Context: an optimization exercise on an open-source flow, tuned for small area. The choices shown serve that exercise and are no tape-out recipe. Function was checked by simulation only, so behaviour that the tests miss may differ from the original. Not every run is shown, and edits may drop behaviour that the tests do not exercise. Power and IR drop assume default switching activity.

--- design/flow/constraint.sdc ---
create_clock -name core_clock -period 10.0 [get_ports {clk}]
set_input_delay 2.0000 -clock core_clock [delete_from_list [all_inputs] [get_ports {clk}]]
set_output_delay 2.0000 -clock core_clock [all_outputs]
set_load 0.01 [all_outputs]
--- design/flow/design.v ---
module vgaout
(
	input clk,
	input rst,  
	input clk_en,
	input [31:0] rez1,
	input [31:0] rez2,
	input [15:0] freq,
	input [15:0] elapsed,
	input  [7:0] mark,
	output reg hs,
	output reg vs,
	output reg de,
	output reg [1:0] b,
	output reg [1:0] r,
	output reg [1:0] g
);
localparam HSYNC_BEG   = 12'd0;
localparam HSYNC_END   = 12'd62;
localparam HSCRN_BEG   = 12'd128;
localparam HREZ        = 12'd240;
localparam HSCRN_END   = 12'd848;
localparam HMAX        = 12'd858;
localparam VSYNC_BEG   = 12'd0;
localparam VSYNC_END   = 12'd6;
localparam VSCRN_BEG   = 12'd30;
localparam VREZ4       = 12'd96;
localparam VREZ3       = 12'd112;
localparam VREZ1       = 12'd240;
localparam VREZ2       = 12'd368;
localparam VSCRN_END   = 12'd510;
localparam VMAX        = 12'd525;
reg [11:0] hcount, vcount;
reg hscr, vscr, nextline;
reg [31:0] r1, r2, r3;
reg [7:0] r4;
reg [5:0] xr;
reg [3:0] yr;
wire [3:0] rn;
wire rezpix;
assign rn = (vcount>=VREZ2) ? r2[31:28] : (vcount>=VREZ1) ? r1[31:28] : r3[31:28];
wire pix = (vcount<VREZ3) ? mpix : rezpix;
wire [5:0] pixcolor = (vcount>=VREZ2) ? 6'b001100 : (vcount>=VREZ1) ? 6'b110000 : (vcount>=VREZ3) ? 6'b111100 : 6'b110011;
hexnum digs
(
	.value(rn),
	.x({xr[2],xr[1]|xr[0]}),
	.y({yr[3:2],yr[1]|yr[0]}),
	.hide(vcount<VREZ1 && xr[5:3]==4),
	.image(rezpix)
);
wire mpix = ({xr[2],xr[1]|xr[0]} <= 2) && ((vcount>>3) == (VREZ4>>3)) && r4[7];
always @(posedge clk) 
if(rst)
begin
	hcount <= 12'd0;
	vcount <= 12'd0;
	hscr <= 1'b0;
	vscr <= 1'b0;
	nextline <= 1'b0;
	de <= 1'b0;
	hs <= 1'b1;
	vs <= 1'b0;
	xr <= 6'd0;
	yr <= 4'd0;
	r1 <= 32'd0;
	r2 <= 32'd0;
	r3 <= 32'd0;
	r4 <= 8'd0;
	{g,r,b} <= 6'd0;
end
else if(clk_en)
begin
	if (hcount==HMAX) hcount <= 9'd0;
		else hcount <= hcount + 9'd1;
	if (hcount==HSCRN_END) begin
		hscr <= 1'b0;
		de <= 0;
	end else if (hcount==HSCRN_BEG) begin
		hscr <= 1'b1;
		de <= vscr;
	end
	if (hcount==HSYNC_BEG) begin
		nextline <= 1'b1;
		hs <= 1'b0;                   
	end
	else
	begin
		nextline <= 1'b0;
		if (hcount==HSYNC_END)
			hs <= 1'b1;
	end
	if (hcount==HREZ) begin
		xr <= 6'd0;
		r1 <= rez1;
		r2 <= rez2;
		r3 <= {elapsed, freq};
		r4 <= mark;
	end
	else if ( (!hcount[2:0]) && (xr!=6'h3f) ) begin
		xr <= xr + 6'd1;
		if (xr[2:0]==3'd7) begin
			r1[31:4] <= r1[27:0];
			r2[31:4] <= r2[27:0];
			r3[31:4] <= r3[27:0];
			r4[7:1]  <= r4[6:0];
		end
	end
	if (nextline) begin
		if (vcount==VMAX)
			vcount <= 9'd0;
		else
			vcount <= vcount + 9'd1;
		if (vcount==VSCRN_END)
			vscr <= 1'b0;
		else if (vcount==VSCRN_BEG)
			vscr <= 1'b1;
		if (vcount==VSYNC_BEG)
			vs <= 1'b1;                  
		else if (vcount==VSYNC_END)
			vs <= 1'b0;
		if ( (vcount==VREZ1) || (vcount==VREZ2) || (vcount==VREZ3))
			yr <= 4'd0;
		else if ( (vcount[2:0]==3'b000) && (yr!=4'hf) )
			yr <= yr + 4'd1;
	end
	{g,r,b} <= pix ? pixcolor : (hscr&vscr) ? 6'b000001 : 6'b000000;
end
endmodule
module hexnum
(
	input  [3:0] value,
	input  [1:0] x,
	input  [2:0] y,
	input        hide,
	output image
);
reg [6:0] ss;
reg i;
always @(*) begin
	if(hide) ss <= 7'b0000000;
	else
	case (value)   
	4'h0: ss <= 7'b0111111;
	4'h1: ss <= 7'b0000110;
	4'h2: ss <= 7'b1011011;
	4'h3: ss <= 7'b1001111;
	4'h4: ss <= 7'b1100110;
	4'h5: ss <= 7'b1101101;
	4'h6: ss <= 7'b1111101;
	4'h7: ss <= 7'b0000111;
	4'h8: ss <= 7'b1111111;
	4'h9: ss <= 7'b1101111;
	4'ha: ss <= 7'b1110111;
	4'hb: ss <= 7'b1111100;
	4'hc: ss <= 7'b0111001;
	4'hd: ss <= 7'b1011110;
	4'he: ss <= 7'b1111001;
	4'hf: ss <= 7'b1110001;
	endcase
end
always @(*) begin
	case (y)
	3'd0: case (x)
				3'd0: i <= ss[0]|ss[5];
				3'd1: i <= ss[0];
				3'd2: i <= ss[0]|ss[1];
				default: i <= 1'b0;
			endcase
	3'd1: case (x)
				3'd0: i <= ss[5];
				3'd2: i <= ss[1];
				default: i <= 1'b0;
			endcase
	3'd2: case (x)
				3'd0: i <= ss[5]|ss[4]; 
				3'd1: i <= ss[6];
				3'd2: i <= ss[1]|ss[2]; 
				default: i <= 1'b0;
			endcase
	3'd3: case (x)
				3'd0: i <= ss[4];
				3'd2: i <= ss[2];
				default: i <= 1'b0;
			endcase
	3'd4: case (x)
				3'd0: i <= ss[3]|ss[4];
				3'd1: i <= ss[3];
				3'd2: i <= ss[3]|ss[2];
				default: i <= 1'b0;
			endcase
	default: i <= 1'b0;
	endcase
end
assign image = i;
endmodule
module tmds_encoder
(
	input clk,
	input rst,  
	input [7:0] data,
	input [1:0] c,
	input blank,
	output reg [9:0] encoded
);
	wire [8:0] xored, xnored;
	assign xored[0] = data[0];
	assign xnored[0] = data[0];
	genvar i;
	generate
		for (i = 1; i < 8; i = i + 1) begin : g_x
			assign xored[i]  = data[i] ^ xored[i-1];
			assign xnored[i] = ~(data[i] ^ xnored[i-1]);
		end
	endgenerate
	assign xored[8] = 1'b1;
	assign xnored[8] = 1'b0;
	wire [3:0] ones = data[0] + data[1] + data[2] + data[3]
	                + data[4] + data[5] + data[6] + data[7];
	wire use_xnor = (ones > 4'd4) || (ones == 4'd4 && data[0] == 1'b0);
	wire [8:0] data_word     = use_xnor ? xnored : xored;
	wire [8:0] data_word_inv = ~data_word;
	wire [3:0] data_word_disparity = 4'b1100 + data_word[0] + data_word[1] + data_word[2] + data_word[3]
	                                         + data_word[4] + data_word[5] + data_word[6] + data_word[7];
	reg [3:0] dc_bias;
	always @(posedge clk) begin
		if (rst) begin
			encoded <= 10'b1101010100;
			dc_bias <= 4'd0;
		end else if (blank) begin
			case (c)
				2'b00:   encoded <= 10'b1101010100;
				2'b01:   encoded <= 10'b0010101011;
				2'b10:   encoded <= 10'b0101010100;
				default: encoded <= 10'b1010101011;
			endcase
			dc_bias <= 4'd0;
		end else begin
			if (data_word_disparity == 4'd0) begin
				if (data_word[8]) begin
					encoded <= {2'b01, data_word[7:0]};
					dc_bias <= dc_bias + data_word_disparity;
				end else begin
					encoded <= {2'b10, data_word_inv[7:0]};
					dc_bias <= dc_bias - data_word_disparity;
				end
			end else if (dc_bias[3] == data_word_disparity[3]) begin
				encoded <= {1'b1, data_word[8], data_word_inv[7:0]};
				dc_bias <= dc_bias + data_word[8] - data_word_disparity;
			end else begin
				encoded <= {1'b0, data_word};
				dc_bias <= dc_bias - data_word_inv[8] + data_word_disparity;
			end
		end
	end
endmodule
module dvi_status
(
	input clk,               
	input rst,               
	input clk_en,            
	input [31:0] rez1,       
	input [31:0] rez2,       
	input [15:0] freq,       
	input [15:0] elapsed,    
	input  [7:0] mark,
	output [9:0] tmds_red,
	output [9:0] tmds_green,
	output [9:0] tmds_blue
);
	wire vga_hsync, vga_vsync, vga_de;
	wire [1:0] vga_r, vga_g, vga_b;
	vgaout showrez
	(
		.clk(clk),
		.rst(rst),
		.clk_en(clk_en),
		.rez1(rez1),
		.rez2(rez2),
		.elapsed(elapsed),
		.freq(freq),
		.mark(mark),
		.hs(vga_hsync),
		.vs(vga_vsync),
		.de(vga_de),
		.r(vga_r),
		.g(vga_g),
		.b(vga_b)
	);
	wire in_hsync = ~vga_hsync;
	wire in_vsync = ~vga_vsync;
	wire in_blank = ~vga_de;
	wire [7:0] red_d   = {vga_r, {6{vga_r[0]}}};
	wire [7:0] green_d = {vga_g, {6{vga_g[0]}}};
	wire [7:0] blue_d  = {vga_b, {6{vga_b[0]}}};
	wire [9:0] encoded_red, encoded_green, encoded_blue;
	tmds_encoder u21 (.clk(clk), .rst(rst), .data(red_d),   .c(2'b00), .blank(in_blank), .encoded(encoded_red));
	tmds_encoder u22 (.clk(clk), .rst(rst), .data(green_d), .c(2'b00), .blank(in_blank), .encoded(encoded_green));
	tmds_encoder u23 (.clk(clk), .rst(rst), .data(blue_d),  .c({in_vsync, in_hsync}), .blank(in_blank), .encoded(encoded_blue));
	reg [9:0] latched_red, latched_green, latched_blue;
	always @(posedge clk) begin
		latched_red   <= encoded_red;
		latched_green <= encoded_green;
		latched_blue  <= encoded_blue;
	end
	assign tmds_red   = latched_red;
	assign tmds_green = latched_green;
	assign tmds_blue  = latched_blue;
endmodule
--- design/flow/run.sh ---
#!/bin/bash
# synth_recipe.tcl (not shown) runs the flow's synth.tcl, then flattens the netlist and writes it again
# the make line also repeats each setting of config.mk as NAME=value (left out here)
make -C /OpenROAD-flow-scripts/flow DESIGN_CONFIG=/design/flow/config.mk WORK_HOME=/design/flow/orfs CLKGATE_MAP_FILE= SYNTH_SCRIPT=/design/flow/synth_recipe.tcl finish
--- design/flow/config.mk ---
export PLATFORM = sky130hd
export DESIGN_NAME = dvi_status
export DESIGN_NICKNAME = dvi_status
export VERILOG_FILES = /design/flow/design.v
export SDC_FILE = /design/flow/constraint.sdc
export NUM_CORES = 4
export LEC_CHECK = 0
export CAP_MARGIN = 20
export CORE_MARGIN = 2
export CORE_UTILIZATION = 40
export PLACE_DENSITY = 0.6
export SLEW_MARGIN = 20
### Final layout, run 1

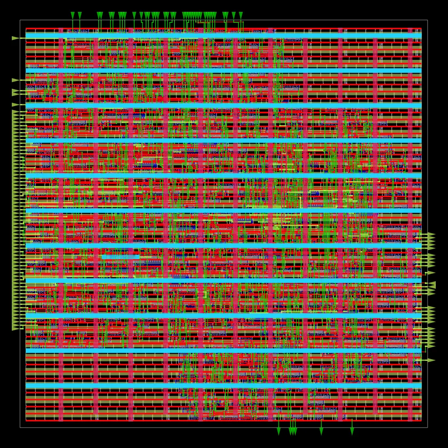
# rows: 56
Chip Width: 158 µm

### Sequential cells coloured by netlist name, run 1

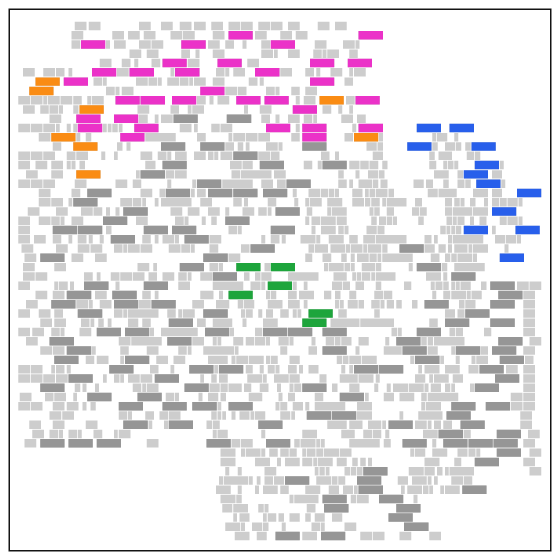
Green marks showrez.xr, sequential cells 6, where centre. Orange marks showrez.r4, sequential cells 8. Blue marks showrez.vcount, sequential cells 12. Magenta marks showrez.r1, sequential cells 32.

### Layout detail, run 1

Window x 59 to 99, y 28 to 68 µm. Cells in grey, sequential cells in the stronger grey; small squares are vias.
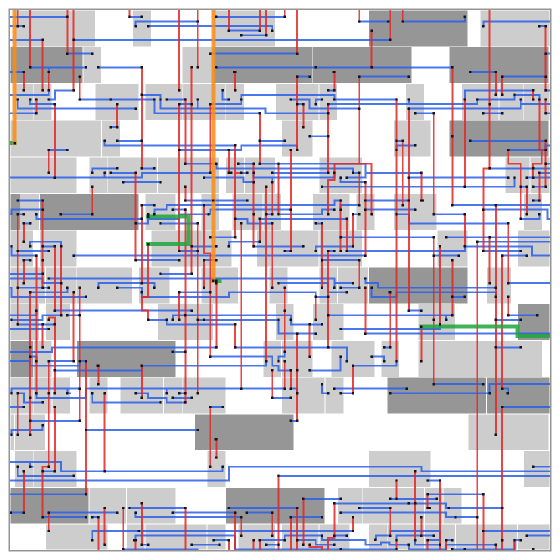
Blue marks met1. Green marks met3. Red marks met2. Orange marks met4.
Sequential cells in the window: 14. Netlist names of flops here include showrez.hcount (9). Most frequent: nor2_1 (15), dfxtp_1 (14), nand2_1 (11). 115 logic cells have their middle in the window.

==> flow_summary.toml, run 1 <==
[final_layout]
areaGrowthSynthToFinish_pct = 21.5
fin_area_um2 = 11600
seq_share_pct = 32.5
nClkBuffers = 17
register_area_um2 = 3760
drive_above_1_share_pct = 4.87
multi_input_area_share_pct = 45.2
layout_common_cells = "dfxtp_1, nor2_1, clkdlybuf4s50_1, mux2i_1, a211oi_1"
clk_share_pct = 5.37
nNetsFinal = 1302
fillerInstances = 2247
largest_class = "multi-input combinational cells"
multiInputGateArea_um2 = 5230
diodes = 1
inverters_excl_clock = 42
final_common_cell = "dfxtp_1"
final_cells = 1470
nMultiInputCombCells = 747
buffers = 141
buffer_area_share_pct = 12.1
nFlopsAndLatches = 188

[timing]
rsz0062_at_grt = "no"
tightest_slew_ns = 0.995
fin_crit_sh_pct = 51.9
fin_setup_tns_ns = 0
period_minus_slack_ns = 5.19
slew_headroom_pct = 33.6
maxSlewViolCount = 0
hold_slack_ns = 0.330
skew_ns = 0.0167
setup_viol = 0
max_freq_ghz = 0.193
finalHoldViolCount = 0

[clocking]
cts.sinks = 188
holdBufCountCts = 0
cts_buffer_depth = 2
clock-root-buffer = "clkbuf_16"
cts_tree = "done"
clk_latency_ns = 0.44
cts_resized = 0
cts.clk_slew.worst_paths_ns = 0.08
cts_setup_buffers = 0
htreeDepth = 4
numCtsBuffers = 17

[hold_path]
hold_end = "latched_blue[8]"
min-delay-path-class = "flip-flop to flip-flop"
hp-start = "u23.encoded[8]"
hold_depth = 0

[detailed_routing]
vias = 7550
drc_errors = 0
top_layer = "met5"
wirelength_um = 21800
via_per_inst = 5.14
dr.pass1.iters = 5
dr_wl_met2_um = 9550
dr_wl_met3_um = 1210
wl_per_cell_um = 14.9
drtAntennaViolNets = 0
drt-initial-drc-count = 481
met1_length_um = 10800

[global_route]
antenna_found_initial = 2
track_usage_pct = 17.6
grt-busiest-layer = "met2"
overflow = 0
grt_max_degree = 108
grt_use_met3_pct = 4.03
grtUsageMet2_pct = 27.1
grt_pass1_vias = 7164
grt_pass1_wl_um = 35100
grtUsageMet1_pct = 24.5

[critical_path]
cp-endpoint = "showrez.r1[10]"
crit_required_ns = 10.34
r2r.worst_path.cells = 10
cp-start-kind = "input port"
critPathMaxFanout = 107
cp-startpoint = "clk_en"
worst_ep_arrival_time_ns = 5.54
rrSetupSlack_ns = 5.46
r2r-end = "showrez.r1[10]"
regToRegStartpoint = "showrez.hcount[0]"
path_class = "input port to flip-flop"
critPathCaptureType = "flip-flop"

[synth]
synth_area_um2 = 9530
synth_edf_count = 0
synth_compound_area_share_pct = 15.5
synthTopCellsByArea = "dfxtp_1, mux2i_1, a211oi_1"
synth_top_area_share_pct = 39.5
synth_seq_cells = 188
yosysTopAreaCell = "dfxtp_1"
async_flop_share_pct = 0
synth_nets = 1226
synth_top_family_by_area = "simple AND/OR/NAND/NOR gates"
synth.area.mux_share_pct = 11.4
synthAdderAreaFrac_pct = 7.93
synthSimpleGateAreaFrac_pct = 15.7
synthCells = 1061
avgSynthCellArea_um2 = 8.98
synth.distinct_cells = 64
post-synth-top-count-cell = "dfxtp_1"
synth_warnings = 4
ys.flop_type = "dfxtp_1"
netlist_top_cells_count = "dfxtp_1, nor2_1, mux2i_1"
yosys.area_share.xor_xnor_pct = 4.13
ys_seq_area_share_pct = 39.5

[power_and_ir_drop]
power-top-group = "sequential cells"
seq_power_share_pct = 47.9
p_leak_uw = 0.00392
totalPowerFinal_uw = 1600
pwr-share-clk_pct = 44.3
comb_power_share_pct = 7.8
seq-power_uw = 765
switching_share_pct = 25.6
irDropWorstVdd_v = 0.0000931
switching_power_uw = 409
p_int_uw = 1190
p_clk_uw = 707
p_comb_uw = 125
p_per_area_nw_per_um2 = 138

[place]
portBuffers = 136
place_area_um2 = 10900
dp.cells = 1437
gp_congestion = 0.871
hpwl_um = 15200

[floorplanning]
tap-cell-count = 319
io_pins = 137
die_area_um2 = 25100
start_util_pct = 40.7
core-area_um2 = 23400

[run]
max-cap-violations = 0

[status]
outcome = "no timing/DRC/antenna violations"
[run 1: worst max-delay path: stages]
cell             delay (ns)
clkdlybuf4s50_1        0.88
nand2_1                0.59
nand2_4                0.77
buf_4                  0.91
nor2_1                 0.08
a211oi_1               0.27
[run 1: through the flow]
stage	setup WS (ns)	util, %
floorplan	6.43	-
global placement	4.47	46.8
detailed placement	4.34	46.8
CTS	4.79	49.4
global route	4.43	49.5
finish	4.81	49.5
[run 1: state kept, by name (all words and copies together) (netlist names), 2 cells and up]
register	cells
latched_blue	6
latched_green	4
latched_red	4
showrez.b	2
showrez.hcount	12
showrez.r1	32
showrez.r2	32
showrez.r3	32
showrez.r4	8
showrez.vcount	12
showrez.xr	6
showrez.yr	4
u21.dc_bias	4
u21.encoded	4
u22.dc_bias	4
u22.encoded	4
u23.dc_bias	4
u23.encoded	6
[run 1: cell families after synthesis]
| kind of cell | count (synthesis) |
|---|---|
| AND/OR/NAND/NOR | 327 |
| AO/OA/AOI/OAI | 209 |
| flip-flops | 188 |
| buffers and inverters | 126 |
| multiplexers | 108 |
| adder cells (fa/ha/maj) | 58 |
| XOR/XNOR | 45 |
## Run 2: files that changed since run 1, shown whole
==> design/flow/design.v <==
module vgaout
(
	input clk,
	input rst,       
	input en,        
	input en1,       
	input [31:0] rez1,
	input [31:0] rez2,
	input [15:0] freq,
	input [15:0] elapsed,
	input  [7:0] mark,
	output de,
	output hs,
	output vs,
	output first,    
	output pix,      
	output [1:0] row
);
reg [9:0] c, d;
wire c_wrap = c[9] & c[8] & c[6] & c[5] & c[3];
wire d_wrap = d[9] & d[4] & d[3] & d[2];
wire nextline = (c == 10'd15);
always @(posedge clk)
	if (rst) begin
		c <= 10'd14;
		d <= 10'd15;
	end else if (en) begin
		c <= c_wrap ? 10'd14 : c + 10'd1;
		if (nextline)
			d <= d_wrap ? 10'd15 : d + 10'd1;
	end
assign hs = !(c >= 10'd15 && c <= 10'd76);
assign vs = (d >= 10'd16 && d <= 10'd21);
assign de = (c >= 10'd143 && c <= 10'd862) && (d >= 10'd46 && d <= 10'd525);
assign first = (c == 10'd143);
assign row = d[8:7];
reg [31:0] rv;
wire [1:0] ahead = {1'b0, en1} + {1'b0, en};
wire ld = (c[9:7] == 3'b001) && (c[6:0] != 7'h7f) &&
          !(c[6:0] == 7'h7e && ahead != 2'd0) &&
          !(c[6:0] == 7'h7d && ahead == 2'd2);
wire [31:0] r3 = {elapsed, freq};
wire [31:0] src;
genvar i;
generate
	for (i = 0; i < 32; i = i + 1) begin : g_src
		if (i % 4 == 3) begin : g_m
			assign src[i] = d[8] ? (d[7] ? rez2[i] : rez1[i]) : (d[7] ? r3[i] : mark[i/4]);
		end else begin : g_n
			assign src[i] = d[8] ? (d[7] ? rez2[i] : rez1[i]) : r3[i];
		end
	end
endgenerate
always @(posedge clk)
	if (ld)
		rv <= src;
wire window = c[9] ^ c[8];
wire [2:0] digit = {c[9], c[7:6]};
wire [1:0] x = {c[5], c[4] | c[3]};
wire [2:0] y = {d[6:5], d[4] | d[3]};
reg [3:0] nib;
always @(*)
	case (digit)
	3'd0: nib = rv[31:28];
	3'd1: nib = rv[27:24];
	3'd2: nib = rv[23:20];
	3'd3: nib = rv[19:16];
	3'd4: nib = rv[15:12];
	3'd5: nib = rv[11:8];
	3'd6: nib = rv[7:4];
	default: nib = rv[3:0];
	endcase
wire rezpix;
hexnum digs
(
	.value(nib),
	.x(x),
	.y(y),
	.hide(d[8:7] == 2'b01 && digit == 3'd4),
	.image(rezpix)
);
wire mrow = (d >= 10'd111 && d <= 10'd118);
wire mpix = (x != 2'd3) && mrow && nib[3];
assign pix = window && (d[9:7] == 3'b000 ? mpix : (!d[9] && rezpix));
endmodule
module hexnum
(
	input  [3:0] value,
	input  [1:0] x,
	input  [2:0] y,
	input        hide,
	output image
);
reg [6:0] ss;
reg i;
always @(*) begin
	if(hide) ss = 7'b0000000;
	else
	case (value)   
	4'h0: ss = 7'b0111111;
	4'h1: ss = 7'b0000110;
	4'h2: ss = 7'b1011011;
	4'h3: ss = 7'b1001111;
	4'h4: ss = 7'b1100110;
	4'h5: ss = 7'b1101101;
	4'h6: ss = 7'b1111101;
	4'h7: ss = 7'b0000111;
	4'h8: ss = 7'b1111111;
	4'h9: ss = 7'b1101111;
	4'ha: ss = 7'b1110111;
	4'hb: ss = 7'b1111100;
	4'hc: ss = 7'b0111001;
	4'hd: ss = 7'b1011110;
	4'he: ss = 7'b1111001;
	4'hf: ss = 7'b1110001;
	endcase
end
always @(*) begin
	case (y)
	3'd0: case (x)
				2'd0: i = ss[0]|ss[5];
				2'd1: i = ss[0];
				2'd2: i = ss[0]|ss[1];
				default: i = 1'b0;
			endcase
	3'd1: case (x)
				2'd0: i = ss[5];
				2'd2: i = ss[1];
				default: i = 1'b0;
			endcase
	3'd2: case (x)
				2'd0: i = ss[5]|ss[4];
				2'd1: i = ss[6];
				2'd2: i = ss[1]|ss[2];
				default: i = 1'b0;
			endcase
	3'd3: case (x)
				2'd0: i = ss[4];
				2'd2: i = ss[2];
				default: i = 1'b0;
			endcase
	3'd4: case (x)
				2'd0: i = ss[3]|ss[4];
				2'd1: i = ss[3];
				2'd2: i = ss[3]|ss[2];
				default: i = 1'b0;
			endcase
	default: i = 1'b0;
	endcase
end
assign image = i;
endmodule
module tmds_encoder
(
	input clk,
	input rst,        
	input blank,
	input ff,         
	input f7,         
	output neg        
);
	reg [3:0] dc_bias;
	assign neg = dc_bias[3];
	always @(posedge clk)
		if (rst || blank)
			dc_bias <= 4'd0;
		else if (neg)
			dc_bias <= dc_bias + (ff ? 4'd3 : f7 ? 4'd2 : 4'd5);
		else
			dc_bias <= dc_bias - (f7 ? 4'd3 : 4'd4);
endmodule
module dvi_status
(
	input clk,               
	input rst,               
	input clk_en,            
	input [31:0] rez1,       
	input [31:0] rez2,       
	input [15:0] freq,       
	input [15:0] elapsed,    
	input  [7:0] mark,
	output [9:0] tmds_red,
	output [9:0] tmds_green,
	output [9:0] tmds_blue
);
	reg rst1, rst2, en1, en2;
	always @(posedge clk) begin
		rst1 <= rst;
		rst2 <= rst1;
		en1 <= clk_en;
		en2 <= en1;
	end
	wire de, hs, vs, first, pix;
	wire [1:0] row;
	vgaout showrez
	(
		.clk(clk),
		.rst(rst2),
		.en(en2),
		.en1(en1),
		.rez1(rez1),
		.rez2(rez2),
		.freq(freq),
		.elapsed(elapsed),
		.mark(mark),
		.de(de),
		.hs(hs),
		.vs(vs),
		.first(first),
		.pix(pix),
		.row(row)
	);
	wire r_ff = pix & row[0];
	wire g_ff = pix & ~(row[1] & row[0]);
	wire b_ff = pix & ~row[1] & ~row[0];
	wire b_7f = ~pix & ~first;
	wire blank = ~de;
	wire r_neg, g_neg, b_neg;
	tmds_encoder u21 (.clk(clk), .rst(rst2), .blank(blank), .ff(r_ff), .f7(1'b0), .neg(r_neg));
	tmds_encoder u22 (.clk(clk), .rst(rst2), .blank(blank), .ff(g_ff), .f7(1'b0), .neg(g_neg));
	tmds_encoder u23 (.clk(clk), .rst(rst2), .blank(blank), .ff(b_ff), .f7(b_7f), .neg(b_neg));
	wire k = rst2 | blank;
	assign tmds_red   = {k | (r_ff ^ r_neg), k | ~r_ff,
	                     ~k & r_neg, k | r_neg, ~k & r_neg, k | r_neg,
	                     ~k & r_neg, k | r_neg, ~k & r_neg, ~k & r_neg};
	assign tmds_green = {k | (g_ff ^ g_neg), k | ~g_ff,
	                     ~k & g_neg, k | g_neg, ~k & g_neg, k | g_neg,
	                     ~k & g_neg, k | g_neg, ~k & g_neg, ~k & g_neg};
	wire c0 = ~hs;                       
	wire c1 = ~vs;                       
	wire b_00 = ~b_ff & ~b_7f;
	wire b9 = blank ? ~(c1 ^ c0) : (b_neg ^ ~b_00);
	wire b8 = blank ? ~c0 : b_00;
	wire b7 = blank ? c0 : (b_neg ^ b_7f);
	wire bo = blank ? c0 : b_neg;        
	wire be = blank ? ~c0 : b_neg;       
	assign tmds_blue = {b9 | rst2, b8 | rst2, b7 & ~rst2, be | rst2, bo & ~rst2, be | rst2,
	                    bo & ~rst2, be | rst2, bo & ~rst2, bo & ~rst2};
endmodule
==> design/flow/config.mk <==
export PLATFORM = sky130hd
export DESIGN_NAME = dvi_status
export DESIGN_NICKNAME = dvi_status
export VERILOG_FILES = /design/flow/design.v
export SDC_FILE = /design/flow/constraint.sdc
export NUM_CORES = 4
export LEC_CHECK = 0
export CAP_MARGIN = 20
export CORE_MARGIN = 2
export CORE_UTILIZATION = 40
export CTS_BUF_LIST = sky130_fd_sc_hd__clkbuf_4
export PLACE_DENSITY = 0.6
export SLEW_MARGIN = 20
### Sequential cells coloured by netlist name, run 2

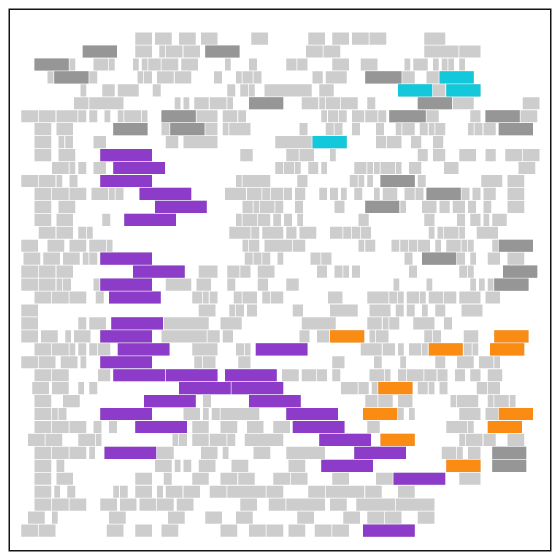
Purple marks showrez.rv, sequential cells 32. Cyan marks u23.dc_bias, sequential cells 4, where upper right. Orange marks showrez.c, sequential cells 10, where lower right.
Another 22 sequential cells are not coloured.

### Hierarchy map of the flops, run 2

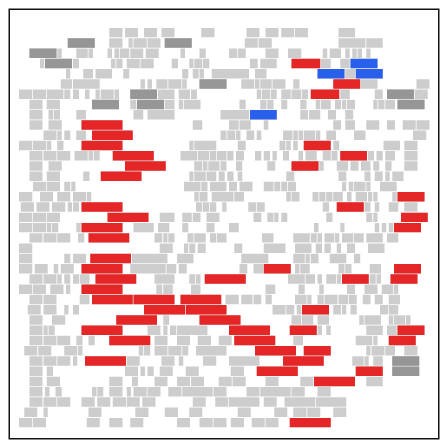
Blue marks u23, sequential cells 4, where upper right. Red marks showrez, sequential cells 52.

==> run 2 against run 1 <==
Effect of this change:
- sequential power is about 60% lower
- core utilization is 4.0 points higher
- register-to-register slack better by 0.12 ns
- non-clock buffer count is 2 lower
- largest cell class unchanged
- largest power group unchanged
- cell count is 48% lower
==> flow_summary.toml, run 2 <==
[status]
outcome = "no timing/DRC/antenna violations"

[detailed_routing]
dr_wl_met2_um = 5760
drt-initial-drc-count = 232
top_layer = "met4"
met1_length_um = 5140
wirelength_um = 11700
wl_per_cell_um = 15.2
vias = 4071
drc_errors = 0
via_per_inst = 5.31
dr_wl_met3_um = 563
drtAntennaViolNets = 0
dr.pass1.iters = 4

[synth]
synth.area.mux_share_pct = 12.0
ys.flop_type = "dfxtp_1"
avgSynthCellArea_um2 = 9.27
synth_top_family_by_area = "simple AND/OR/NAND/NOR gates"
synth_area_um2 = 4790
post-synth-top-count-cell = "nor2_1"
synth_warnings = 4
netlist_top_cells_count = "nor2_1, a21oi_1, dfxtp_1"
synth.distinct_cells = 68
synthCells = 517
synth_top_area_share_pct = 20.1
async_flop_share_pct = 0
yosysTopAreaCell = "edfxtp_1"
synthTopCellsByArea = "edfxtp_1, dfxtp_1, mux2i_1"
synthSimpleGateAreaFrac_pct = 17.9
synth_compound_area_share_pct = 17.0
synthAdderAreaFrac_pct = 6.74
synth_seq_cells = 68
synth_edf_count = 32
yosys.area_share.xor_xnor_pct = 3.84
ys_seq_area_share_pct = 35.1
synth_nets = 648

[clocking]
clk_latency_ns = 0.43
cts_buffer_depth = 2
cts_setup_buffers = 0
numCtsBuffers = 9
cts_resized = 0
cts.sinks = 68
holdBufCountCts = 0
htreeDepth = 3
cts_tree = "done"
clock-root-buffer = "clkbuf_4"
cts.clk_slew.worst_paths_ns = 0.11

[critical_path]
critPathCaptureType = "primary output"
path_delay_family = "multiplexers"
crit_required_ns = 8.00
cp_slowest_cell = "dfxtp_1"
crit_chain = "mux4_1, mux2_4, ha_1, o211ai_1, o2111ai_1, nor2_1, o41ai_4, nand3_1, a21oi_1, ha_1, mux2i_1, nand2b_1, clkdlybuf4s50_1"
cp.buffers_inverters = 1
path_class = "flip-flop to primary output"
critPathMaxFanout = 23
cpPeakStageDelay_ns = 0.91
cp-start-kind = "flip-flop"
worst_ep_arrival_time_ns = 4.79
rrSetupSlack_ns = 5.58
cpMostUsedCell = "ha_1"

[global_route]
track_usage_pct = 19.1
antenna_found_initial = 0
overflow = 0
grt_pass1_wl_um = 19600
grt_pass1_vias = 4094
grt_max_degree = 62

[final_layout]
fillerInstances = 1086
largest_register_ffs = 32
largest_registers = "showrez.rv: 32 flops, showrez.c: 10 flops, showrez.d: 10 flops"
final_util_pct = 53.5
inverters_excl_clock = 20
areaGrowthSynthToFinish_pct = 29.2
largest_register = "showrez.rv"
buffers = 139
nMultiInputCombCells = 380
nNetsFinal = 749
diodes = 0
clk_share_pct = 1.82
largest_class = "multi-input combinational cells"
multi_input_area_share_pct = 44.4
multiInputGateArea_um2 = 2750
drive_above_1_share_pct = 7.87
nClkBuffers = 13
final_common_cell = "clkdlybuf4s50_1"
layout_common_cells = "clkdlybuf4s50_1, nor2_1, a21oi_1, dfxtp_1, edfxtp_1"
seq_share_pct = 27.2
register_area_um2 = 1680
nFlopsAndLatches = 68
buffer_area_share_pct = 22.4

[floorplanning]
core-area_um2 = 11600
die_w_um = 113
tap-cell-count = 143
start_util_pct = 41.4
dieHeight_um = 113
fp-row-count = 39

[power_and_ir_drop]
p_per_area_nw_per_um2 = 89.5
p_leak_uw = 0.00227
irDropWorstVdd_v = 0.0000692

[hold_path]
min-delay-path-class = "flip-flop to flip-flop"

[place]
portBuffers = 136
gp_congestion = 0.910
hpwl_um = 9120

[run]
max-cap-violations = 0

[timing]
fin_crit_sh_pct = 67.9
slew_headroom_pct = 41.3
setup_viol = 0
finalHoldViolCount = 0
fin_setup_tns_ns = 0
rsz0062_at_grt = "no"
tightest_slew_ns = 0.879
max_freq_ghz = 0.147
period_minus_slack_ns = 6.79
skew_ns = 0.0108
maxSlewViolCount = 0
### Layout detail, run 2

Window x 37 to 77, y 14 to 54 µm. Cells in grey, sequential cells in the stronger grey; small squares are vias.
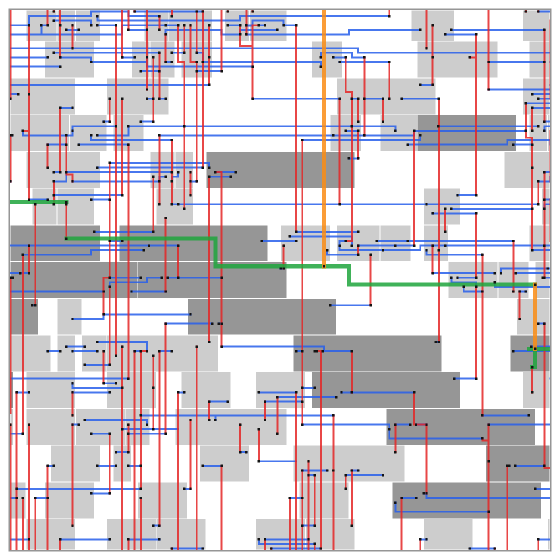
Blue marks met1. Green marks met3. Red marks met2. Orange marks met4.
78 logic cells have their middle in the window. Netlist names of flops here include showrez.rv (10), showrez.c (1). Most frequent: clkdlybuf4s50_1 (16), edfxtp_1 (10). Sequential cells in the window: 11.

### Final layout, run 2

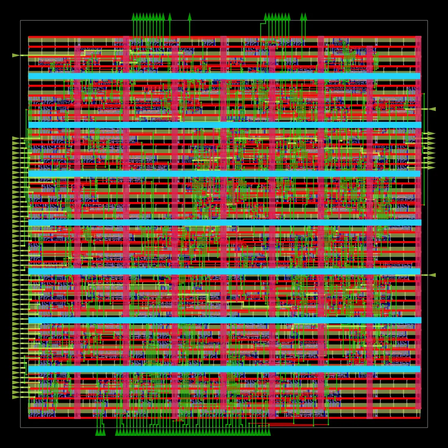
I/O pins: 137
Die Area: 12900 µm²

==> run 2: through the flow <==
stage	worst slack [ns]	std cells	power [µW]	area, µm²	hold slack, ns
after global routing	2.72	766	587	6190	0.354
final	3.21	766	554	6190	0.341
after detailed placement	3.70	750	405	6080	0.315
after CTS	3.16	766	563	6190	0.342
after floorplan	4.85	517	349	4790	0.310
after global placement	3.79	750	404	6080	0.318
==> run 2: routing by layer <==
| metal | global-route usage (%) | up-vias |
|---|---|---|
| met5 | 0 | - |
| met1 | 23.0 | 1887 |
| met4 | 5.61 | 0 |
| met3 | 5.79 | 18 |
| li1 | - | 2059 |
| met2 | 33.1 | 107 |
==> run 2: final timing paths <==
| path | depth (start not counted) | endpoint | startpoint |
|---|---|---|---|
| max | 13 | tmds_blue[9] | showrez.c[7] |
| max reg2reg | 14 | u23.dc_bias[2] | showrez.c[7] |
| min | 0 | rst2 | rst1 |
| min reg2reg | 0 | rst2 | rst1 |
==> run 2: power breakdown <==
part | switching (µW) | internal, µW
Sequential | 7.69 | 295
Clock | 94.2 | 61.2
Combinational | 33.0 | 63.0
Total | 135 | 419
==> inputs of run 3 (changes only) <==
--- a/design/flow/config.mk
+++ b/design/flow/config.mk
@@ -9,5 +9,7 @@
 export CORE_MARGIN = 2
 export CORE_UTILIZATION = 40
 export CTS_BUF_LIST = sky130_fd_sc_hd__clkbuf_4
+export CTS_CLUSTER_DIAMETER = 200
+export CTS_CLUSTER_SIZE = 40
 export PLACE_DENSITY = 0.6
 export SLEW_MARGIN = 20
### Routed clock nets over the placement, run 3

Bar = 20 µm.
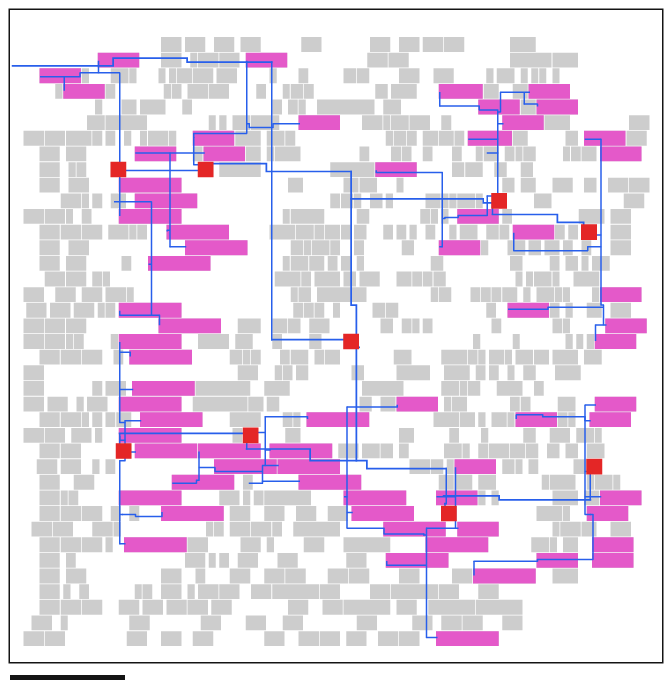
Magenta marks flip-flops, count 68. Red marks cells driving clock nets, count 9. Blue marks clock wires, length 954 µm.
Position of the flops: widely spread. There are 10 routed clock nets.
clock group power: 155 µW
clock latency (worst-skew pair): 0.43 ns
clock skew: 0.0108 ns
Clk pwr share: 28.1%

==> run 3 against run 2 <==
Effect of this change:
- sequential power about the same
- maximum frequency unchanged
- worst setup slack unchanged
- cell area unchanged
- wire length unchanged
- worst hold slack unchanged
- highest routed layer unchanged
- cell count unchanged
- sequential share of layout area unchanged
- via count unchanged
- largest cell class unchanged
- critical path depth unchanged
==> flow_summary.toml, run 3 <==
[synth]
synth_area_um2 = 4790
yosys.area_share.xor_xnor_pct = 3.84
synth.distinct_cells = 68
netlist_top_cells_count = "nor2_1, a21oi_1, dfxtp_1"
avgSynthCellArea_um2 = 9.27
synthCells = 517
synthSimpleGateAreaFrac_pct = 17.9
synth_nets = 648
synth_warnings = 4
ys.flop_type = "dfxtp_1"
synth_compound_area_share_pct = 17.0
synthAdderAreaFrac_pct = 6.74
ys_seq_area_share_pct = 35.1
yosysTopAreaCell = "edfxtp_1"
synthTopCellsByArea = "edfxtp_1, dfxtp_1, mux2i_1"
synth_top_area_share_pct = 20.1
async_flop_share_pct = 0

[critical_path]
worst_ep_arrival_time_ns = 4.79
regToRegStartpoint = "showrez.c[7]"
path_delay_family = "multiplexers"
cp_slowest_cell = "dfxtp_1"
worst-path-stages = 13
cp-startpoint = "showrez.c[7]"
cp.buffers_inverters = 1
r2r-end = "u23.dc_bias[2]"
cpPeakStageDelay_ns = 0.91
rrSetupSlack_ns = 5.58
cpMostUsedCell = "ha_1"
critPathCaptureType = "primary output"
critPathMaxFanout = 23
path_class = "flip-flop to primary output"
crit_chain = "mux4_1, mux2_4, ha_1, o211ai_1, o2111ai_1, nor2_1, o41ai_4, nand3_1, a21oi_1, ha_1, mux2i_1, nand2b_1, clkdlybuf4s50_1"

[floorplanning]
die_area_um2 = 12900
fp-row-count = 39
tap-cell-count = 143
io_pins = 137
die_w_um = 113
core-area_um2 = 11600

[detailed_routing]
dr_wl_met2_um = 5760
vias = 4071
drt-initial-drc-count = 232
wirelength_um = 11700
wl_per_cell_um = 15.2
top_layer = "met4"
via_per_inst = 5.31

[global_route]
grt-busiest-layer = "met2"
grtUsageMet2_pct = 33.1
track_usage_pct = 19.1
overflow = 0
grt_pass1_wl_um = 19600
antenna_found_initial = 0
grtUsageMet1_pct = 23.0
grt_max_degree = 62

[power_and_ir_drop]
p_leak_uw = 0.00227
irDropWorstVdd_v = 0.0000692

[place]
place_area_um2 = 6080
portBuffers = 136
gp_congestion = 0.910

[final_layout]
buffers = 139
layout_common_cells = "clkdlybuf4s50_1, nor2_1, a21oi_1, dfxtp_1, edfxtp_1"
final_common_cell = "clkdlybuf4s50_1"
clk_share_pct = 1.82
fillerInstances = 1086
areaGrowthSynthToFinish_pct = 29.2
diodes = 0
inverters_excl_clock = 20
largest_register_ffs = 32
largest_class = "multi-input combinational cells"
seq_share_pct = 27.2
largest_registers = "showrez.rv: 32 flops, showrez.c: 10 flops, showrez.d: 10 flops"
register_area_um2 = 1680
fin_area_um2 = 6190
nClkBuffers = 13
multiInputGateArea_um2 = 2750
multi_input_area_share_pct = 44.4
nFlopsAndLatches = 68
drive_above_1_share_pct = 7.87

[timing]
finalHoldViolCount = 0
tightest_slew_ns = 0.879
fin_setup_tns_ns = 0
period_minus_slack_ns = 6.79
setup_viol = 0
fin_crit_sh_pct = 67.9
hold_slack_ns = 0.341

[clocking]
cts_resized = 0
cts.sinks = 68
holdBufCountCts = 0
cts.clk_slew.worst_paths_ns = 0.11
cts_setup_buffers = 0
cts_buffer_depth = 2
htreeDepth = 3

[hold_path]
min-delay-path-class = "flip-flop to flip-flop"

[run]
max-cap-violations = 0

[status]
outcome = "no timing/DRC/antenna violations"
run 3: cell counts after synthesis:
No cell type changed its count.
run 3: power breakdown:
| part | leakage [µW] | total [µW] | switching, µW | internal [µW] |
|---|---|---|---|---|
| registers | 0.000581 | 303 | 7.69 | 295 |
| logic | 0.00162 | 96.0 | 33.0 | 63.0 |
| clock network | 0.0000715 | 155 | 94.2 | 61.2 |
| total | 0.00227 | 554 | 135 | 419 |
run 3: worst min-delay path by stage:
| stage | cells after the start | slack [ns] | to | from |
|---|---|---|---|---|
| after floorplan | 0 | 0.31 | rst2 | rst1 |
| after global placement | 0 | 0.32 | rst2 | rst1 |
| after detailed placement | 0 | 0.32 | rst2 | rst1 |
| after CTS | 0 | 0.34 | rst2 | rst1 |
| after global routing | 0 | 0.35 | rst2 | rst1 |
| final | 0 | 0.34 | rst2 | rst1 |
run 3: through the flow:
stage | utilization (%) | cells | setup slack, ns | total power, µW
floorplan | - | 517 | 4.85 | 349
global placement | 52.5 | 750 | 3.79 | 404
detailed placement | 52.5 | 750 | 3.70 | 405
CTS | 53.5 | 766 | 3.16 | 563
global route | 53.5 | 766 | 2.72 | 587
finish | 53.5 | 766 | 3.21 | 554
==> inputs of run 4 (changes only) <==
--- a/design/flow/config.mk
+++ b/design/flow/config.mk
@@ -8,8 +8,5 @@
 export CAP_MARGIN = 20
 export CORE_MARGIN = 2
 export CORE_UTILIZATION = 40
-export CTS_BUF_LIST = sky130_fd_sc_hd__clkbuf_4
-export CTS_CLUSTER_DIAMETER = 200
-export CTS_CLUSTER_SIZE = 40
 export PLACE_DENSITY = 0.6
 export SLEW_MARGIN = 20
### Layout detail, run 4

Window x 37 to 77, y 14 to 54 µm. Cells in grey, sequential cells in the stronger grey; small squares are vias.
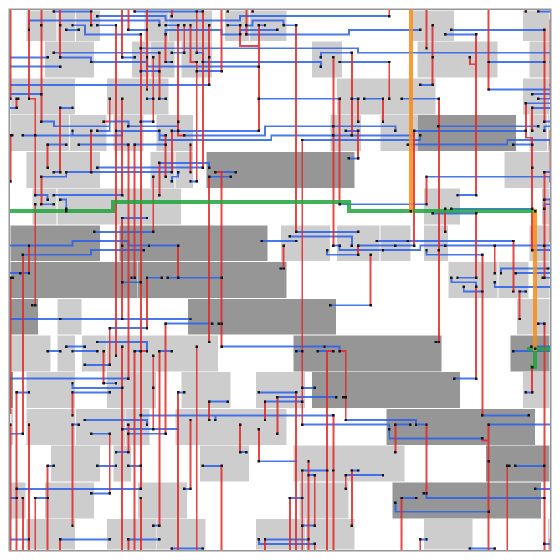
Red marks met2. Green marks met3. Orange marks met4. Blue marks met1.
77 logic cells have their middle in the window. Sequential cells in the window: 11. Most frequent: clkdlybuf4s50_1 (16), edfxtp_1 (10). Netlist names of flops here include showrez.rv (10), showrez.c (1).

### Hierarchy map of the flops, run 4

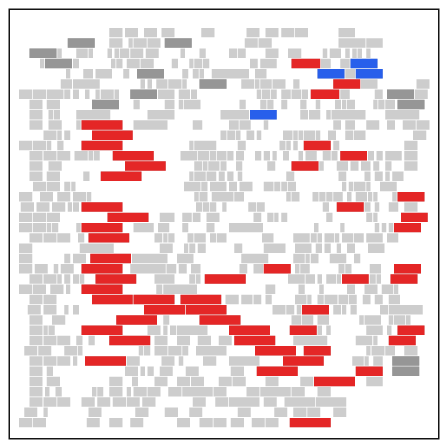
Red marks showrez, sequential cells 52. Blue marks u23, sequential cells 4, where upper right.
Another 12 sequential cells are not coloured.

==> run 4 against run 3 <==
Effect of this change:
- clock skew shrank 0.0034 ns
- clock power up 79%
- largest power group unchanged
- worst setup slack better by 0.13 ns
- maximum frequency rose by 1.9%
- highest routed layer unchanged
- via count is 0.64% lower
- critical path depth unchanged
- combinational power barely moved
- cell count stayed put
- non-clock buffer count is the same
==> flow_summary.toml, run 4 <==
[final_layout]
fillerInstances = 1072
diodes = 0
fin_area_um2 = 6330
layout_common_cells = "clkdlybuf4s50_1, nor2_1, a21oi_1, dfxtp_1, edfxtp_1"
drive_above_1_share_pct = 7.22
largest_register_ffs = 32
final_common_cell = "clkdlybuf4s50_1"

[clocking]
clock-root-buffer = "clkbuf_16"
cts_setup_buffers = 0
htreeDepth = 3

[synth]
ys.flop_type = "dfxtp_1"
synth_edf_count = 32
synth_seq_cells = 68
synthCells = 517
avgSynthCellArea_um2 = 9.27
synth_compound_area_share_pct = 17.0
yosysTopAreaCell = "edfxtp_1"
synth_warnings = 4
post-synth-top-count-cell = "nor2_1"
synth.distinct_cells = 68
synth_area_um2 = 4790
synthTopCellsByArea = "edfxtp_1, dfxtp_1, mux2i_1"
yosys.area_share.xor_xnor_pct = 3.84
synth_nets = 648
synthSimpleGateAreaFrac_pct = 17.9

[critical_path]
cp-start-kind = "flip-flop"
cp_slowest_cell = "dfxtp_1"
critPathCaptureType = "primary output"
crit_required_ns = 8.00
worst-path-stages = 13
worst_ep_arrival_time_ns = 4.66
cpPeakStageDelay_ns = 0.88
r2r-end = "u23.dc_bias[2]"
cp.buffers_inverters = 1

[place]
gp_congestion = 0.910
portBuffers = 136
dp.cells = 750

[power_and_ir_drop]
seq_power_share_pct = 44.9
p_int_uw = 525
p_leak_uw = 0.00233
comb_power_share_pct = 14.2

[detailed_routing]
via_per_inst = 5.28
vias = 4045
drt-initial-drc-count = 239
dr_wl_met3_um = 595
dr_wl_met2_um = 5810
drtAntennaViolNets = 0
met1_length_um = 5030
dr.pass1.iters = 4
top_layer = "met4"
drc_errors = 0

[status]
outcome = "no timing/DRC/antenna violations"

[floorplanning]
die_area_um2 = 12900
io_pins = 137
core-area_um2 = 11600

[global_route]
grt-busiest-layer = "met2"
grt_max_degree = 62
antenna_found_initial = 0
grt_pass1_vias = 4096
track_usage_pct = 19.1
grt_use_met3_pct = 5.79
grt_pass1_wl_um = 19600

[timing]
timing.final.ws_setup_ns = 3.34
fin_crit_sh_pct = 66.6
setup_viol = 0
maxSlewViolCount = 0
hold_slack_ns = 0.327
fin_setup_tns_ns = 0

[hold_path]
min-delay-path-class = "flip-flop to flip-flop"
hold_depth = 0
### Sequential cells coloured by netlist name, run 4

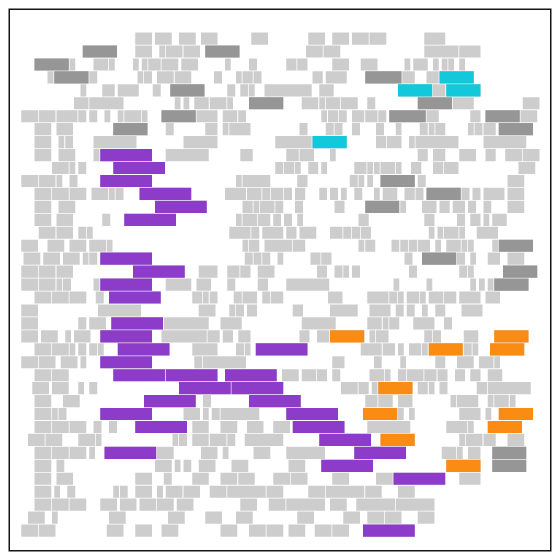
Purple marks showrez.rv, sequential cells 32. Cyan marks u23.dc_bias, sequential cells 4, where upper right. Orange marks showrez.c, sequential cells 10, where lower right.
Another 22 sequential cells are not coloured.
Seq area share: 26.6%
Seq. cell area: 1680 µm²
Core Util, Final: 54.8%
Seq. pwr: 303 µW

### Final layout, run 4

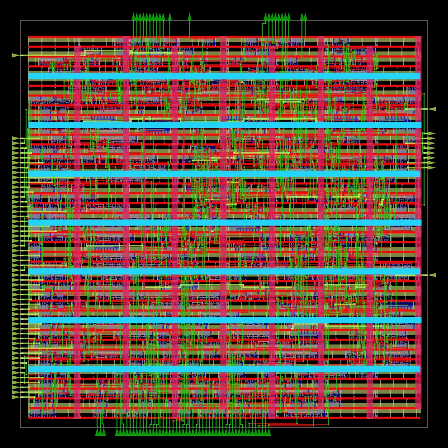
final WL: 11600 µm
fin cells: 766
# rows: 39
Chip Width: 113 µm
Die Y: 113 µm

[run 4: cell type report]
class                   count  area (µm²)  share of cell area (%)
repair buffers            139        1380                    21.9
well taps                 143         179                    2.83
flip-flops and latches     68        1680                    26.6
multi-input cells         380        2750                    43.4
clock inverters             3        15.0                   0.237
inverters                  20        80.1                    1.26
clock buffers              13         240                    3.79
[run 4: worst max-delay path by stage]
| stage | start | end |
|---|---|---|
| after CTS | showrez.c[7] | tmds_blue[9] |
| after detailed placement | showrez.c[7] | tmds_blue[9] |
| after global routing | showrez.c[6] | tmds_blue[9] |
| final | showrez.c[7] | tmds_blue[9] |
| after floorplan | showrez.c[9] | tmds_blue[9] |
| after global placement | showrez.c[9] | tmds_blue[9] |
[run 4: cell families after synthesis]
group | Yosys count
AND/OR/NAND/NOR | 174
AO/OA/AOI/OAI | 118
buffers and inverters | 69
flip-flops | 68
multiplexers | 43
adder cells (fa/ha/maj) | 24
XOR/XNOR | 21
[run 4: power groups by stage]
stage	Combinational [µW]	Clock, µW	Sequential [µW]
floorplan	44.3	0	305
global placement	95.5	0	309
detailed placement	96.6	0	309
CTS	96.9	286	303
global route	106	300	304
finish	96.0	277	303
==> inputs of run 5 (changes only) <==
--- a/design/flow/config.mk
+++ b/design/flow/config.mk
@@ -8,5 +8,6 @@
 export CAP_MARGIN = 20
 export CORE_MARGIN = 2
 export CORE_UTILIZATION = 40
+export CTS_BUF_LIST = sky130_fd_sc_hd__clkbuf_2 sky130_fd_sc_hd__clkbuf_4 sky130_fd_sc_hd__clkbuf_8
 export PLACE_DENSITY = 0.6
 export SLEW_MARGIN = 20
### Routed clock nets over the placement, run 5

Bar = 20 µm.
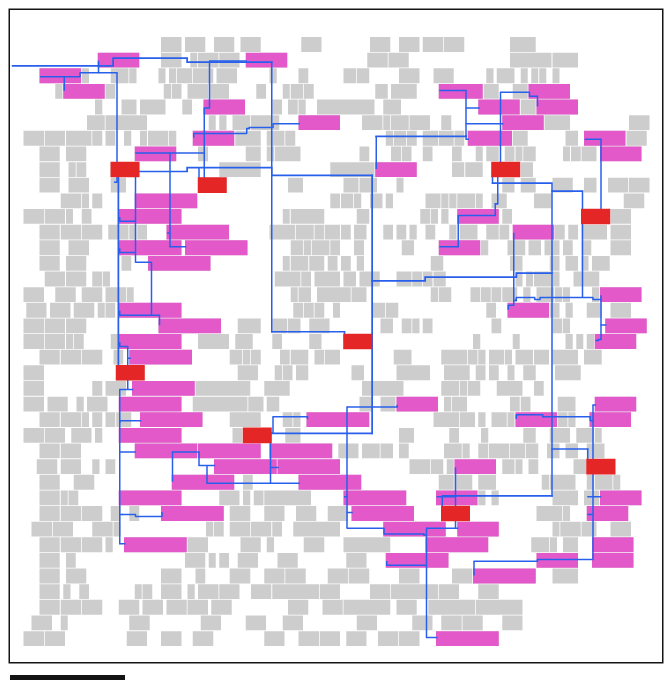
Magenta marks flip-flops, count 68. Blue marks clock wires, length 1020 µm. Red marks cells driving clock nets, count 9.
Position of the flops: widely spread. There are 10 routed clock nets.

### Final layout, run 5

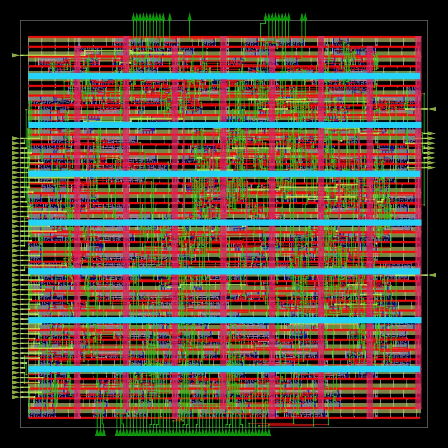
Core Util, Final: 54.0%
post-route cell area: 6250 µm²
final WL: 11700 µm

==> run 5 against run 4 <==
Effect of this change:
- still clean
- worst setup slack worse by 0.035 ns
- sequential power barely moved
- clock power shrank 27%
- core utilization down 0.75 points
- first-iteration DRC count is 9.2% lower
- critical path type unchanged
- largest power group unchanged
==> flow_summary.toml, run 5 <==
[timing]
maxSlewViolCount = 0
timing.final.ws_setup_ns = 3.31
fin_setup_tns_ns = 0
finalHoldViolCount = 0
fin_crit_sh_pct = 66.9
tightest_slew_ns = 0.872
max_freq_ghz = 0.149
rsz0062_at_grt = "no"
period_minus_slack_ns = 6.69
hold_slack_ns = 0.332
setup_viol = 0
slew_headroom_pct = 41.8
skew_ns = 0.00924

[detailed_routing]
drc_errors = 0
vias = 4072
drtAntennaViolNets = 0
drt-initial-drc-count = 217
top_layer = "met4"
dr_wl_met3_um = 613
wl_per_cell_um = 15.2
dr.pass1.iters = 4
via_per_inst = 5.32
dr_wl_met2_um = 5790
met1_length_um = 4990

[final_layout]
largest_register = "showrez.rv"
largest_register_ffs = 32
fillerInstances = 1084
layout_common_cells = "clkdlybuf4s50_1, nor2_1, a21oi_1, dfxtp_1, edfxtp_1"
nNetsFinal = 749
final_common_cell = "clkdlybuf4s50_1"
areaGrowthSynthToFinish_pct = 30.4
largest_registers = "showrez.rv: 32 flops, showrez.c: 10 flops, showrez.d: 10 flops"
diodes = 0
drive_above_1_share_pct = 7.87
final_cells = 766

[power_and_ir_drop]
comb_power_share_pct = 16.0
p_int_uw = 458
power-top-group = "sequential cells"
switching_power_uw = 143
switching_share_pct = 23.8
irDropWorstVdd_v = 0.0000557
seq-power_uw = 303
seq_power_share_pct = 50.4
p_leak_uw = 0.00229
pwr-share-clk_pct = 33.7
p_comb_uw = 95.9
p_clk_uw = 202
totalPowerFinal_uw = 601
p_per_area_nw_per_um2 = 96.2

[floorplanning]
die_w_um = 113
fp-row-count = 39
start_util_pct = 41.4
core-area_um2 = 11600
io_pins = 137
dieHeight_um = 113
die_area_um2 = 12900

[synth]
synth_warnings = 4
ys_seq_area_share_pct = 35.1
synth_nets = 648
ys.flop_type = "dfxtp_1"
synthCells = 517
synth_seq_cells = 68
synth_edf_count = 32
synth_top_area_share_pct = 20.1
yosysTopAreaCell = "edfxtp_1"
synth.distinct_cells = 68
synth_area_um2 = 4790
avgSynthCellArea_um2 = 9.27
synthTopCellsByArea = "edfxtp_1, dfxtp_1, mux2i_1"
netlist_top_cells_count = "nor2_1, a21oi_1, dfxtp_1"
post-synth-top-count-cell = "nor2_1"

[critical_path]
critPathCaptureType = "primary output"
critPathMaxFanout = 19
rrSetupSlack_ns = 5.60
r2r.worst_path.cells = 18
worst_ep_arrival_time_ns = 4.69
regToRegStartpoint = "showrez.c[9]"
cp-startpoint = "showrez.c[9]"
cp-start-kind = "flip-flop"
crit_required_ns = 8.00
path_class = "flip-flop to primary output"
cp-endpoint = "tmds_blue[9]"
r2r-end = "u23.dc_bias[2]"

[place]
gp_congestion = 0.910
place_area_um2 = 6080
place_ws_ns = 3.70
dp.cells = 750
hpwl_um = 9120

[global_route]
grt_use_met3_pct = 5.31
track_usage_pct = 19.2
overflow = 0
grt_pass1_vias = 4100
grtUsageMet2_pct = 32.8
grtUsageMet1_pct = 23.2
grt_pass1_wl_um = 19600
grt-busiest-layer = "met2"
antenna_found_initial = 0
grt_max_degree = 62

[clocking]
clock-root-buffer = "clkbuf_8"
clk_latency_ns = 0.37
cts_setup_buffers = 0
holdBufCountCts = 0
htreeDepth = 3
numCtsBuffers = 9
cts.clk_slew.worst_paths_ns = 0.07
cts_resized = 0
cts_tree = "done"
cts_buffer_depth = 2
cts.sinks = 68

[hold_path]
hold_end = "rst2"
min-delay-path-class = "flip-flop to flip-flop"
hold_depth = 0
hp-start = "rst1"

[run]
max-cap-violations = 0

[status]
outcome = "no timing/DRC/antenna violations"
### Sequential cells coloured by netlist name, run 5

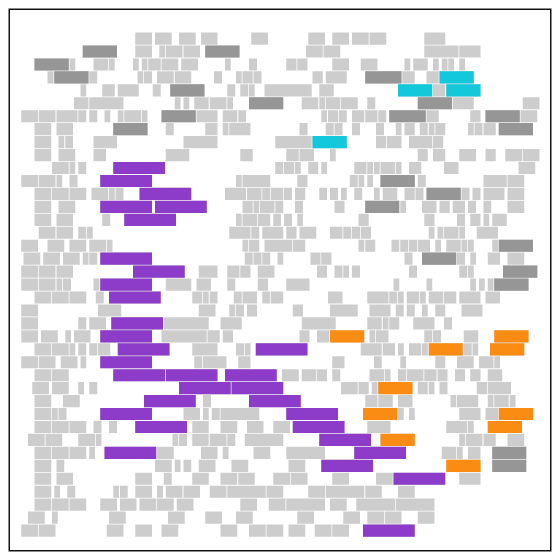
Orange marks showrez.c, sequential cells 10, where lower right. Cyan marks u23.dc_bias, sequential cells 4, where upper right. Purple marks showrez.rv, sequential cells 32.
Another 22 sequential cells are not coloured.

### Hierarchy map of the flops, run 5

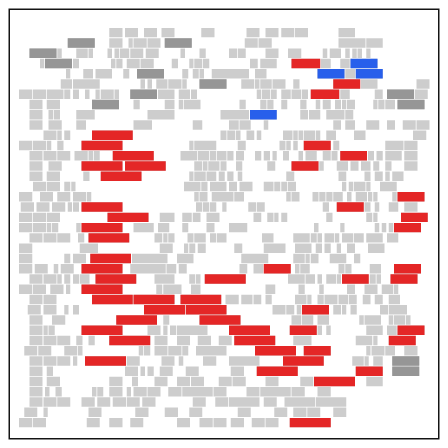
Red marks showrez, sequential cells 52. Blue marks u23, sequential cells 4, where upper right.

-- run 5: cells by family (layout without fill, tap and decap cells) --
logic type / count (synthesis) / in the layout / share of synthesized area, %
and+or+nand+nor: 174 / 174 / 17.9
AOI/OAI and AO/OA: 118 / 118 / 17.0
buffers and inverters: 69 / 175 / 7.50
DFF: 68 / 68 / 35.1
muxes: 43 / 43 / 12.0
adders and majority gates: 24 / 24 / 6.74
xor gates and xnor gates: 21 / 21 / 3.84
-- run 5: cell type report --
class                           count  area [µm²]  share of cell area, %
Multi-Input combinational cell    380        2750                   44.0
Timing Repair Buffer              139        1380                   22.2
Tap cell                          143         179                   2.86
Sequential cell                    68        1680                   27.0
Clock buffer                       13         154                   2.46
Clock inverter                      3        15.0                  0.240
Inverter                           20        80.1                   1.28
-- run 5: worst max-delay path: stages (launching register included) --
cell             delay (ns)
dfxtp_1                0.77
mux2_4                 0.35
a22o_1                 0.23
o21bai_2               0.13
and2_1                 0.30
inv_2                  0.11
ha_1                   0.28
o211ai_1               0.08
o2111ai_1              0.17
nor2_1                 0.13
o41ai_4                0.38
nand3_1                0.17
a21oi_1                0.25
ha_1                   0.28
mux2i_1                0.14
nand2b_1               0.07
clkdlybuf4s50_1        0.47
==> inputs of run 6 (changes only) <==
--- a/design/flow/config.mk
+++ b/design/flow/config.mk
@@ -8,6 +8,8 @@
 export CAP_MARGIN = 20
 export CORE_MARGIN = 2
 export CORE_UTILIZATION = 40
-export CTS_BUF_LIST = sky130_fd_sc_hd__clkbuf_2 sky130_fd_sc_hd__clkbuf_4 sky130_fd_sc_hd__clkbuf_8
+export CTS_BUF_LIST = sky130_fd_sc_hd__clkbuf_8
+export CTS_CLUSTER_DIAMETER = 500
+export CTS_CLUSTER_SIZE = 100
 export PLACE_DENSITY = 0.6
 export SLEW_MARGIN = 20
### Final layout, run 6

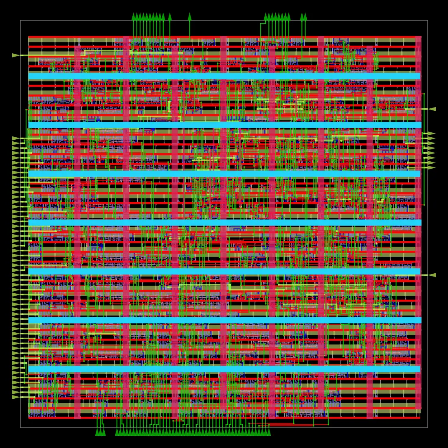
post-route cell area: 6230 µm²
final WL: 11700 µm
Core Util, Final: 53.9%

### Layout detail, run 6

Window x 37 to 77, y 14 to 54 µm. Cells in grey, sequential cells in the stronger grey; small squares are vias.
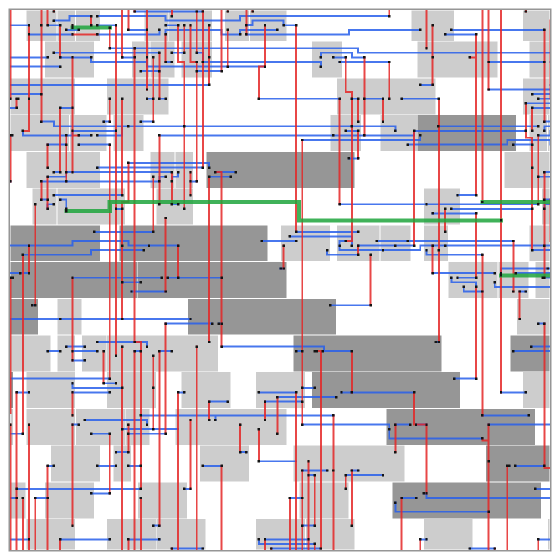
Red marks met2. Blue marks met1. Green marks met3.
77 logic cells have their middle in the window. Sequential cells in the window: 11. Netlist names of flops here include showrez.rv (10), showrez.c (1). Most frequent: clkdlybuf4s50_1 (16), edfxtp_1 (10).

==> run 6 against run 5 <==
Effect of this change:
- total power shrank 2.8%
- still clean on timing, DRC and antenna
- critical path depth is the same
- synthesized area is the same
- largest power group unchanged
- cell area shrank 0.24%
- die area is the same
- cell count is the same
- register-to-register slack lost 0.02 ns
- count of clock-buffer cells in the layout shrank 4
- global-route usage is essentially flat
- wire length grew 0.15%
- combinational power is essentially flat
- worst setup slack lost 0.020 ns
==> flow_summary.toml, run 6 <==
[global_route]
track_usage_pct = 19.1
grt_max_degree = 62
grt_pass1_wl_um = 19600
overflow = 0
grt_pass1_vias = 4099
antenna_found_initial = 0

[final_layout]
final_cells = 766
buffers = 139
nMultiInputCombCells = 380
multiInputGateArea_um2 = 2750
layout_common_cells = "clkdlybuf4s50_1, nor2_1, a21oi_1, dfxtp_1, edfxtp_1"
multi_input_area_share_pct = 44.1
nNetsFinal = 749
register_area_um2 = 1680
nFlopsAndLatches = 68
nClkBuffers = 9
final_common_cell = "clkdlybuf4s50_1"
diodes = 0
largest_register = "showrez.rv"
largest_class = "multi-input combinational cells"
drive_above_1_share_pct = 7.22
largest_register_ffs = 32
areaGrowthSynthToFinish_pct = 30.1
buffer_area_share_pct = 22.2

[floorplanning]
core-area_um2 = 11600
dieHeight_um = 113
io_pins = 137
die_w_um = 113
fp-row-count = 39
start_util_pct = 41.4
tap-cell-count = 143

[synth]
synth_compound_area_share_pct = 17.0
synth_edf_count = 32
synth.area.mux_share_pct = 12.0
post-synth-top-count-cell = "nor2_1"
synth.distinct_cells = 68
synthCells = 517
synthTopCellsByArea = "edfxtp_1, dfxtp_1, mux2i_1"
synth_seq_cells = 68
synth_top_area_share_pct = 20.1
netlist_top_cells_count = "nor2_1, a21oi_1, dfxtp_1"
async_flop_share_pct = 0
ys_seq_area_share_pct = 35.1
synth_nets = 648
yosys.area_share.xor_xnor_pct = 3.84
ys.flop_type = "dfxtp_1"
synthSimpleGateAreaFrac_pct = 17.9
synth_warnings = 4

[power_and_ir_drop]
pwr-share-clk_pct = 31.8
p_per_area_nw_per_um2 = 93.8
p_int_uw = 443
switching_share_pct = 24.2
p_leak_uw = 0.00230
comb_power_share_pct = 16.4
switching_power_uw = 141
totalPowerFinal_uw = 584

[timing]
fin_setup_tns_ns = 0
max_freq_ghz = 0.149
slew_headroom_pct = 41.7
tightest_slew_ns = 0.873
period_minus_slack_ns = 6.71
maxSlewViolCount = 0
rsz0062_at_grt = "no"
hold_slack_ns = 0.332
fin_crit_sh_pct = 67.1
timing.final.ws_setup_ns = 3.29
finalHoldViolCount = 0
setup_viol = 0
skew_ns = 0.00857

[critical_path]
critPathMaxFanout = 19
cp-start-kind = "flip-flop"
cp.buffers_inverters = 2
worst_ep_arrival_time_ns = 4.71
critPathCaptureType = "primary output"
cpPeakStageDelay_ns = 0.77
crit_required_ns = 8.00
path_class = "flip-flop to primary output"
cp_slowest_cell = "dfxtp_1"
path_delay_family = "compound AO/OA/AOI/OAI gates"

[clocking]
cts.clk_slew.worst_paths_ns = 0.07
cts_setup_buffers = 0
clk_latency_ns = 0.36
clock-root-buffer = "clkbuf_8"
cts_tree = "done"
cts_buffer_depth = 2
cts_resized = 0
holdBufCountCts = 0
cts.sinks = 68

[detailed_routing]
via_per_inst = 5.34
vias = 4087
wl_per_cell_um = 15.2
drtAntennaViolNets = 0
drc_errors = 0

[place]
place_ws_ns = 3.70
dp.cells = 750
portBuffers = 136
place_area_um2 = 6080
gp_congestion = 0.910
hpwl_um = 9120

[run]
max-cap-violations = 0

[hold_path]
min-delay-path-class = "flip-flop to flip-flop"

[status]
outcome = "no timing/DRC/antenna violations"
### Sequential cells coloured by netlist name, run 6

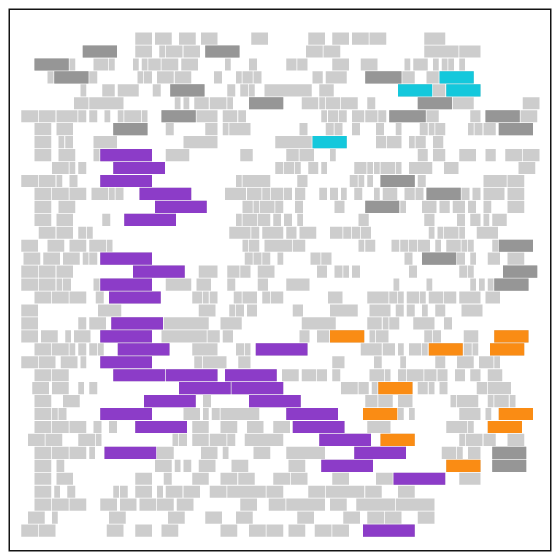
Cyan marks u23.dc_bias, sequential cells 4, where upper right. Orange marks showrez.c, sequential cells 10, where lower right. Purple marks showrez.rv, sequential cells 32.
Another 22 sequential cells are not coloured.
Seq area share: 27.0%

### Routed clock nets over the placement, run 6

Bar = 20 µm.
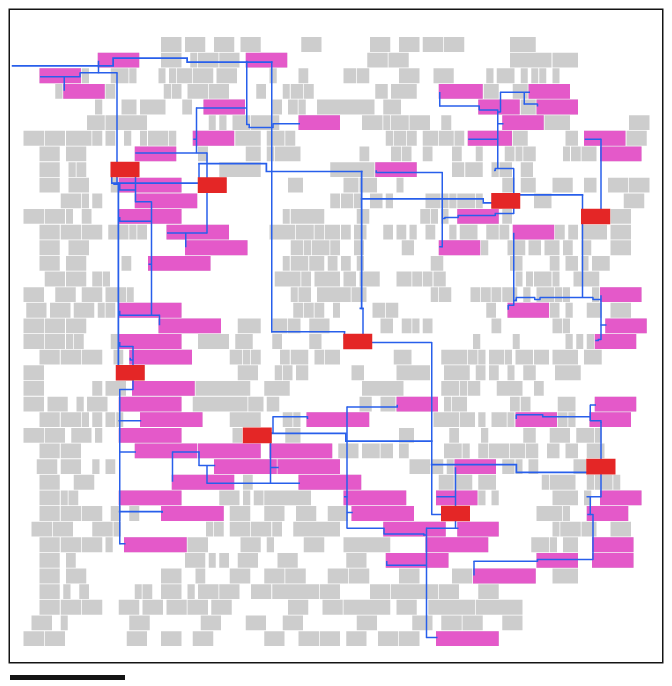
Magenta marks flip-flops, count 68. Red marks cells driving clock nets, count 9. Blue marks clock wires, length 984 µm.
There are 10 routed clock nets. Position of the flops: widely spread.

[run 6: per-layer routing]
layer / up-vias / GRT usage (%) / share of wire, %
li1: 2054 / - / -
met1: 1886 / 23.2 / 43
met2: 128 / 32.9 / 50
met3: 19 / 5.31 / 5.4
met4: 0 / 6.59 / 1.7
met5: - / 0 / 0
[run 6: path summary, 6_finish.rpt]
path              slack (ns)  cells past startpoint             end         start
hold reg to reg         0.33                      0            rst2          rst1
hold / removal          0.33                      0            rst2          rst1
setup reg to reg        5.58                     17  u23.dc_bias[2]  showrez.c[9]
setup / recovery        3.29                     16    tmds_blue[9]  showrez.c[9]
[run 6: power groups by stage]
stage                     Sequential [µW]  Combinational, µW  Clock [µW]
after CTS                             303               96.9         194
after global placement                309               95.5           0
after global routing                  303                106         208
after floorplan                       305               44.3           0
after detailed placement              309               96.6           0
final                                 303               95.9         186
[run 6: logic make-up (layout without fill, tap and decap cells)]
logic type / Yosys count / count (layout)
AO/OA/AOI/OAI: 118 / 118
XOR/XNOR: 21 / 21
adder cells (fa/ha/maj): 24 / 24
buffers and inverters: 69 / 175
flip-flops: 68 / 68
multiplexers: 43 / 43
AND/OR/NAND/NOR: 174 / 174
==> inputs of run 7 (changes only) <==
--- a/design/flow/design.v
+++ b/design/flow/design.v
@@ -20,15 +20,14 @@
 wire c_wrap = c[9] & c[8] & c[6] & c[5] & c[3];
 wire d_wrap = d[9] & d[4] & d[3] & d[2];
 wire nextline = (c == 10'd15);
-always @(posedge clk)
-	if (rst) begin
-		c <= 10'd14;
-		d <= 10'd15;
-	end else if (en) begin
-		c <= c_wrap ? 10'd14 : c + 10'd1;
-		if (nextline)
-			d <= d_wrap ? 10'd15 : d + 10'd1;
-	end
+wire c_load = rst | (en & c_wrap);
+wire d_load = rst | (en & nextline & d_wrap);
+wire [9:0] c_inc = c + {9'd0, en};
+wire [9:0] d_inc = d + {9'd0, en & nextline};
+always @(posedge clk) begin
+	c <= c_load ? 10'd14 : c_inc;
+	d <= d_load ? 10'd15 : d_inc;
+end
 assign hs = !(c >= 10'd15 && c <= 10'd76);
 assign vs = (d >= 10'd16 && d <= 10'd21);
 assign de = (c >= 10'd143 && c <= 10'd862) && (d >= 10'd46 && d <= 10'd525);
@@ -215,10 +214,12 @@
 	wire b_ff = pix & ~row[1] & ~row[0];
 	wire b_7f = ~pix & ~first;
 	wire blank = ~de;
-	wire r_neg, g_neg, b_neg;
-	tmds_encoder u21 (.clk(clk), .rst(rst2), .blank(blank), .ff(r_ff), .f7(1'b0), .neg(r_neg));
-	tmds_encoder u22 (.clk(clk), .rst(rst2), .blank(blank), .ff(g_ff), .f7(1'b0), .neg(g_neg));
+	wire p_neg, z_neg, b_neg;
+	tmds_encoder u21 (.clk(clk), .rst(rst2), .blank(blank), .ff(pix),  .f7(1'b0), .neg(p_neg));
+	tmds_encoder u22 (.clk(clk), .rst(rst2), .blank(blank), .ff(1'b0), .f7(1'b0), .neg(z_neg));
 	tmds_encoder u23 (.clk(clk), .rst(rst2), .blank(blank), .ff(b_ff), .f7(b_7f), .neg(b_neg));
+	wire r_neg = row[0] ? p_neg : z_neg;
+	wire g_neg = (row[1] & row[0]) ? z_neg : p_neg;
 	wire k = rst2 | blank;
 	assign tmds_red   = {k | (r_ff ^ r_neg), k | ~r_ff,
 	                     ~k & r_neg, k | r_neg, ~k & r_neg, k | r_neg,
--- a/design/flow/config.mk
+++ b/design/flow/config.mk
@@ -8,8 +8,6 @@
 export CAP_MARGIN = 20
 export CORE_MARGIN = 2
 export CORE_UTILIZATION = 40
-export CTS_BUF_LIST = sky130_fd_sc_hd__clkbuf_8
-export CTS_CLUSTER_DIAMETER = 500
-export CTS_CLUSTER_SIZE = 100
+export CTS_BUF_LIST = sky130_fd_sc_hd__clkbuf_4
 export PLACE_DENSITY = 0.6
 export SLEW_MARGIN = 20
### Sequential cells coloured by netlist name, run 7

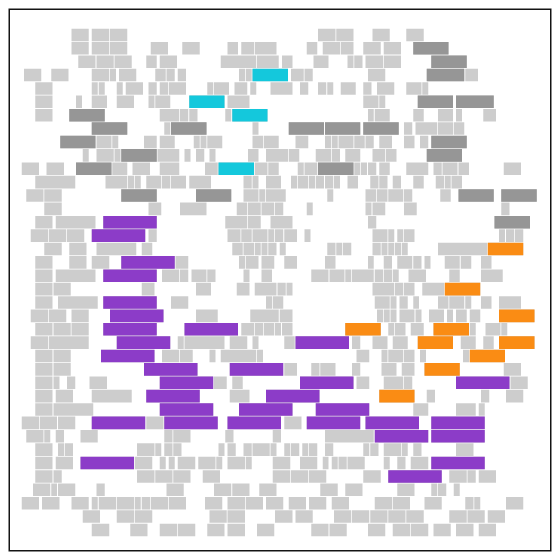
Purple marks showrez.rv, sequential cells 32. Cyan marks u23.dc_bias, sequential cells 4, where top centre. Orange marks showrez.c, sequential cells 10, where middle right.
Another 22 sequential cells are not coloured.
Core Util, Final: 54.4%
Seq area share: 28.4%
Seq. pwr: 304 µW

### Final layout, run 7

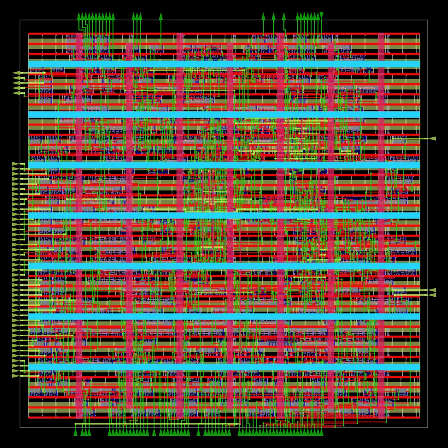
Die Y: 110 µm
Die Area: 12100 µm²
# rows: 38
final WL: 10800 µm
post-route cell area: 5920 µm²

==> run 7 against run 6 <==
Effect of this change:
- global-route usage decreased by 0.29 points
- largest cell class unchanged
- count of clock-buffer cells in the layout unchanged
- critical endpoint unchanged
- register-to-register slack got worse by 0.16 ns
- core utilization increased by 0.51 points
- still clean on timing, DRC and antenna
==> flow_summary.toml, run 7 <==
[status]
outcome = "no timing/DRC/antenna violations"

[power_and_ir_drop]
totalPowerFinal_uw = 543
p_comb_uw = 91.3
switching_share_pct = 25.0
irDropWorstVdd_v = 0.0000556
comb_power_share_pct = 16.8
switching_power_uw = 136
seq_power_share_pct = 55.9
p_int_uw = 408
power-top-group = "sequential cells"
p_leak_uw = 0.00204
p_clk_uw = 148

[global_route]
track_usage_pct = 18.8
grt_pass1_wl_um = 17800
grtUsageMet1_pct = 23.1
antenna_found_initial = 1
grtUsageMet2_pct = 32.6
grt_pass1_vias = 3741
overflow = 0
grt_max_degree = 63
grt_use_met3_pct = 3.97

[timing]
finalHoldViolCount = 0
fin_crit_sh_pct = 67.7
maxSlewViolCount = 0
timing.final.ws_setup_ns = 3.23
period_minus_slack_ns = 6.77
tightest_slew_ns = 0.821
setup_viol = 0
skew_ns = 0.0179
hold_slack_ns = 0.338
slew_headroom_pct = 45.2
fin_setup_tns_ns = 0
max_freq_ghz = 0.148
rsz0062_at_grt = "no"

[detailed_routing]
vias = 3898
top_layer = "met4"
drc_errors = 0
wl_per_cell_um = 14.8
dr_wl_met3_um = 637
met1_length_um = 4620
drtAntennaViolNets = 0
drt-initial-drc-count = 236
dr_wl_met2_um = 5390
dr.pass1.iters = 4
via_per_inst = 5.35

[critical_path]
critPathMaxFanout = 20
critPathCaptureType = "primary output"
crit_required_ns = 8.00
cp_slowest_cell = "dfxtp_1"
cp-start-kind = "flip-flop"
crit_chain = "mux2i_1, o311ai_1, o22ai_1, inv_1, ha_1, o21bai_1, a31oi_1, a31oi_1, o32ai_1, o31ai_2, a21boi_0, ha_1, o21ai_0, nand2b_1, clkdlybuf4s50_1"
cpPeakStageDelay_ns = 0.87
path_delay_family = "compound AO/OA/AOI/OAI gates"
path_class = "flip-flop to primary output"
cp.buffers_inverters = 2
worst_ep_arrival_time_ns = 4.77

[final_layout]
nMultiInputCombCells = 347
diodes = 1
largest_registers = "showrez.rv: 32 flops, showrez.c: 10 flops, showrez.d: 10 flops"
layout_common_cells = "clkdlybuf4s50_1, nor2_1, a21oi_1, dfxtp_1"
drive_above_1_share_pct = 8.52
buffers = 139
clk_share_pct = 1.86
nFlopsAndLatches = 68
largest_class = "multi-input combinational cells"
buffer_area_share_pct = 23.7
areaGrowthSynthToFinish_pct = 32.3
largest_register_ffs = 32
nNetsFinal = 706
nClkBuffers = 9
inverters_excl_clock = 17
fillerInstances = 999
register_area_um2 = 1680
multi_input_area_share_pct = 41.9
multiInputGateArea_um2 = 2480

[synth]
synth_top_area_share_pct = 21.5
yosysTopAreaCell = "edfxtp_1"
synth_edf_count = 32
avgSynthCellArea_um2 = 9.33
async_flop_share_pct = 0
netlist_top_cells_count = "nor2_1, dfxtp_1, a21oi_1"
synth_seq_cells = 68
synth_area_um2 = 4480
synth_nets = 604
synth.distinct_cells = 69
synth_warnings = 4
ys_seq_area_share_pct = 37.6
synthTopCellsByArea = "edfxtp_1, dfxtp_1, mux2i_1"
post-synth-top-count-cell = "nor2_1"
ys.flop_type = "dfxtp_1"
synthCells = 480

[run]
max-cap-violations = 0

[clocking]
clock-root-buffer = "clkbuf_4"
numCtsBuffers = 9
cts_resized = 0
holdBufCountCts = 0
cts.sinks = 68
htreeDepth = 3
cts_setup_buffers = 0
cts.clk_slew.worst_paths_ns = 0.11
cts_tree = "done"
clk_latency_ns = 0.41

[place]
dp.cells = 710
place_area_um2 = 5780
place_ws_ns = 3.73
gp_congestion = 0.958
hpwl_um = 8200
portBuffers = 136

[floorplanning]
io_pins = 137
tap-cell-count = 140
die_w_um = 110
### Routed clock nets over the placement, run 7

Bar = 20 µm.
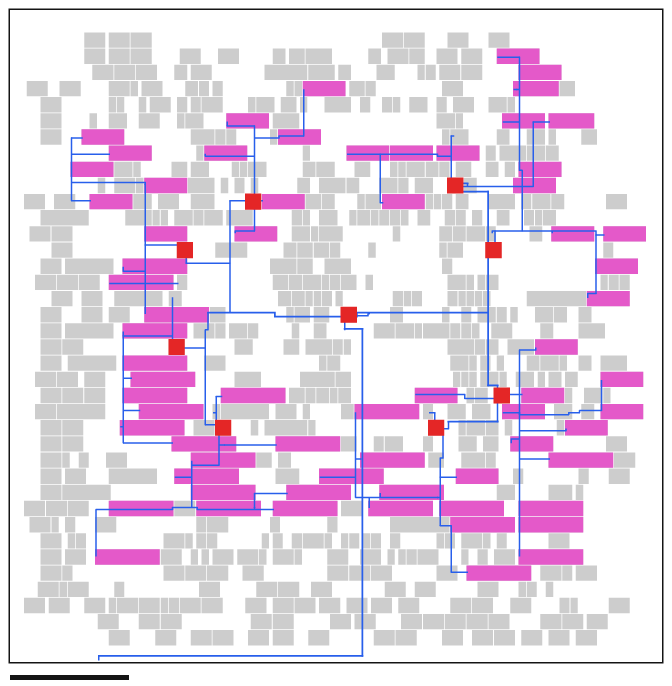
Blue marks clock wires, length 843 µm. Magenta marks flip-flops, count 68. Red marks cells driving clock nets, count 9.
There are 10 routed clock nets.

### Hierarchy map of the flops, run 7

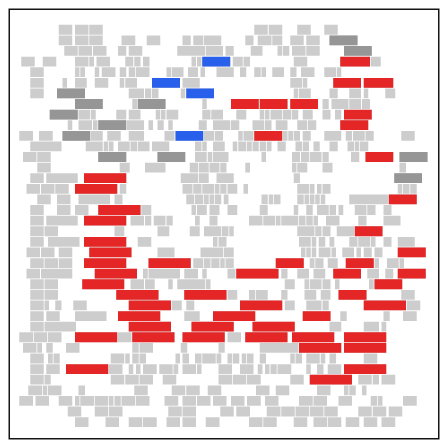
Red marks showrez, sequential cells 52. Blue marks u23, sequential cells 4, where top centre.
Another 12 sequential cells are not coloured.
fin cells: 728

[run 7: cell families (layout without fill, tap and decap cells)]
family	after synthesis	in the layout	synth area share, %
DFF	68	68	37.6
xor gates and xnor gates	23	23	4.50
adders and majority gates	18	18	5.17
and+or+nand+nor	157	157	16.7
muxes	43	43	12.2
other	0	1	0
buffers and inverters	65	172	7.41
AOI/OAI and AO/OA	106	106	16.5
[run 7: worst register-to-register path: stages (launching register included)]
cell,delay (ns)
dfxtp_1,0.87
mux2i_1,0.36
o311ai_1,0.13
o22ai_1,0.32
inv_1,0.22
ha_1,0.31
o21bai_1,0.10
a31oi_1,0.11
a31oi_1,0.23
o32ai_1,0.12
o31ai_2,0.27
nand2_2,0.20
o21a_1,0.24
or2_1,0.23
ha_1,0.21
inv_1,0.07
fa_1,0.42
nor2_1,0.10
[run 7: final timing paths]
kind | start | end | slack (ns) | cells after the start
setup / recovery | showrez.c[6] | tmds_blue[9] | 3.23 | 15
setup reg to reg | showrez.c[6] | u23.dc_bias[1] | 5.42 | 17
hold reg to reg | rst1 | rst2 | 0.34 | 0
hold / removal | rst1 | rst2 | 0.34 | 0
==> inputs of run 8 (changes only) <==
==> design/flow/flow/run.sh (new file) <==
#!/bin/bash
# Layout flow: the standard layout (standard.sh), with three changes:
#  - ports are buffered with the smallest buffer (buf_1) instead of the
#    resizer's default pick;
#  - right after floorplan, each combinational cell is set to the smallest
#    cell of the same function (repair_design sizes up again where needed);
#  - clock tree built from clkbuf_4 without dummy loads.
# Each step's full tool output goes to orfs/logs (ORFS's own logs); make's
# output goes to standard.log in this folder.
set -euo pipefail
here=$(cd "$(dirname "$0")" && pwd)
export BUFFER_PORTS_ARGS="-buffer_cell sky130_fd_sc_hd__buf_1"
export POST_FLOORPLAN_TCL="$here/downsize.tcl"
bash standard.sh > standard.log 2>&1
==> design/flow/flow/downsize.tcl (new file) <==
# Set every combinational cell to the smallest-area cell of the same
# function (same base name, other drive strength). Registers, clock cells,
# tie cells and physical cells are left as they are.
set n 0
foreach inst [get_cells *] {
  set master [get_property $inst ref_name]
  if {![regexp {^(sky130_fd_sc_hd__([a-z0-9]+))_([0-9]+)$} $master -> base short size]} { continue }
  if {[regexp {^(df|edf|sdf|sedf|dl|clk|conb|tap|fill|decap|diode|lpflow|probe)} $short]} { continue }
  set best ""
  set best_area 1e9
  foreach lc [get_lib_cells -quiet "*/${base}_*"] {
    set name [get_name $lc]
    if {![regexp "^${base}_\[0-9\]+\$" $name]} { continue }
    if {[get_property $lc is_dont_use]} { continue }
    set a [get_property $lc area]
    if {$a < $best_area} { set best_area $a; set best $lc }
  }
  if {$best ne "" && [get_name $best] ne $master} {
    replace_cell $inst $best
    incr n
  }
}
puts "downsize: replaced $n cells"
==> design/flow/standard.sh (new file) <==
#!/bin/bash
# synth_recipe.tcl (not shown) runs the flow's synth.tcl, then flattens the netlist and writes it again
# the make line also repeats each setting of config.mk as NAME=value (left out here)
make -C /OpenROAD-flow-scripts/flow DESIGN_CONFIG=/design/flow/config.mk WORK_HOME=/design/flow/orfs CLKGATE_MAP_FILE= SYNTH_SCRIPT=/design/flow/synth_recipe.tcl "${@:-finish}"
removed: design/flow/run.sh
==> run 8 against run 7 <==
Effect of this change:
- the run now fails in floorplan
- synthesized area did not move
- synthesized cell count did not move
==> flow_summary.toml, run 8 <==
[synth]
ys_seq_area_share_pct = 37.6
synth_top_family_by_area = "simple AND/OR/NAND/NOR gates"
synthSimpleGateAreaFrac_pct = 16.7
post-synth-top-count-cell = "nor2_1"
async_flop_share_pct = 0
synth_warnings = 4
synth.area.mux_share_pct = 12.2
synthTopCellsByArea = "edfxtp_1, dfxtp_1, mux2i_1"
synth_nets = 604
synthCells = 480
avgSynthCellArea_um2 = 9.33
synth_compound_area_share_pct = 16.5
synth_top_area_share_pct = 21.5
ys.flop_type = "dfxtp_1"
netlist_top_cells_count = "nor2_1, dfxtp_1, a21oi_1"
yosysTopAreaCell = "edfxtp_1"
synthAdderAreaFrac_pct = 5.17
synth_seq_cells = 68
synth_edf_count = 32
synth_area_um2 = 4480
yosys.area_share.xor_xnor_pct = 4.50
synth.distinct_cells = 69

[floorplanning]
dieHeight_um = 110
die_w_um = 110
fp-row-count = 38
start_util_pct = 41.1

[status]
firstError = "Error: floorplan.tcl, 161 liberty_cell objects do not have a is_dont_use property."
lastStage = "floorplan"
outcome = "aborted with a tool error"
[run 8: cell counts after synthesis]
No cell type changed its count.
[run 8: cells by family after synthesis]
| group | after synthesis |
|---|---|
| adder cells (fa/ha/maj) | 18 |
| flip-flops | 68 |
| buffers and inverters | 65 |
| XOR/XNOR | 23 |
| AND/OR/NAND/NOR | 157 |
| multiplexers | 43 |
| AO/OA/AOI/OAI | 106 |
==> inputs of run 9 (changes only) <==
--- a/design/flow/flow/downsize.tcl
+++ b/design/flow/flow/downsize.tcl
@@ -11,7 +11,10 @@
   foreach lc [get_lib_cells -quiet "*/${base}_*"] {
     set name [get_name $lc]
     if {![regexp "^${base}_\[0-9\]+\$" $name]} { continue }
-    if {[get_property $lc is_dont_use]} { continue }
+    if {[get_property $lc dont_use]} { continue }
+    set skip 0
+    foreach pat $::env(DONT_USE_CELLS) { if {[string match $pat $name]} { set skip 1 } }
+    if {$skip} { continue }
     set a [get_property $lc area]
     if {$a < $best_area} { set best_area $a; set best $lc }
   }
--- a/design/flow/config.mk
+++ b/design/flow/config.mk
@@ -8,6 +8,6 @@
 export CAP_MARGIN = 20
 export CORE_MARGIN = 2
 export CORE_UTILIZATION = 40
-export CTS_BUF_LIST = sky130_fd_sc_hd__clkbuf_4
+export CTS_BUF_LIST = sky130_fd_sc_hd__clkbuf_4 sky130_fd_sc_hd__clkbuf_8
 export PLACE_DENSITY = 0.6
 export SLEW_MARGIN = 20
### Hierarchy map of the flops, run 9

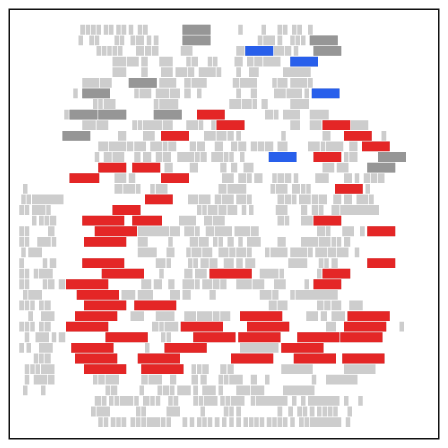
Red marks showrez, sequential cells 52. Blue marks u23, sequential cells 4.
Another 12 sequential cells are not coloured.
Core Util, Final: 47.0%
fin cells: 727

### Final layout, run 9

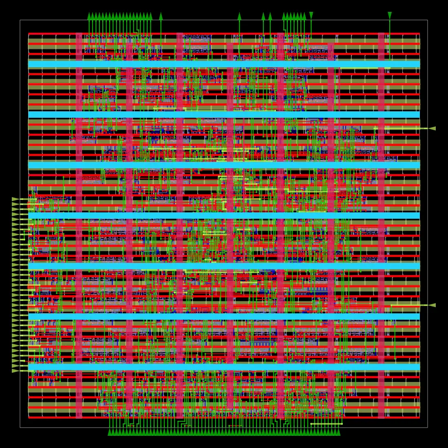
final WL: 9910 µm
Chip Width: 110 µm
post-route cell area: 5120 µm²

==> run 9 against run 8 <==
Effect of this change:
- now clean on timing, DRC and antenna
- synthesized area did not move
- synthesized cell count did not move
==> flow_summary.toml, run 9 <==
[clocking]
cts_buffer_depth = 2
cts_resized = 0
clock-root-buffer = "clkbuf_8"
holdBufCountCts = 0
numCtsBuffers = 9
cts_setup_buffers = 0
cts.sinks = 68
htreeDepth = 3
clk_latency_ns = 0.35
cts_tree = "done"
cts.clk_slew.worst_paths_ns = 0.09

[timing]
period_minus_slack_ns = 6.59
maxSlewViolCount = 0
fin_setup_tns_ns = 0
finalHoldViolCount = 0
max_freq_ghz = 0.152
fin_crit_sh_pct = 65.9
setup_viol = 0
skew_ns = 0.00950
tightest_slew_ns = 0.903
slew_headroom_pct = 39.8
timing.final.ws_setup_ns = 3.41
rsz0062_at_grt = "no"

[final_layout]
drive_above_1_share_pct = 5.28
largest_register_ffs = 32
largest_register = "showrez.rv"
nNetsFinal = 706
layout_common_cells = "buf_1, nor2_1, a21oi_1, dfxtp_1"
areaGrowthSynthToFinish_pct = 14.3
fillerInstances = 1030
diodes = 0
largest_registers = "showrez.rv: 32 flops, showrez.c: 10 flops, showrez.d: 10 flops"
final_common_cell = "buf_1"

[place]
place_ws_ns = 3.82
gp_congestion = 0.832
dp.cells = 710
hpwl_um = 7530
portBuffers = 136

[critical_path]
cp_slowest_cell = "dfxtp_1"
crit_chain = "mux4_2, nor2_1, a211oi_1, inv_1, ha_1, o21ai_0, o211ai_1, a22oi_1, a311oi_1, o31ai_1, nand2_1, o21a_1, o31a_1, buf_1"
critPathCaptureType = "primary output"
critPathMaxFanout = 23
path_class = "flip-flop to primary output"
cpPeakStageDelay_ns = 0.86
cp-start-kind = "flip-flop"
worst_ep_arrival_time_ns = 4.59
cp.buffers_inverters = 2
crit_required_ns = 8.00
path_delay_family = "compound AO/OA/AOI/OAI gates"

[synth]
synth_compound_area_share_pct = 16.5
synth_nets = 604
avgSynthCellArea_um2 = 9.33
synthTopCellsByArea = "edfxtp_1, dfxtp_1, mux2i_1"
synth_seq_cells = 68
async_flop_share_pct = 0
synth.distinct_cells = 69
synth.area.mux_share_pct = 12.2
yosys.area_share.xor_xnor_pct = 4.50
synth_edf_count = 32
yosysTopAreaCell = "edfxtp_1"
synth_warnings = 4
post-synth-top-count-cell = "nor2_1"
netlist_top_cells_count = "nor2_1, dfxtp_1, a21oi_1"
synth_top_area_share_pct = 21.5
ys_seq_area_share_pct = 37.6
synth_area_um2 = 4480
synthCells = 480
ys.flop_type = "dfxtp_1"
synthSimpleGateAreaFrac_pct = 16.7
synth_top_family_by_area = "simple AND/OR/NAND/NOR gates"
synthAdderAreaFrac_pct = 5.17

[global_route]
grtUsageMet1_pct = 22.5
overflow = 0
grt_pass1_vias = 3531
grt_max_degree = 62
grt_use_met3_pct = 3.62
grt-busiest-layer = "met2"
antenna_found_initial = 0
track_usage_pct = 17.2
grt_pass1_wl_um = 16400
grtUsageMet2_pct = 28.9

[floorplanning]
fp-row-count = 38
io_pins = 137
core-area_um2 = 10900
die_area_um2 = 12100
start_util_pct = 41.1

[detailed_routing]
top_layer = "met4"
drc_errors = 0
met1_length_um = 4470
dr.pass1.iters = 4
via_per_inst = 5.23
vias = 3799
drt-initial-drc-count = 187
dr_wl_met3_um = 389
dr_wl_met2_um = 4970
drtAntennaViolNets = 0
wl_per_cell_um = 13.6

[power_and_ir_drop]
irDropWorstVdd_v = 0.0000619
p_leak_uw = 0.00168
p_per_area_nw_per_um2 = 117

[run]
max-cap-violations = 0

[status]
outcome = "no timing/DRC/antenna violations"

[hold_path]
min-delay-path-class = "flip-flop to flip-flop"
### Sequential cells coloured by netlist name, run 9

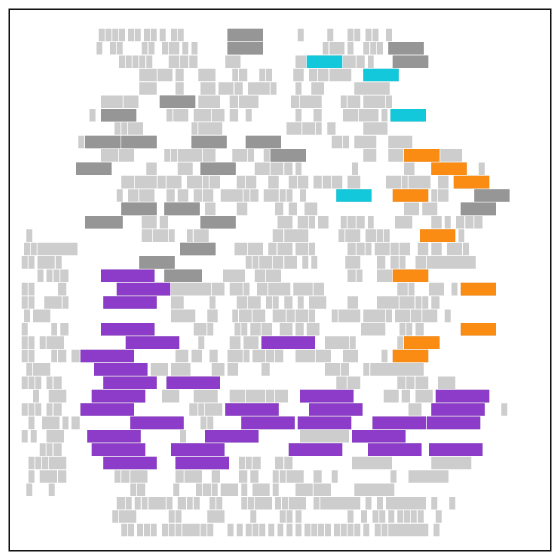
Orange marks showrez.c, sequential cells 10, where middle right. Purple marks showrez.rv, sequential cells 32, where a horizontal strip, bottom. Cyan marks u23.dc_bias, sequential cells 4.
Another 22 sequential cells are not coloured.

### Layout detail, run 9

Window x 35 to 75, y 13 to 53 µm. Cells in grey, sequential cells in the stronger grey; small squares are vias.
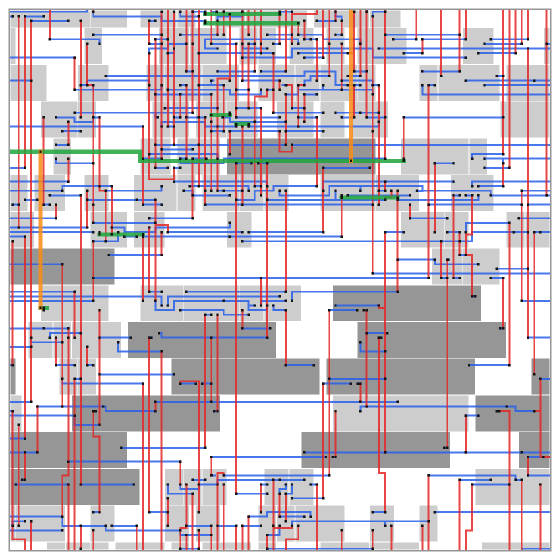
Orange marks met4. Green marks met3. Blue marks met1. Red marks met2.
93 logic cells have their middle in the window. Most frequent: nor2_1 (13), a21oi_1 (12), edfxtp_1 (12). Netlist names of flops here include showrez.rv (12). Sequential cells in the window: 12.

-- run 9: per-stage QoR --
stage | hold WS [ns] | power (µW) | instance area, µm²
after floorplan | 0.310 | 346 | 4480
after global placement | 0.316 | 368 | 4880
after detailed placement | 0.314 | 369 | 4880
after CTS | 0.338 | 604 | 5090
after global routing | 0.346 | 626 | 5120
final | 0.333 | 597 | 5120
-- run 9: final cells by class --
class                      instances  area [µm²]  share of cell area, %
inverter                          17        63.8                   1.25
multi-input combinational        347        2430                   47.6
sequential                        68        1680                   32.9
timing repair buffer             139         553                   10.8
tap                              140         175                   3.42
clock inverter                     7        82.6                   1.61
clock buffer                       9         124                   2.42
-- run 9: path summary, 6_finish.rpt --
kind | from | endpoint | slack (ns) | depth (start not counted)
setup / recovery | showrez.c[7] | tmds_blue[7] | 3.41 | 14
hold / removal | rst1 | rst2 | 0.33 | 0
setup reg to reg | showrez.c[7] | u23.dc_bias[2] | 5.03 | 18
hold reg to reg | rst1 | rst2 | 0.33 | 0
-- run 9: power by group --
part	leakage (µW)	internal, µW	switching [µW]	total, µW
Clock	0.0000984	119	115	234
Combinational	0.00100	29.6	29.4	59.0
Sequential	0.000581	295	8.35	304
==> inputs of run 10 (changes only) <==
--- a/design/flow/config.mk
+++ b/design/flow/config.mk
@@ -8,6 +8,6 @@
 export CAP_MARGIN = 20
 export CORE_MARGIN = 2
 export CORE_UTILIZATION = 40
-export CTS_BUF_LIST = sky130_fd_sc_hd__clkbuf_4 sky130_fd_sc_hd__clkbuf_8
+export CTS_BUF_LIST = sky130_fd_sc_hd__clkbuf_8
 export PLACE_DENSITY = 0.6
 export SLEW_MARGIN = 20
### Routed clock nets over the placement, run 10

Bar = 20 µm.
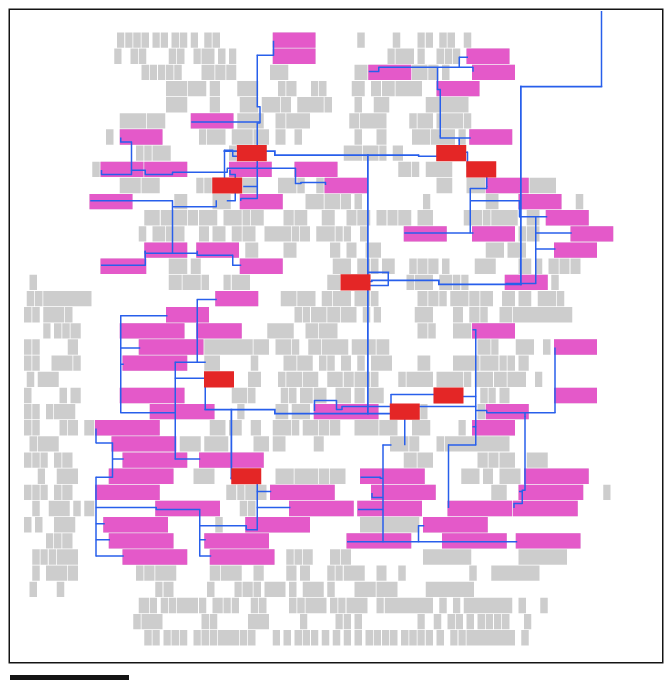
Magenta marks flip-flops, count 68. Blue marks clock wires, length 890 µm. Red marks cells driving clock nets, count 9.
Position of the flops: widely spread. There are 10 routed clock nets.

==> run 10 against run 9 <==
Effect of this change:
- wire length unchanged
- first-iteration DRC count unchanged
- register-to-register slack about the same
- critical path depth unchanged
==> flow_summary.toml, run 10 <==
[hold_path]
hold_end = "rst2"
hp-start = "rst1"
min-delay-path-class = "flip-flop to flip-flop"
hold_depth = 0

[clocking]
cts_setup_buffers = 0
cts_resized = 0
numCtsBuffers = 9
cts_buffer_depth = 2
clock-root-buffer = "clkbuf_8"
cts.sinks = 68
cts_tree = "done"
htreeDepth = 3
holdBufCountCts = 0
cts.clk_slew.worst_paths_ns = 0.09

[place]
portBuffers = 136
place_ws_ns = 3.82
gp_congestion = 0.832
hpwl_um = 7530

[timing]
fin_setup_tns_ns = 0
setup_viol = 0
maxSlewViolCount = 0
timing.final.ws_setup_ns = 3.41
skew_ns = 0.00950
finalHoldViolCount = 0
slew_headroom_pct = 39.8
max_freq_ghz = 0.152
hold_slack_ns = 0.333
period_minus_slack_ns = 6.59
rsz0062_at_grt = "no"
tightest_slew_ns = 0.903

[critical_path]
path_class = "flip-flop to primary output"
cp-endpoint = "tmds_blue[7]"
worst_ep_arrival_time_ns = 4.59
cp-startpoint = "showrez.c[7]"
critPathCaptureType = "primary output"
regToRegStartpoint = "showrez.c[7]"
rrSetupSlack_ns = 5.03
crit_required_ns = 8.00
cp_slowest_cell = "dfxtp_1"
cpPeakStageDelay_ns = 0.86
r2r-end = "u23.dc_bias[2]"
crit_chain = "mux4_2, nor2_1, a211oi_1, inv_1, ha_1, o21ai_0, o211ai_1, a22oi_1, a311oi_1, o31ai_1, nand2_1, o21a_1, o31a_1, buf_1"
r2r.worst_path.cells = 18
cp-start-kind = "flip-flop"

[global_route]
grt-busiest-layer = "met2"
overflow = 0
antenna_found_initial = 0
grt_max_degree = 62
grtUsageMet2_pct = 28.9
grtUsageMet1_pct = 22.5
grt_pass1_vias = 3531
grt_use_met3_pct = 3.62
track_usage_pct = 17.2

[detailed_routing]
vias = 3799
drtAntennaViolNets = 0
dr_wl_met2_um = 4970
dr_wl_met3_um = 389
dr.pass1.iters = 4
via_per_inst = 5.23
met1_length_um = 4470
drc_errors = 0
drt-initial-drc-count = 187
wl_per_cell_um = 13.6
top_layer = "met4"
wirelength_um = 9910

[synth]
synthCells = 480
ys.flop_type = "dfxtp_1"
synth_nets = 604
ys_seq_area_share_pct = 37.6
synth_warnings = 4
async_flop_share_pct = 0
synthTopCellsByArea = "edfxtp_1, dfxtp_1, mux2i_1"
yosysTopAreaCell = "edfxtp_1"
avgSynthCellArea_um2 = 9.33
netlist_top_cells_count = "nor2_1, dfxtp_1, a21oi_1"
post-synth-top-count-cell = "nor2_1"
synth.distinct_cells = 69
synth_edf_count = 32
synth_area_um2 = 4480
synth_seq_cells = 68
synth_top_area_share_pct = 21.5

[final_layout]
diodes = 0
register_area_um2 = 1680
fillerInstances = 1030
largest_register_ffs = 32
areaGrowthSynthToFinish_pct = 14.3
multiInputGateArea_um2 = 2430
largest_registers = "showrez.rv: 32 flops, showrez.c: 10 flops, showrez.d: 10 flops"
largest_register = "showrez.rv"
drive_above_1_share_pct = 5.28
final_util_pct = 47.0
layout_common_cells = "buf_1, nor2_1, a21oi_1, dfxtp_1"
nNetsFinal = 706
final_common_cell = "buf_1"

[power_and_ir_drop]
p_int_uw = 444
p_comb_uw = 59.0
pwr-share-clk_pct = 39.2
seq_power_share_pct = 50.9
switching_power_uw = 153
switching_share_pct = 25.7
seq-power_uw = 304
comb_power_share_pct = 9.9
p_per_area_nw_per_um2 = 117
power-top-group = "sequential cells"
p_leak_uw = 0.00168
irDropWorstVdd_v = 0.0000619

[floorplanning]
start_util_pct = 41.1
fp-row-count = 38
core-area_um2 = 10900
die_area_um2 = 12100
dieHeight_um = 110
die_w_um = 110
io_pins = 137

[status]
outcome = "no timing/DRC/antenna violations"

[run]
max-cap-violations = 0
run 10: cell counts in the layout (fill, tap and decap cells not counted):
Identical to the previous run, type by type.
run 10: per-stage QoR:
step	instance area, µm²	std cells	total power [µW]
3_5_place_dp	4880	710	369
6_report	5120	727	597
3_3_place_gp	4880	710	368
2_1_floorplan	4480	480	346
4_1_cts	5090	726	604
5_1_grt	5120	727	626
run 10: final cells by class:
cell class | instances | area share [%]
tap | 140 | 3.42
inverter | 17 | 1.25
clock inverter | 7 | 1.61
multi-input combinational | 347 | 47.6
clock buffer | 9 | 2.42
timing repair buffer | 139 | 10.8
sequential | 68 | 32.9
run 10: logic make-up after synthesis:
family                     share of synthesized area, %
AOI/OAI and AO/OA                                  16.5
xor gates and xnor gates                           4.50
adders and majority gates                          5.17
buffers and inverters                              7.41
DFF                                                37.6
muxes                                              12.2
and+or+nand+nor                                    16.7
run 10: worst max-delay path: cells and delay by family, from the launching register on:
kind	cells	cell delay [ns]
multiplexers	1	0.36
AND/OR/NAND/NOR	2	0.36
buffers and inverters	2	0.36
flip-flops	1	0.86
adder cells (fa/ha/maj)	1	0.27
AO/OA/AOI/OAI	8	2.03
==> inputs of run 11 (changes only) <==
--- a/design/flow/flow/run.sh
+++ b/design/flow/flow/run.sh
@@ -11,4 +11,5 @@
 here=$(cd "$(dirname "$0")" && pwd)
 export BUFFER_PORTS_ARGS="-buffer_cell sky130_fd_sc_hd__buf_1"
 export POST_FLOORPLAN_TCL="$here/downsize.tcl"
+export CTS_ARGS="-buf_list sky130_fd_sc_hd__clkbuf_16 -root_buf sky130_fd_sc_hd__clkbuf_16 -dont_use_dummy_load -repair_clock_nets"
 bash standard.sh > standard.log 2>&1
### Layout detail, run 11

Window x 35 to 75, y 13 to 53 µm. Cells in grey, sequential cells in the stronger grey; small squares are vias.
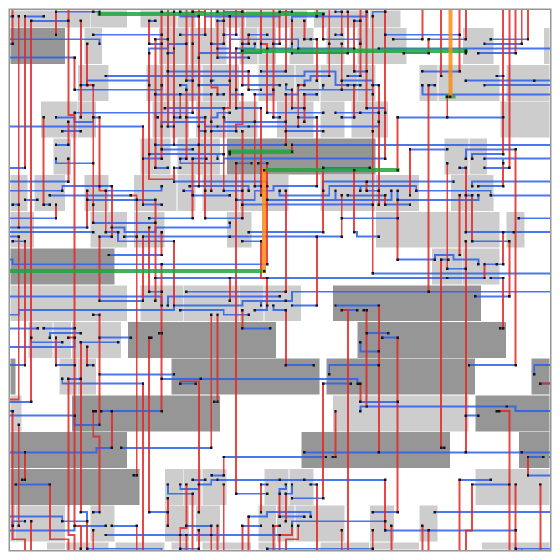
Blue marks met1. Red marks met2. Green marks met3. Orange marks met4.
Most frequent: nor2_1 (13), a21oi_1 (12), edfxtp_1 (12). Netlist names of flops here include showrez.rv (12), showrez.d (1). Sequential cells in the window: 13. 91 logic cells have their middle in the window.

### Final layout, run 11

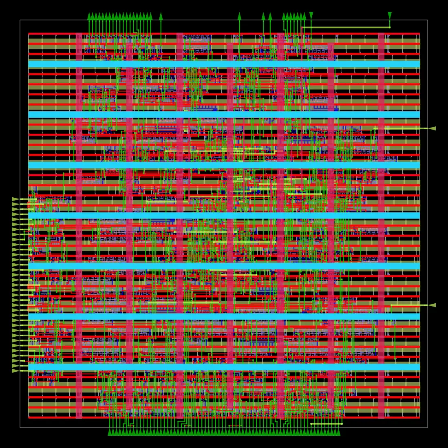
final WL: 9960 µm
post-route cell area: 5130 µm²
fin cells: 720

==> run 11 against run 10 <==
Effect of this change:
- count of clock-buffer cells in the layout unchanged
- combinational power about the same
- critical path depth unchanged
- maximum frequency up 0.37%
- sequential share of layout area down 0.12 points
- die area unchanged
- sequential power about the same
- via count about the same
- non-clock buffer count unchanged
==> flow_summary.toml, run 11 <==
[global_route]
antenna_found_initial = 0
grt_pass1_vias = 3540
grtUsageMet1_pct = 22.3
grt-busiest-layer = "met2"
grtUsageMet2_pct = 29.0
track_usage_pct = 17.3
overflow = 0
grt_use_met3_pct = 3.79
grt_pass1_wl_um = 16400
grt_max_degree = 62

[final_layout]
largest_registers = "showrez.rv: 32 flops, showrez.c: 10 flops, showrez.d: 10 flops"
drive_above_1_share_pct = 4.14
areaGrowthSynthToFinish_pct = 14.7
largest_register = "showrez.rv"
final_common_cell = "buf_1"
nNetsFinal = 706
layout_common_cells = "buf_1, nor2_1, a21oi_1, dfxtp_1"
largest_register_ffs = 32
diodes = 0

[critical_path]
critPathMaxFanout = 23
cp-endpoint = "tmds_blue[7]"
regToRegStartpoint = "showrez.c[7]"
rrSetupSlack_ns = 5.02
path_delay_family = "compound AO/OA/AOI/OAI gates"
worst_ep_arrival_time_ns = 4.57
worst-path-stages = 14
r2r.worst_path.cells = 18
cpPeakStageDelay_ns = 0.83
cp.buffers_inverters = 2
crit_required_ns = 8.00
critPathCaptureType = "primary output"
r2r-end = "u23.dc_bias[2]"
path_class = "flip-flop to primary output"
cp-start-kind = "flip-flop"
crit_chain = "mux4_2, nor2_1, a211oi_1, inv_1, ha_1, o21ai_0, o211ai_1, a22oi_1, a311oi_1, o31ai_1, nand2_1, o21a_1, o31a_1, buf_1"
cp-startpoint = "showrez.c[7]"
cp_slowest_cell = "dfxtp_1"

[power_and_ir_drop]
totalPowerFinal_uw = 621
power-top-group = "sequential cells"
switching_power_uw = 138
switching_share_pct = 22.2
irDropWorstVdd_v = 0.0000628
seq_power_share_pct = 49.1
p_leak_uw = 0.00170
p_per_area_nw_per_um2 = 121
p_comb_uw = 59.0
comb_power_share_pct = 9.5
p_int_uw = 483

[timing]
maxSlewViolCount = 0
period_minus_slack_ns = 6.57
slew_headroom_pct = 40.5
fin_crit_sh_pct = 65.7
setup_viol = 0
tightest_slew_ns = 0.892
finalHoldViolCount = 0
max_freq_ghz = 0.152
rsz0062_at_grt = "no"
fin_setup_tns_ns = 0

[detailed_routing]
wl_per_cell_um = 13.8
dr_wl_met2_um = 4940
dr_wl_met3_um = 377
via_per_inst = 5.27
dr.pass1.iters = 4
drtAntennaViolNets = 0
top_layer = "met4"
vias = 3797
met1_length_um = 4510
drt-initial-drc-count = 178
drc_errors = 0

[synth]
avgSynthCellArea_um2 = 9.33
ys_seq_area_share_pct = 37.6
post-synth-top-count-cell = "nor2_1"
ys.flop_type = "dfxtp_1"
yosysTopAreaCell = "edfxtp_1"
synth_seq_cells = 68
netlist_top_cells_count = "nor2_1, dfxtp_1, a21oi_1"
synthCells = 480
synth_nets = 604
synthTopCellsByArea = "edfxtp_1, dfxtp_1, mux2i_1"
synth.distinct_cells = 69
synth_area_um2 = 4480
async_flop_share_pct = 0
synth_top_area_share_pct = 21.5
synth_edf_count = 32
synth_warnings = 4

[hold_path]
min-delay-path-class = "flip-flop to flip-flop"
hold_end = "rst2"
hold_depth = 0
hp-start = "rst1"

[clocking]
cts_setup_buffers = 0
cts_resized = 0
cts.sinks = 68
cts.clk_slew.worst_paths_ns = 0.06
htreeDepth = 3
holdBufCountCts = 0
numCtsBuffers = 9
cts_buffer_depth = 2
clock-root-buffer = "clkbuf_16"
cts_tree = "done"

[floorplanning]
io_pins = 137
core-area_um2 = 10900
start_util_pct = 41.1
dieHeight_um = 110
die_area_um2 = 12100
fp-row-count = 38
die_w_um = 110

[place]
place_area_um2 = 4880
hpwl_um = 7530
gp_congestion = 0.832
portBuffers = 136

[status]
outcome = "no timing/DRC/antenna violations"

[run]
max-cap-violations = 0
### Routed clock nets over the placement, run 11

Bar = 20 µm.
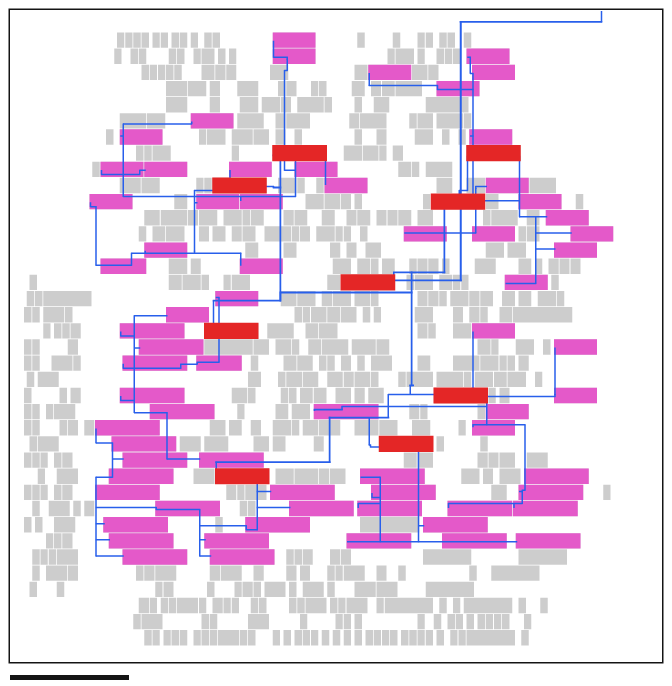
Magenta marks flip-flops, count 68. Red marks cells driving clock nets, count 9. Blue marks clock wires, length 904 µm.
Position of the flops: widely spread. There are 10 routed clock nets.
clock latency (worst-skew pair): 0.33 ns
clock skew: 0.0218 ns
Clk pwr share: 41.4%
clock group power: 257 µW

### Sequential cells coloured by netlist name, run 11

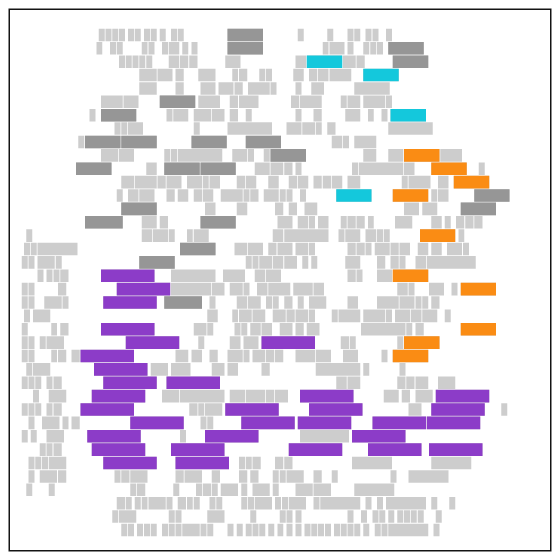
Orange marks showrez.c, sequential cells 10, where middle right. Cyan marks u23.dc_bias, sequential cells 4. Purple marks showrez.rv, sequential cells 32, where a horizontal strip, bottom.
Another 22 sequential cells are not coloured.
Seq. pwr: 305 µW
Seq area share: 32.8%

[run 11: changes by cell type in the layout (fill, tap and decap cells not counted), moves of 2 or more]
cell	previous run	this run
clkbuf_8	9	0
clkbuf_16	0	9
clkinvlp_4	2	0
inv_6	2	0
[run 11: logic make-up after synthesis]
| family | synth area share (%) |
|---|---|
| AND/OR/NAND/NOR | 16.7 |
| XOR/XNOR | 4.50 |
| adder cells (fa/ha/maj) | 5.17 |
| multiplexers | 12.2 |
| AO/OA/AOI/OAI | 16.5 |
| flip-flops | 37.6 |
| buffers and inverters | 7.41 |
[run 11: through the flow]
stage / setup slack, ns / instances / hold slack [ns] / util, %
3_3_place_gp: 3.98 / 710 / 0.316 / 44.8
4_1_cts: 3.46 / 719 / 0.329 / 46.9
3_5_place_dp: 3.82 / 710 / 0.314 / 44.8
5_1_grt: 2.94 / 720 / 0.337 / 47.2
6_report: 3.43 / 720 / 0.325 / 47.2
2_1_floorplan: 5.00 / 480 / 0.310 / -
[run 11: area by class of cell]
class	count	area (µm²)
timing repair buffer	139	553
tap	140	175
fill	1026	5750
multi-input combinational	347	2430
clock buffer	9	225
sequential	68	1680
inverter	17	63.8
==> inputs of run 12 (changes only) <==
--- a/design/flow/flow/run.sh
+++ b/design/flow/flow/run.sh
@@ -11,5 +11,5 @@
 here=$(cd "$(dirname "$0")" && pwd)
 export BUFFER_PORTS_ARGS="-buffer_cell sky130_fd_sc_hd__buf_1"
 export POST_FLOORPLAN_TCL="$here/downsize.tcl"
-export CTS_ARGS="-buf_list sky130_fd_sc_hd__clkbuf_16 -root_buf sky130_fd_sc_hd__clkbuf_16 -dont_use_dummy_load -repair_clock_nets"
+export CTS_ARGS="-sink_clustering_enable -sink_clustering_size 34 -sink_clustering_max_diameter 200 -buf_list sky130_fd_sc_hd__clkbuf_8 -dont_use_dummy_load -repair_clock_nets"
 bash standard.sh > standard.log 2>&1
### Sequential cells coloured by netlist name, run 12

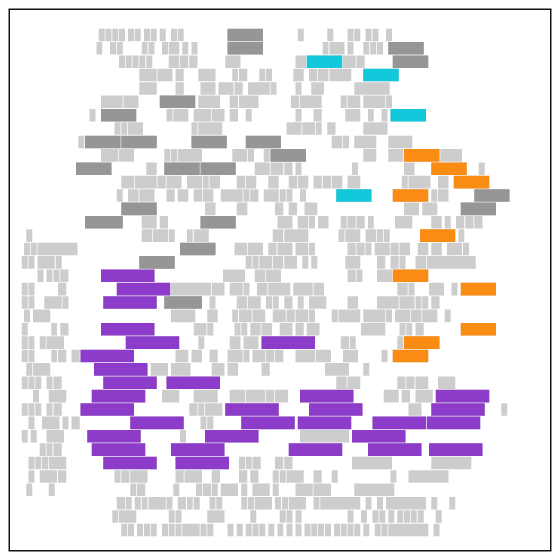
Purple marks showrez.rv, sequential cells 32, where a horizontal strip, bottom. Cyan marks u23.dc_bias, sequential cells 4. Orange marks showrez.c, sequential cells 10, where middle right.

### Hierarchy map of the flops, run 12

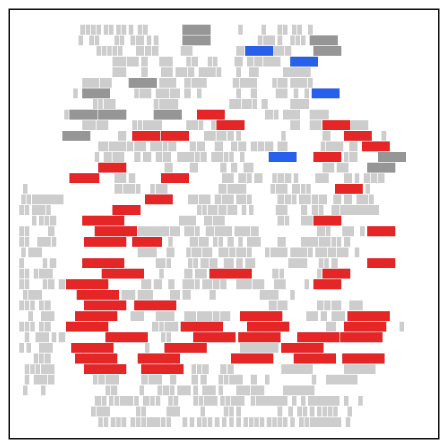
Red marks showrez, sequential cells 52. Blue marks u23, sequential cells 4.

==> run 12 against run 11 <==
Effect of this change:
- register-to-register slack got worse by 0.02 ns
- still clean on timing, DRC and antenna
- synthesized area did not move
- flip-flop and latch count did not move
- clock skew rose by 0.0067 ns
- synthesized cell count did not move
==> flow_summary.toml, run 12 <==
[timing]
rsz0062_at_grt = "no"
timing.final.ws_setup_ns = 3.40
setup_viol = 0
fin_setup_tns_ns = 0
slew_headroom_pct = 40.3
tightest_slew_ns = 0.896
fin_crit_sh_pct = 66.0
finalHoldViolCount = 0
max_freq_ghz = 0.151

[floorplanning]
core-area_um2 = 10900
fp-row-count = 38
start_util_pct = 41.1
die_w_um = 110

[synth]
synth_seq_cells = 68
avgSynthCellArea_um2 = 9.33
netlist_top_cells_count = "nor2_1, dfxtp_1, a21oi_1"
ys_seq_area_share_pct = 37.6
synth_edf_count = 32
synth_top_family_by_area = "simple AND/OR/NAND/NOR gates"
post-synth-top-count-cell = "nor2_1"
synth.distinct_cells = 69
synthSimpleGateAreaFrac_pct = 16.7
synth_compound_area_share_pct = 16.5
synth_nets = 604
synthCells = 480
ys.flop_type = "dfxtp_1"

[hold_path]
hold_end = "rst2"
hold_depth = 0
hp-start = "rst1"
min-delay-path-class = "flip-flop to flip-flop"

[run]
max-cap-violations = 0

[clocking]
cts_setup_buffers = 0
cts.sinks = 68
cts.clk_slew.worst_paths_ns = 0.07
cts_buffer_depth = 2
htreeDepth = 3
cts_tree = "done"
cts_resized = 0

[final_layout]
nFlopsAndLatches = 68
diodes = 0
register_area_um2 = 1680
nClkBuffers = 9
inverters_excl_clock = 17
areaGrowthSynthToFinish_pct = 12.4
nMultiInputCombCells = 347
buffers = 139
multiInputGateArea_um2 = 2430
final_common_cell = "buf_1"
nNetsFinal = 706
fillerInstances = 1038
multi_input_area_share_pct = 48.3
largest_register_ffs = 32

[global_route]
antenna_found_initial = 0
overflow = 0
grt_pass1_wl_um = 16300

[power_and_ir_drop]
totalPowerFinal_uw = 531
irDropWorstVdd_v = 0.0000455
p_per_area_nw_per_um2 = 106

[detailed_routing]
drt-initial-drc-count = 176
drtAntennaViolNets = 0
vias = 3758
wl_per_cell_um = 13.8
drc_errors = 0
dr.pass1.iters = 4

[critical_path]
rrSetupSlack_ns = 5.00
worst_ep_arrival_time_ns = 4.60
cp-startpoint = "showrez.c[7]"
critPathCaptureType = "primary output"
critPathMaxFanout = 23
r2r.worst_path.cells = 18
cp_slowest_cell = "dfxtp_1"
cpPeakStageDelay_ns = 0.85
crit_required_ns = 8.00
crit_chain = "mux4_2, nor2_1, a211oi_1, inv_1, ha_1, o21ai_0, o211ai_1, a22oi_1, a311oi_1, o31ai_1, nand2_1, o21a_1, o31a_1, buf_1"

[status]
outcome = "no timing/DRC/antenna violations"

[place]
portBuffers = 136
hpwl_um = 7530
### Final layout, run 12

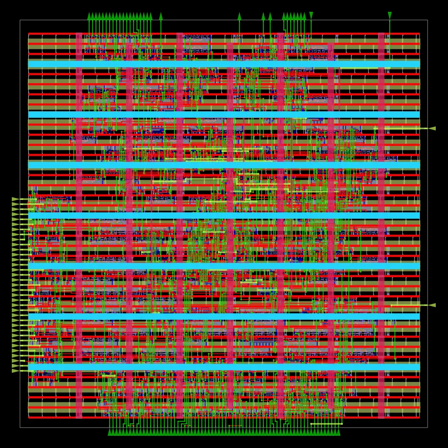
Core Util, Final: 46.2%
post-route cell area: 5030 µm²
final WL: 9920 µm

### Routed clock nets over the placement, run 12

Bar = 20 µm.
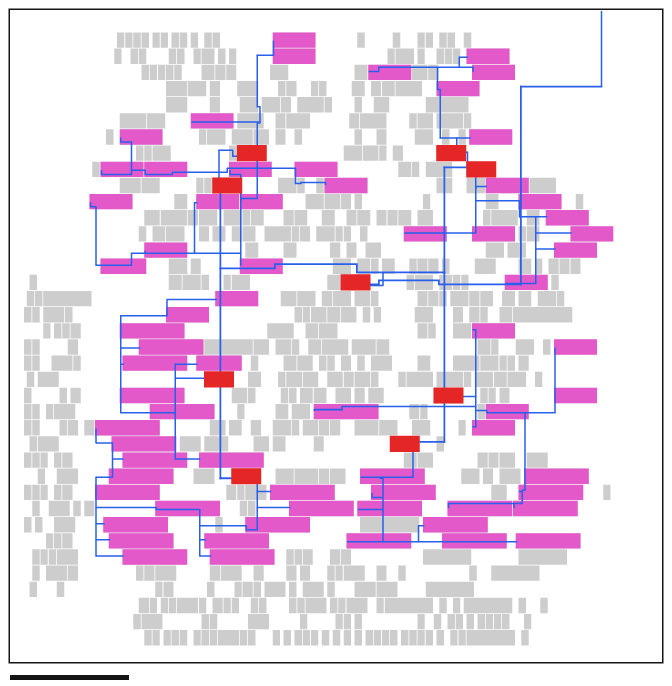
Red marks cells driving clock nets, count 9. Blue marks clock wires, length 883 µm. Magenta marks flip-flops, count 68.
Position of the flops: widely spread. There are 10 routed clock nets.

-- run 12: cell counts after synthesis --
No cell type changed its count.
-- run 12: per-layer routing --
| layer | vias to the layer above | track usage (%) | wire (µm) |
|---|---|---|---|
| li1 | 1924 | - | - |
| met3 | 12 | 2.90 | 381 |
| met4 | 0 | 6.24 | 152 |
| met2 | 79 | 28.9 | 4910 |
| met1 | 1743 | 22.3 | 4470 |
| met5 | - | 0 | 0 |
-- run 12: power breakdown --
part | internal [µW] | switching [µW]
Clock | 80.0 | 88.4
Combinational | 29.6 | 29.4
Sequential | 296 | 8.39
Total | 405 | 126
-- run 12: stage by stage --
| step | utilization, % | instance area (µm²) | hold slack (ns) | cells |
|---|---|---|---|---|
| after floorplan | - | 4480 | 0.310 | 480 |
| after global placement | 44.8 | 4880 | 0.316 | 710 |
| after detailed placement | 44.8 | 4880 | 0.314 | 710 |
| after CTS | 46.0 | 5010 | 0.331 | 719 |
| after global routing | 46.2 | 5030 | 0.339 | 720 |
| final | 46.2 | 5030 | 0.326 | 720 |
==> inputs of run 13 (changes only) <==
--- a/design/flow/config.mk
+++ b/design/flow/config.mk
@@ -5,9 +5,9 @@
 export SDC_FILE = /design/flow/constraint.sdc
 export NUM_CORES = 4
 export LEC_CHECK = 0
-export CAP_MARGIN = 20
+export CAP_MARGIN = 0
 export CORE_MARGIN = 2
 export CORE_UTILIZATION = 40
 export CTS_BUF_LIST = sky130_fd_sc_hd__clkbuf_8
 export PLACE_DENSITY = 0.6
-export SLEW_MARGIN = 20
+export SLEW_MARGIN = 0
### Routed clock nets over the placement, run 13

Bar = 20 µm.
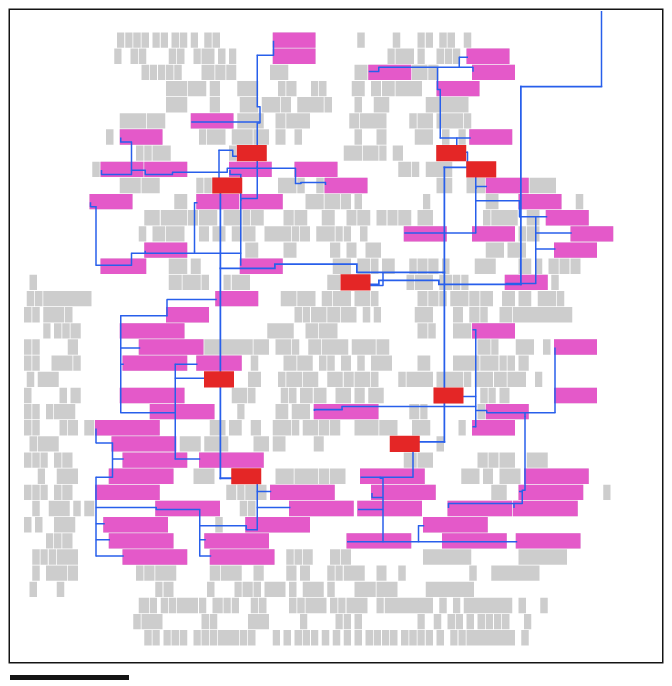
Blue marks clock wires, length 883 µm. Magenta marks flip-flops, count 68. Red marks cells driving clock nets, count 9.
Position of the flops: widely spread.
Clk pwr share: 31.7%
clock skew: 0.0289 ns
clock latency (worst-skew pair): 0.35 ns
clock group power: 168 µW

### Layout detail, run 13

Window x 35 to 75, y 13 to 53 µm. Cells in grey, sequential cells in the stronger grey; small squares are vias.
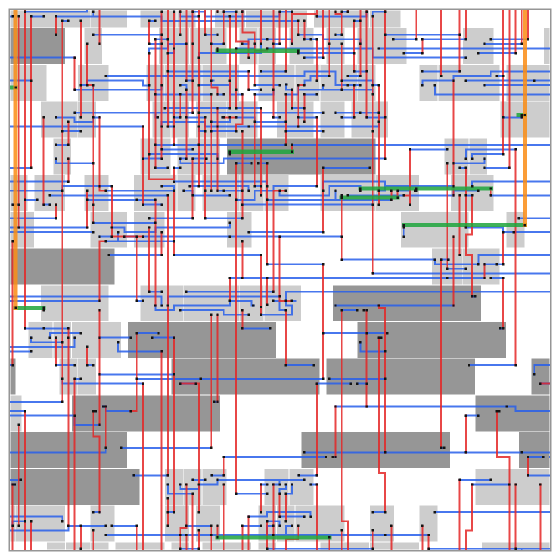
Blue marks met1. Red marks met2. Orange marks met4. Green marks met3.
92 logic cells have their middle in the window. Most frequent: nor2_1 (13), a21oi_1 (12), edfxtp_1 (12). Netlist names of flops here include showrez.rv (12), showrez.d (1). Sequential cells in the window: 13.

==> run 13 against run 12 <==
Effect of this change:
- still clean
- via count rose by 0.53%
- non-clock buffer count fell by 1
- total power barely moved
- register-to-register slack barely moved
- die area did not move
- critical path depth did not move
- wire length rose by 0.30%
- synthesized area did not move
- critical endpoint unchanged
==> flow_summary.toml, run 13 <==
[floorplanning]
dieHeight_um = 110
io_pins = 137
start_util_pct = 41.1
die_area_um2 = 12100
fp-row-count = 38
core-area_um2 = 10900
die_w_um = 110

[timing]
fin_crit_sh_pct = 66.0
period_minus_slack_ns = 6.60
slew_headroom_pct = 26.0
setup_viol = 0
tightest_slew_ns = 1.11
fin_setup_tns_ns = 0
timing.final.ws_setup_ns = 3.40

[synth]
ys.flop_type = "dfxtp_1"
async_flop_share_pct = 0
ys_seq_area_share_pct = 37.6
synth_top_area_share_pct = 21.5
synth_warnings = 4
avgSynthCellArea_um2 = 9.33
yosysTopAreaCell = "edfxtp_1"
netlist_top_cells_count = "nor2_1, dfxtp_1, a21oi_1"
synth_area_um2 = 4480
synthCells = 480
post-synth-top-count-cell = "nor2_1"
synth.distinct_cells = 69
synthTopCellsByArea = "edfxtp_1, dfxtp_1, mux2i_1"

[power_and_ir_drop]
p_comb_uw = 59.1
seq-power_uw = 304
comb_power_share_pct = 11.1
switching_power_uw = 126
p_leak_uw = 0.00164
p_per_area_nw_per_um2 = 106
seq_power_share_pct = 57.2
irDropWorstVdd_v = 0.0000456
totalPowerFinal_uw = 532
power-top-group = "sequential cells"

[critical_path]
crit_chain = "mux4_2, nor2_1, a211oi_1, inv_1, ha_1, o21ai_0, o211ai_1, a22oi_1, a311oi_1, o31ai_1, nand2_1, o21a_1, o31a_1, buf_1"
path_class = "flip-flop to primary output"
cp-startpoint = "showrez.c[7]"
cpPeakStageDelay_ns = 0.84
path_delay_family = "compound AO/OA/AOI/OAI gates"
regToRegStartpoint = "showrez.c[7]"
critPathCaptureType = "primary output"
cp_slowest_cell = "dfxtp_1"
cp.buffers_inverters = 2
critPathMaxFanout = 23

[final_layout]
final_common_cell = "buf_1"
nNetsFinal = 705
drive_above_1_share_pct = 3.97
layout_common_cells = "buf_1, nor2_1, a21oi_1, dfxtp_1"
largest_register_ffs = 32
diodes = 0
final_util_pct = 46.0
areaGrowthSynthToFinish_pct = 11.8
final_cells = 719
fillerInstances = 1040
fin_area_um2 = 5010
largest_registers = "showrez.rv: 32 flops, showrez.c: 10 flops, showrez.d: 10 flops"

[clocking]
cts_setup_buffers = 0
numCtsBuffers = 9
cts.clk_slew.worst_paths_ns = 0.07
cts_buffer_depth = 2
holdBufCountCts = 0
cts.sinks = 68
clock-root-buffer = "clkbuf_8"
cts_tree = "done"

[global_route]
grt_pass1_wl_um = 16300
grtUsageMet2_pct = 28.9
antenna_found_initial = 0
track_usage_pct = 17.2
grt-busiest-layer = "met2"
grt_use_met3_pct = 2.90
overflow = 0
grtUsageMet1_pct = 22.3
grt_pass1_vias = 3539

[place]
hpwl_um = 7530
dp.cells = 710
portBuffers = 136
gp_congestion = 0.832
place_ws_ns = 3.82

[hold_path]
min-delay-path-class = "flip-flop to flip-flop"
hp-start = "rst1"

[detailed_routing]
wirelength_um = 9950
drt-initial-drc-count = 203
vias = 3778
drtAntennaViolNets = 0
dr.pass1.iters = 4
drc_errors = 0

[status]
outcome = "no timing/DRC/antenna violations"
### Hierarchy map of the flops, run 13

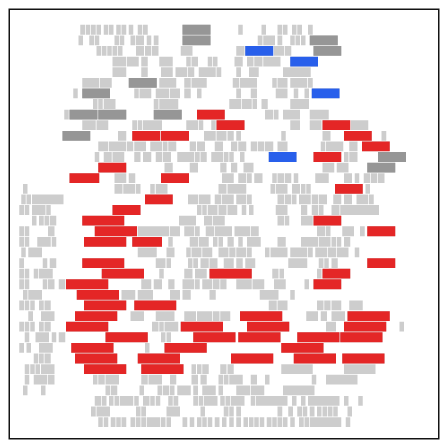
Blue marks u23, sequential cells 4. Red marks showrez, sequential cells 52.

### Sequential cells coloured by netlist name, run 13

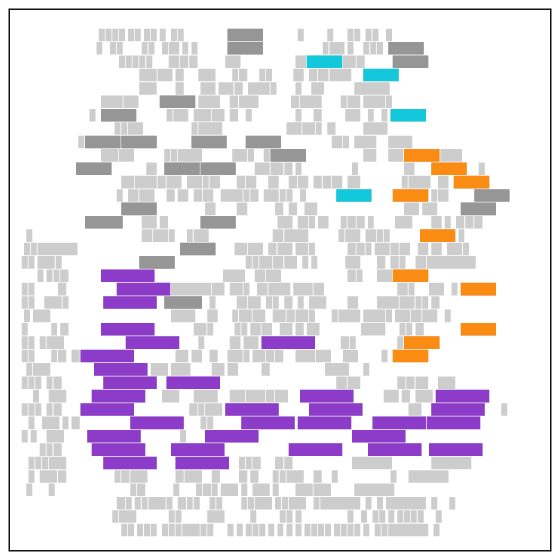
Cyan marks u23.dc_bias, sequential cells 4. Orange marks showrez.c, sequential cells 10, where middle right. Purple marks showrez.rv, sequential cells 32, where a horizontal strip, bottom.

run 13: layer usage:
layer	vias up	wire length, µm
li1	1922	-
met1	1769	4560
met2	75	4920
met3	12	322
met4	0	152
met5	-	0
run 13: cell type report:
| class | count | area (µm²) | area share (%) |
|---|---|---|---|
| multi-input cells | 347 | 2430 | 48.6 |
| flip-flops and latches | 68 | 1680 | 33.6 |
| repair buffers | 138 | 526 | 10.5 |
| well taps | 140 | 175 | 3.50 |
| clock buffers | 9 | 124 | 2.47 |
| inverters | 17 | 63.8 | 1.27 |
run 13: path summary, 6_finish.rpt:
check,endpoint,slack [ns],depth (start not counted)
max,tmds_blue[7],3.40,14
min,rst2,0.33,0
max reg2reg,u23.dc_bias[2],5.00,18
min reg2reg,rst2,0.33,0
run 13: logic make-up after synthesis:
logic type                 Yosys count  synth area share (%)
AOI/OAI and AO/OA                  106                  16.5
xor gates and xnor gates            23                  4.50
adders and majority gates           18                  5.17
buffers and inverters               65                  7.41
DFF                                 68                  37.6
muxes                               43                  12.2
and+or+nand+nor                    157                  16.7

-- what the ideal ports hide --
In the flow no input, the clock included, has a driving cell. The finished layouts below were timed again as built, in two steps.
Step 1, drivers: a clkbuf_16 drives clk and a buf_2 each remaining input, both assumed.
Step 2 also shifts input and output timing later by t, the mid clock arrival at the registers, as if the neighbouring blocks saw the same clock.
Three values: no drivers, after step 1, after step 2; two values: the first two.
| run | shift t [ns] | slack for setup (ns) | worst setup path at the end | cell pins on the clock port's net |
|---|---|---|---|---|
| run 1 | 0.479 | 4.809 / 4.820 / 4.341 | input to register | 1 |
| run 2 | 0.464 | 3.212 / 3.179 / 3.642 | register to output | 1 |
| run 3 | 0.464 | 3.212 / 3.179 / 3.642 | register to output | 1 |
| run 4 | 0.374 | 3.340 / 3.300 / 3.674 | register to output | 1 |
| run 5 | 0.404 | 3.306 / 3.269 / 3.674 | register to output | 1 |
| run 6 | 0.395 | 3.286 / 3.250 / 3.644 | register to output | 1 |
| run 7 | 0.436 | 3.233 / 3.199 / 3.635 | register to output | 1 |
| run 9 | 0.379 | 3.410 / 3.377 / 3.756 | register to output | 1 |
| run 10 | 0.379 | 3.410 / 3.377 / 3.756 | register to output | 1 |
| run 11 | 0.358 | 3.435 / 3.398 / 3.756 | register to output | 1 |
| run 12 | 0.369 | 3.399 / 3.366 / 3.735 | register to output | 1 |
| run 13 | 0.369 | 3.403 / 3.370 / 3.740 | register to output | 1 |
After both steps setup and hold are still met in every run listed. The setup slack of run 1, which loses most, moves by +0.011 ns with the drivers and by -0.468 ns with both steps.
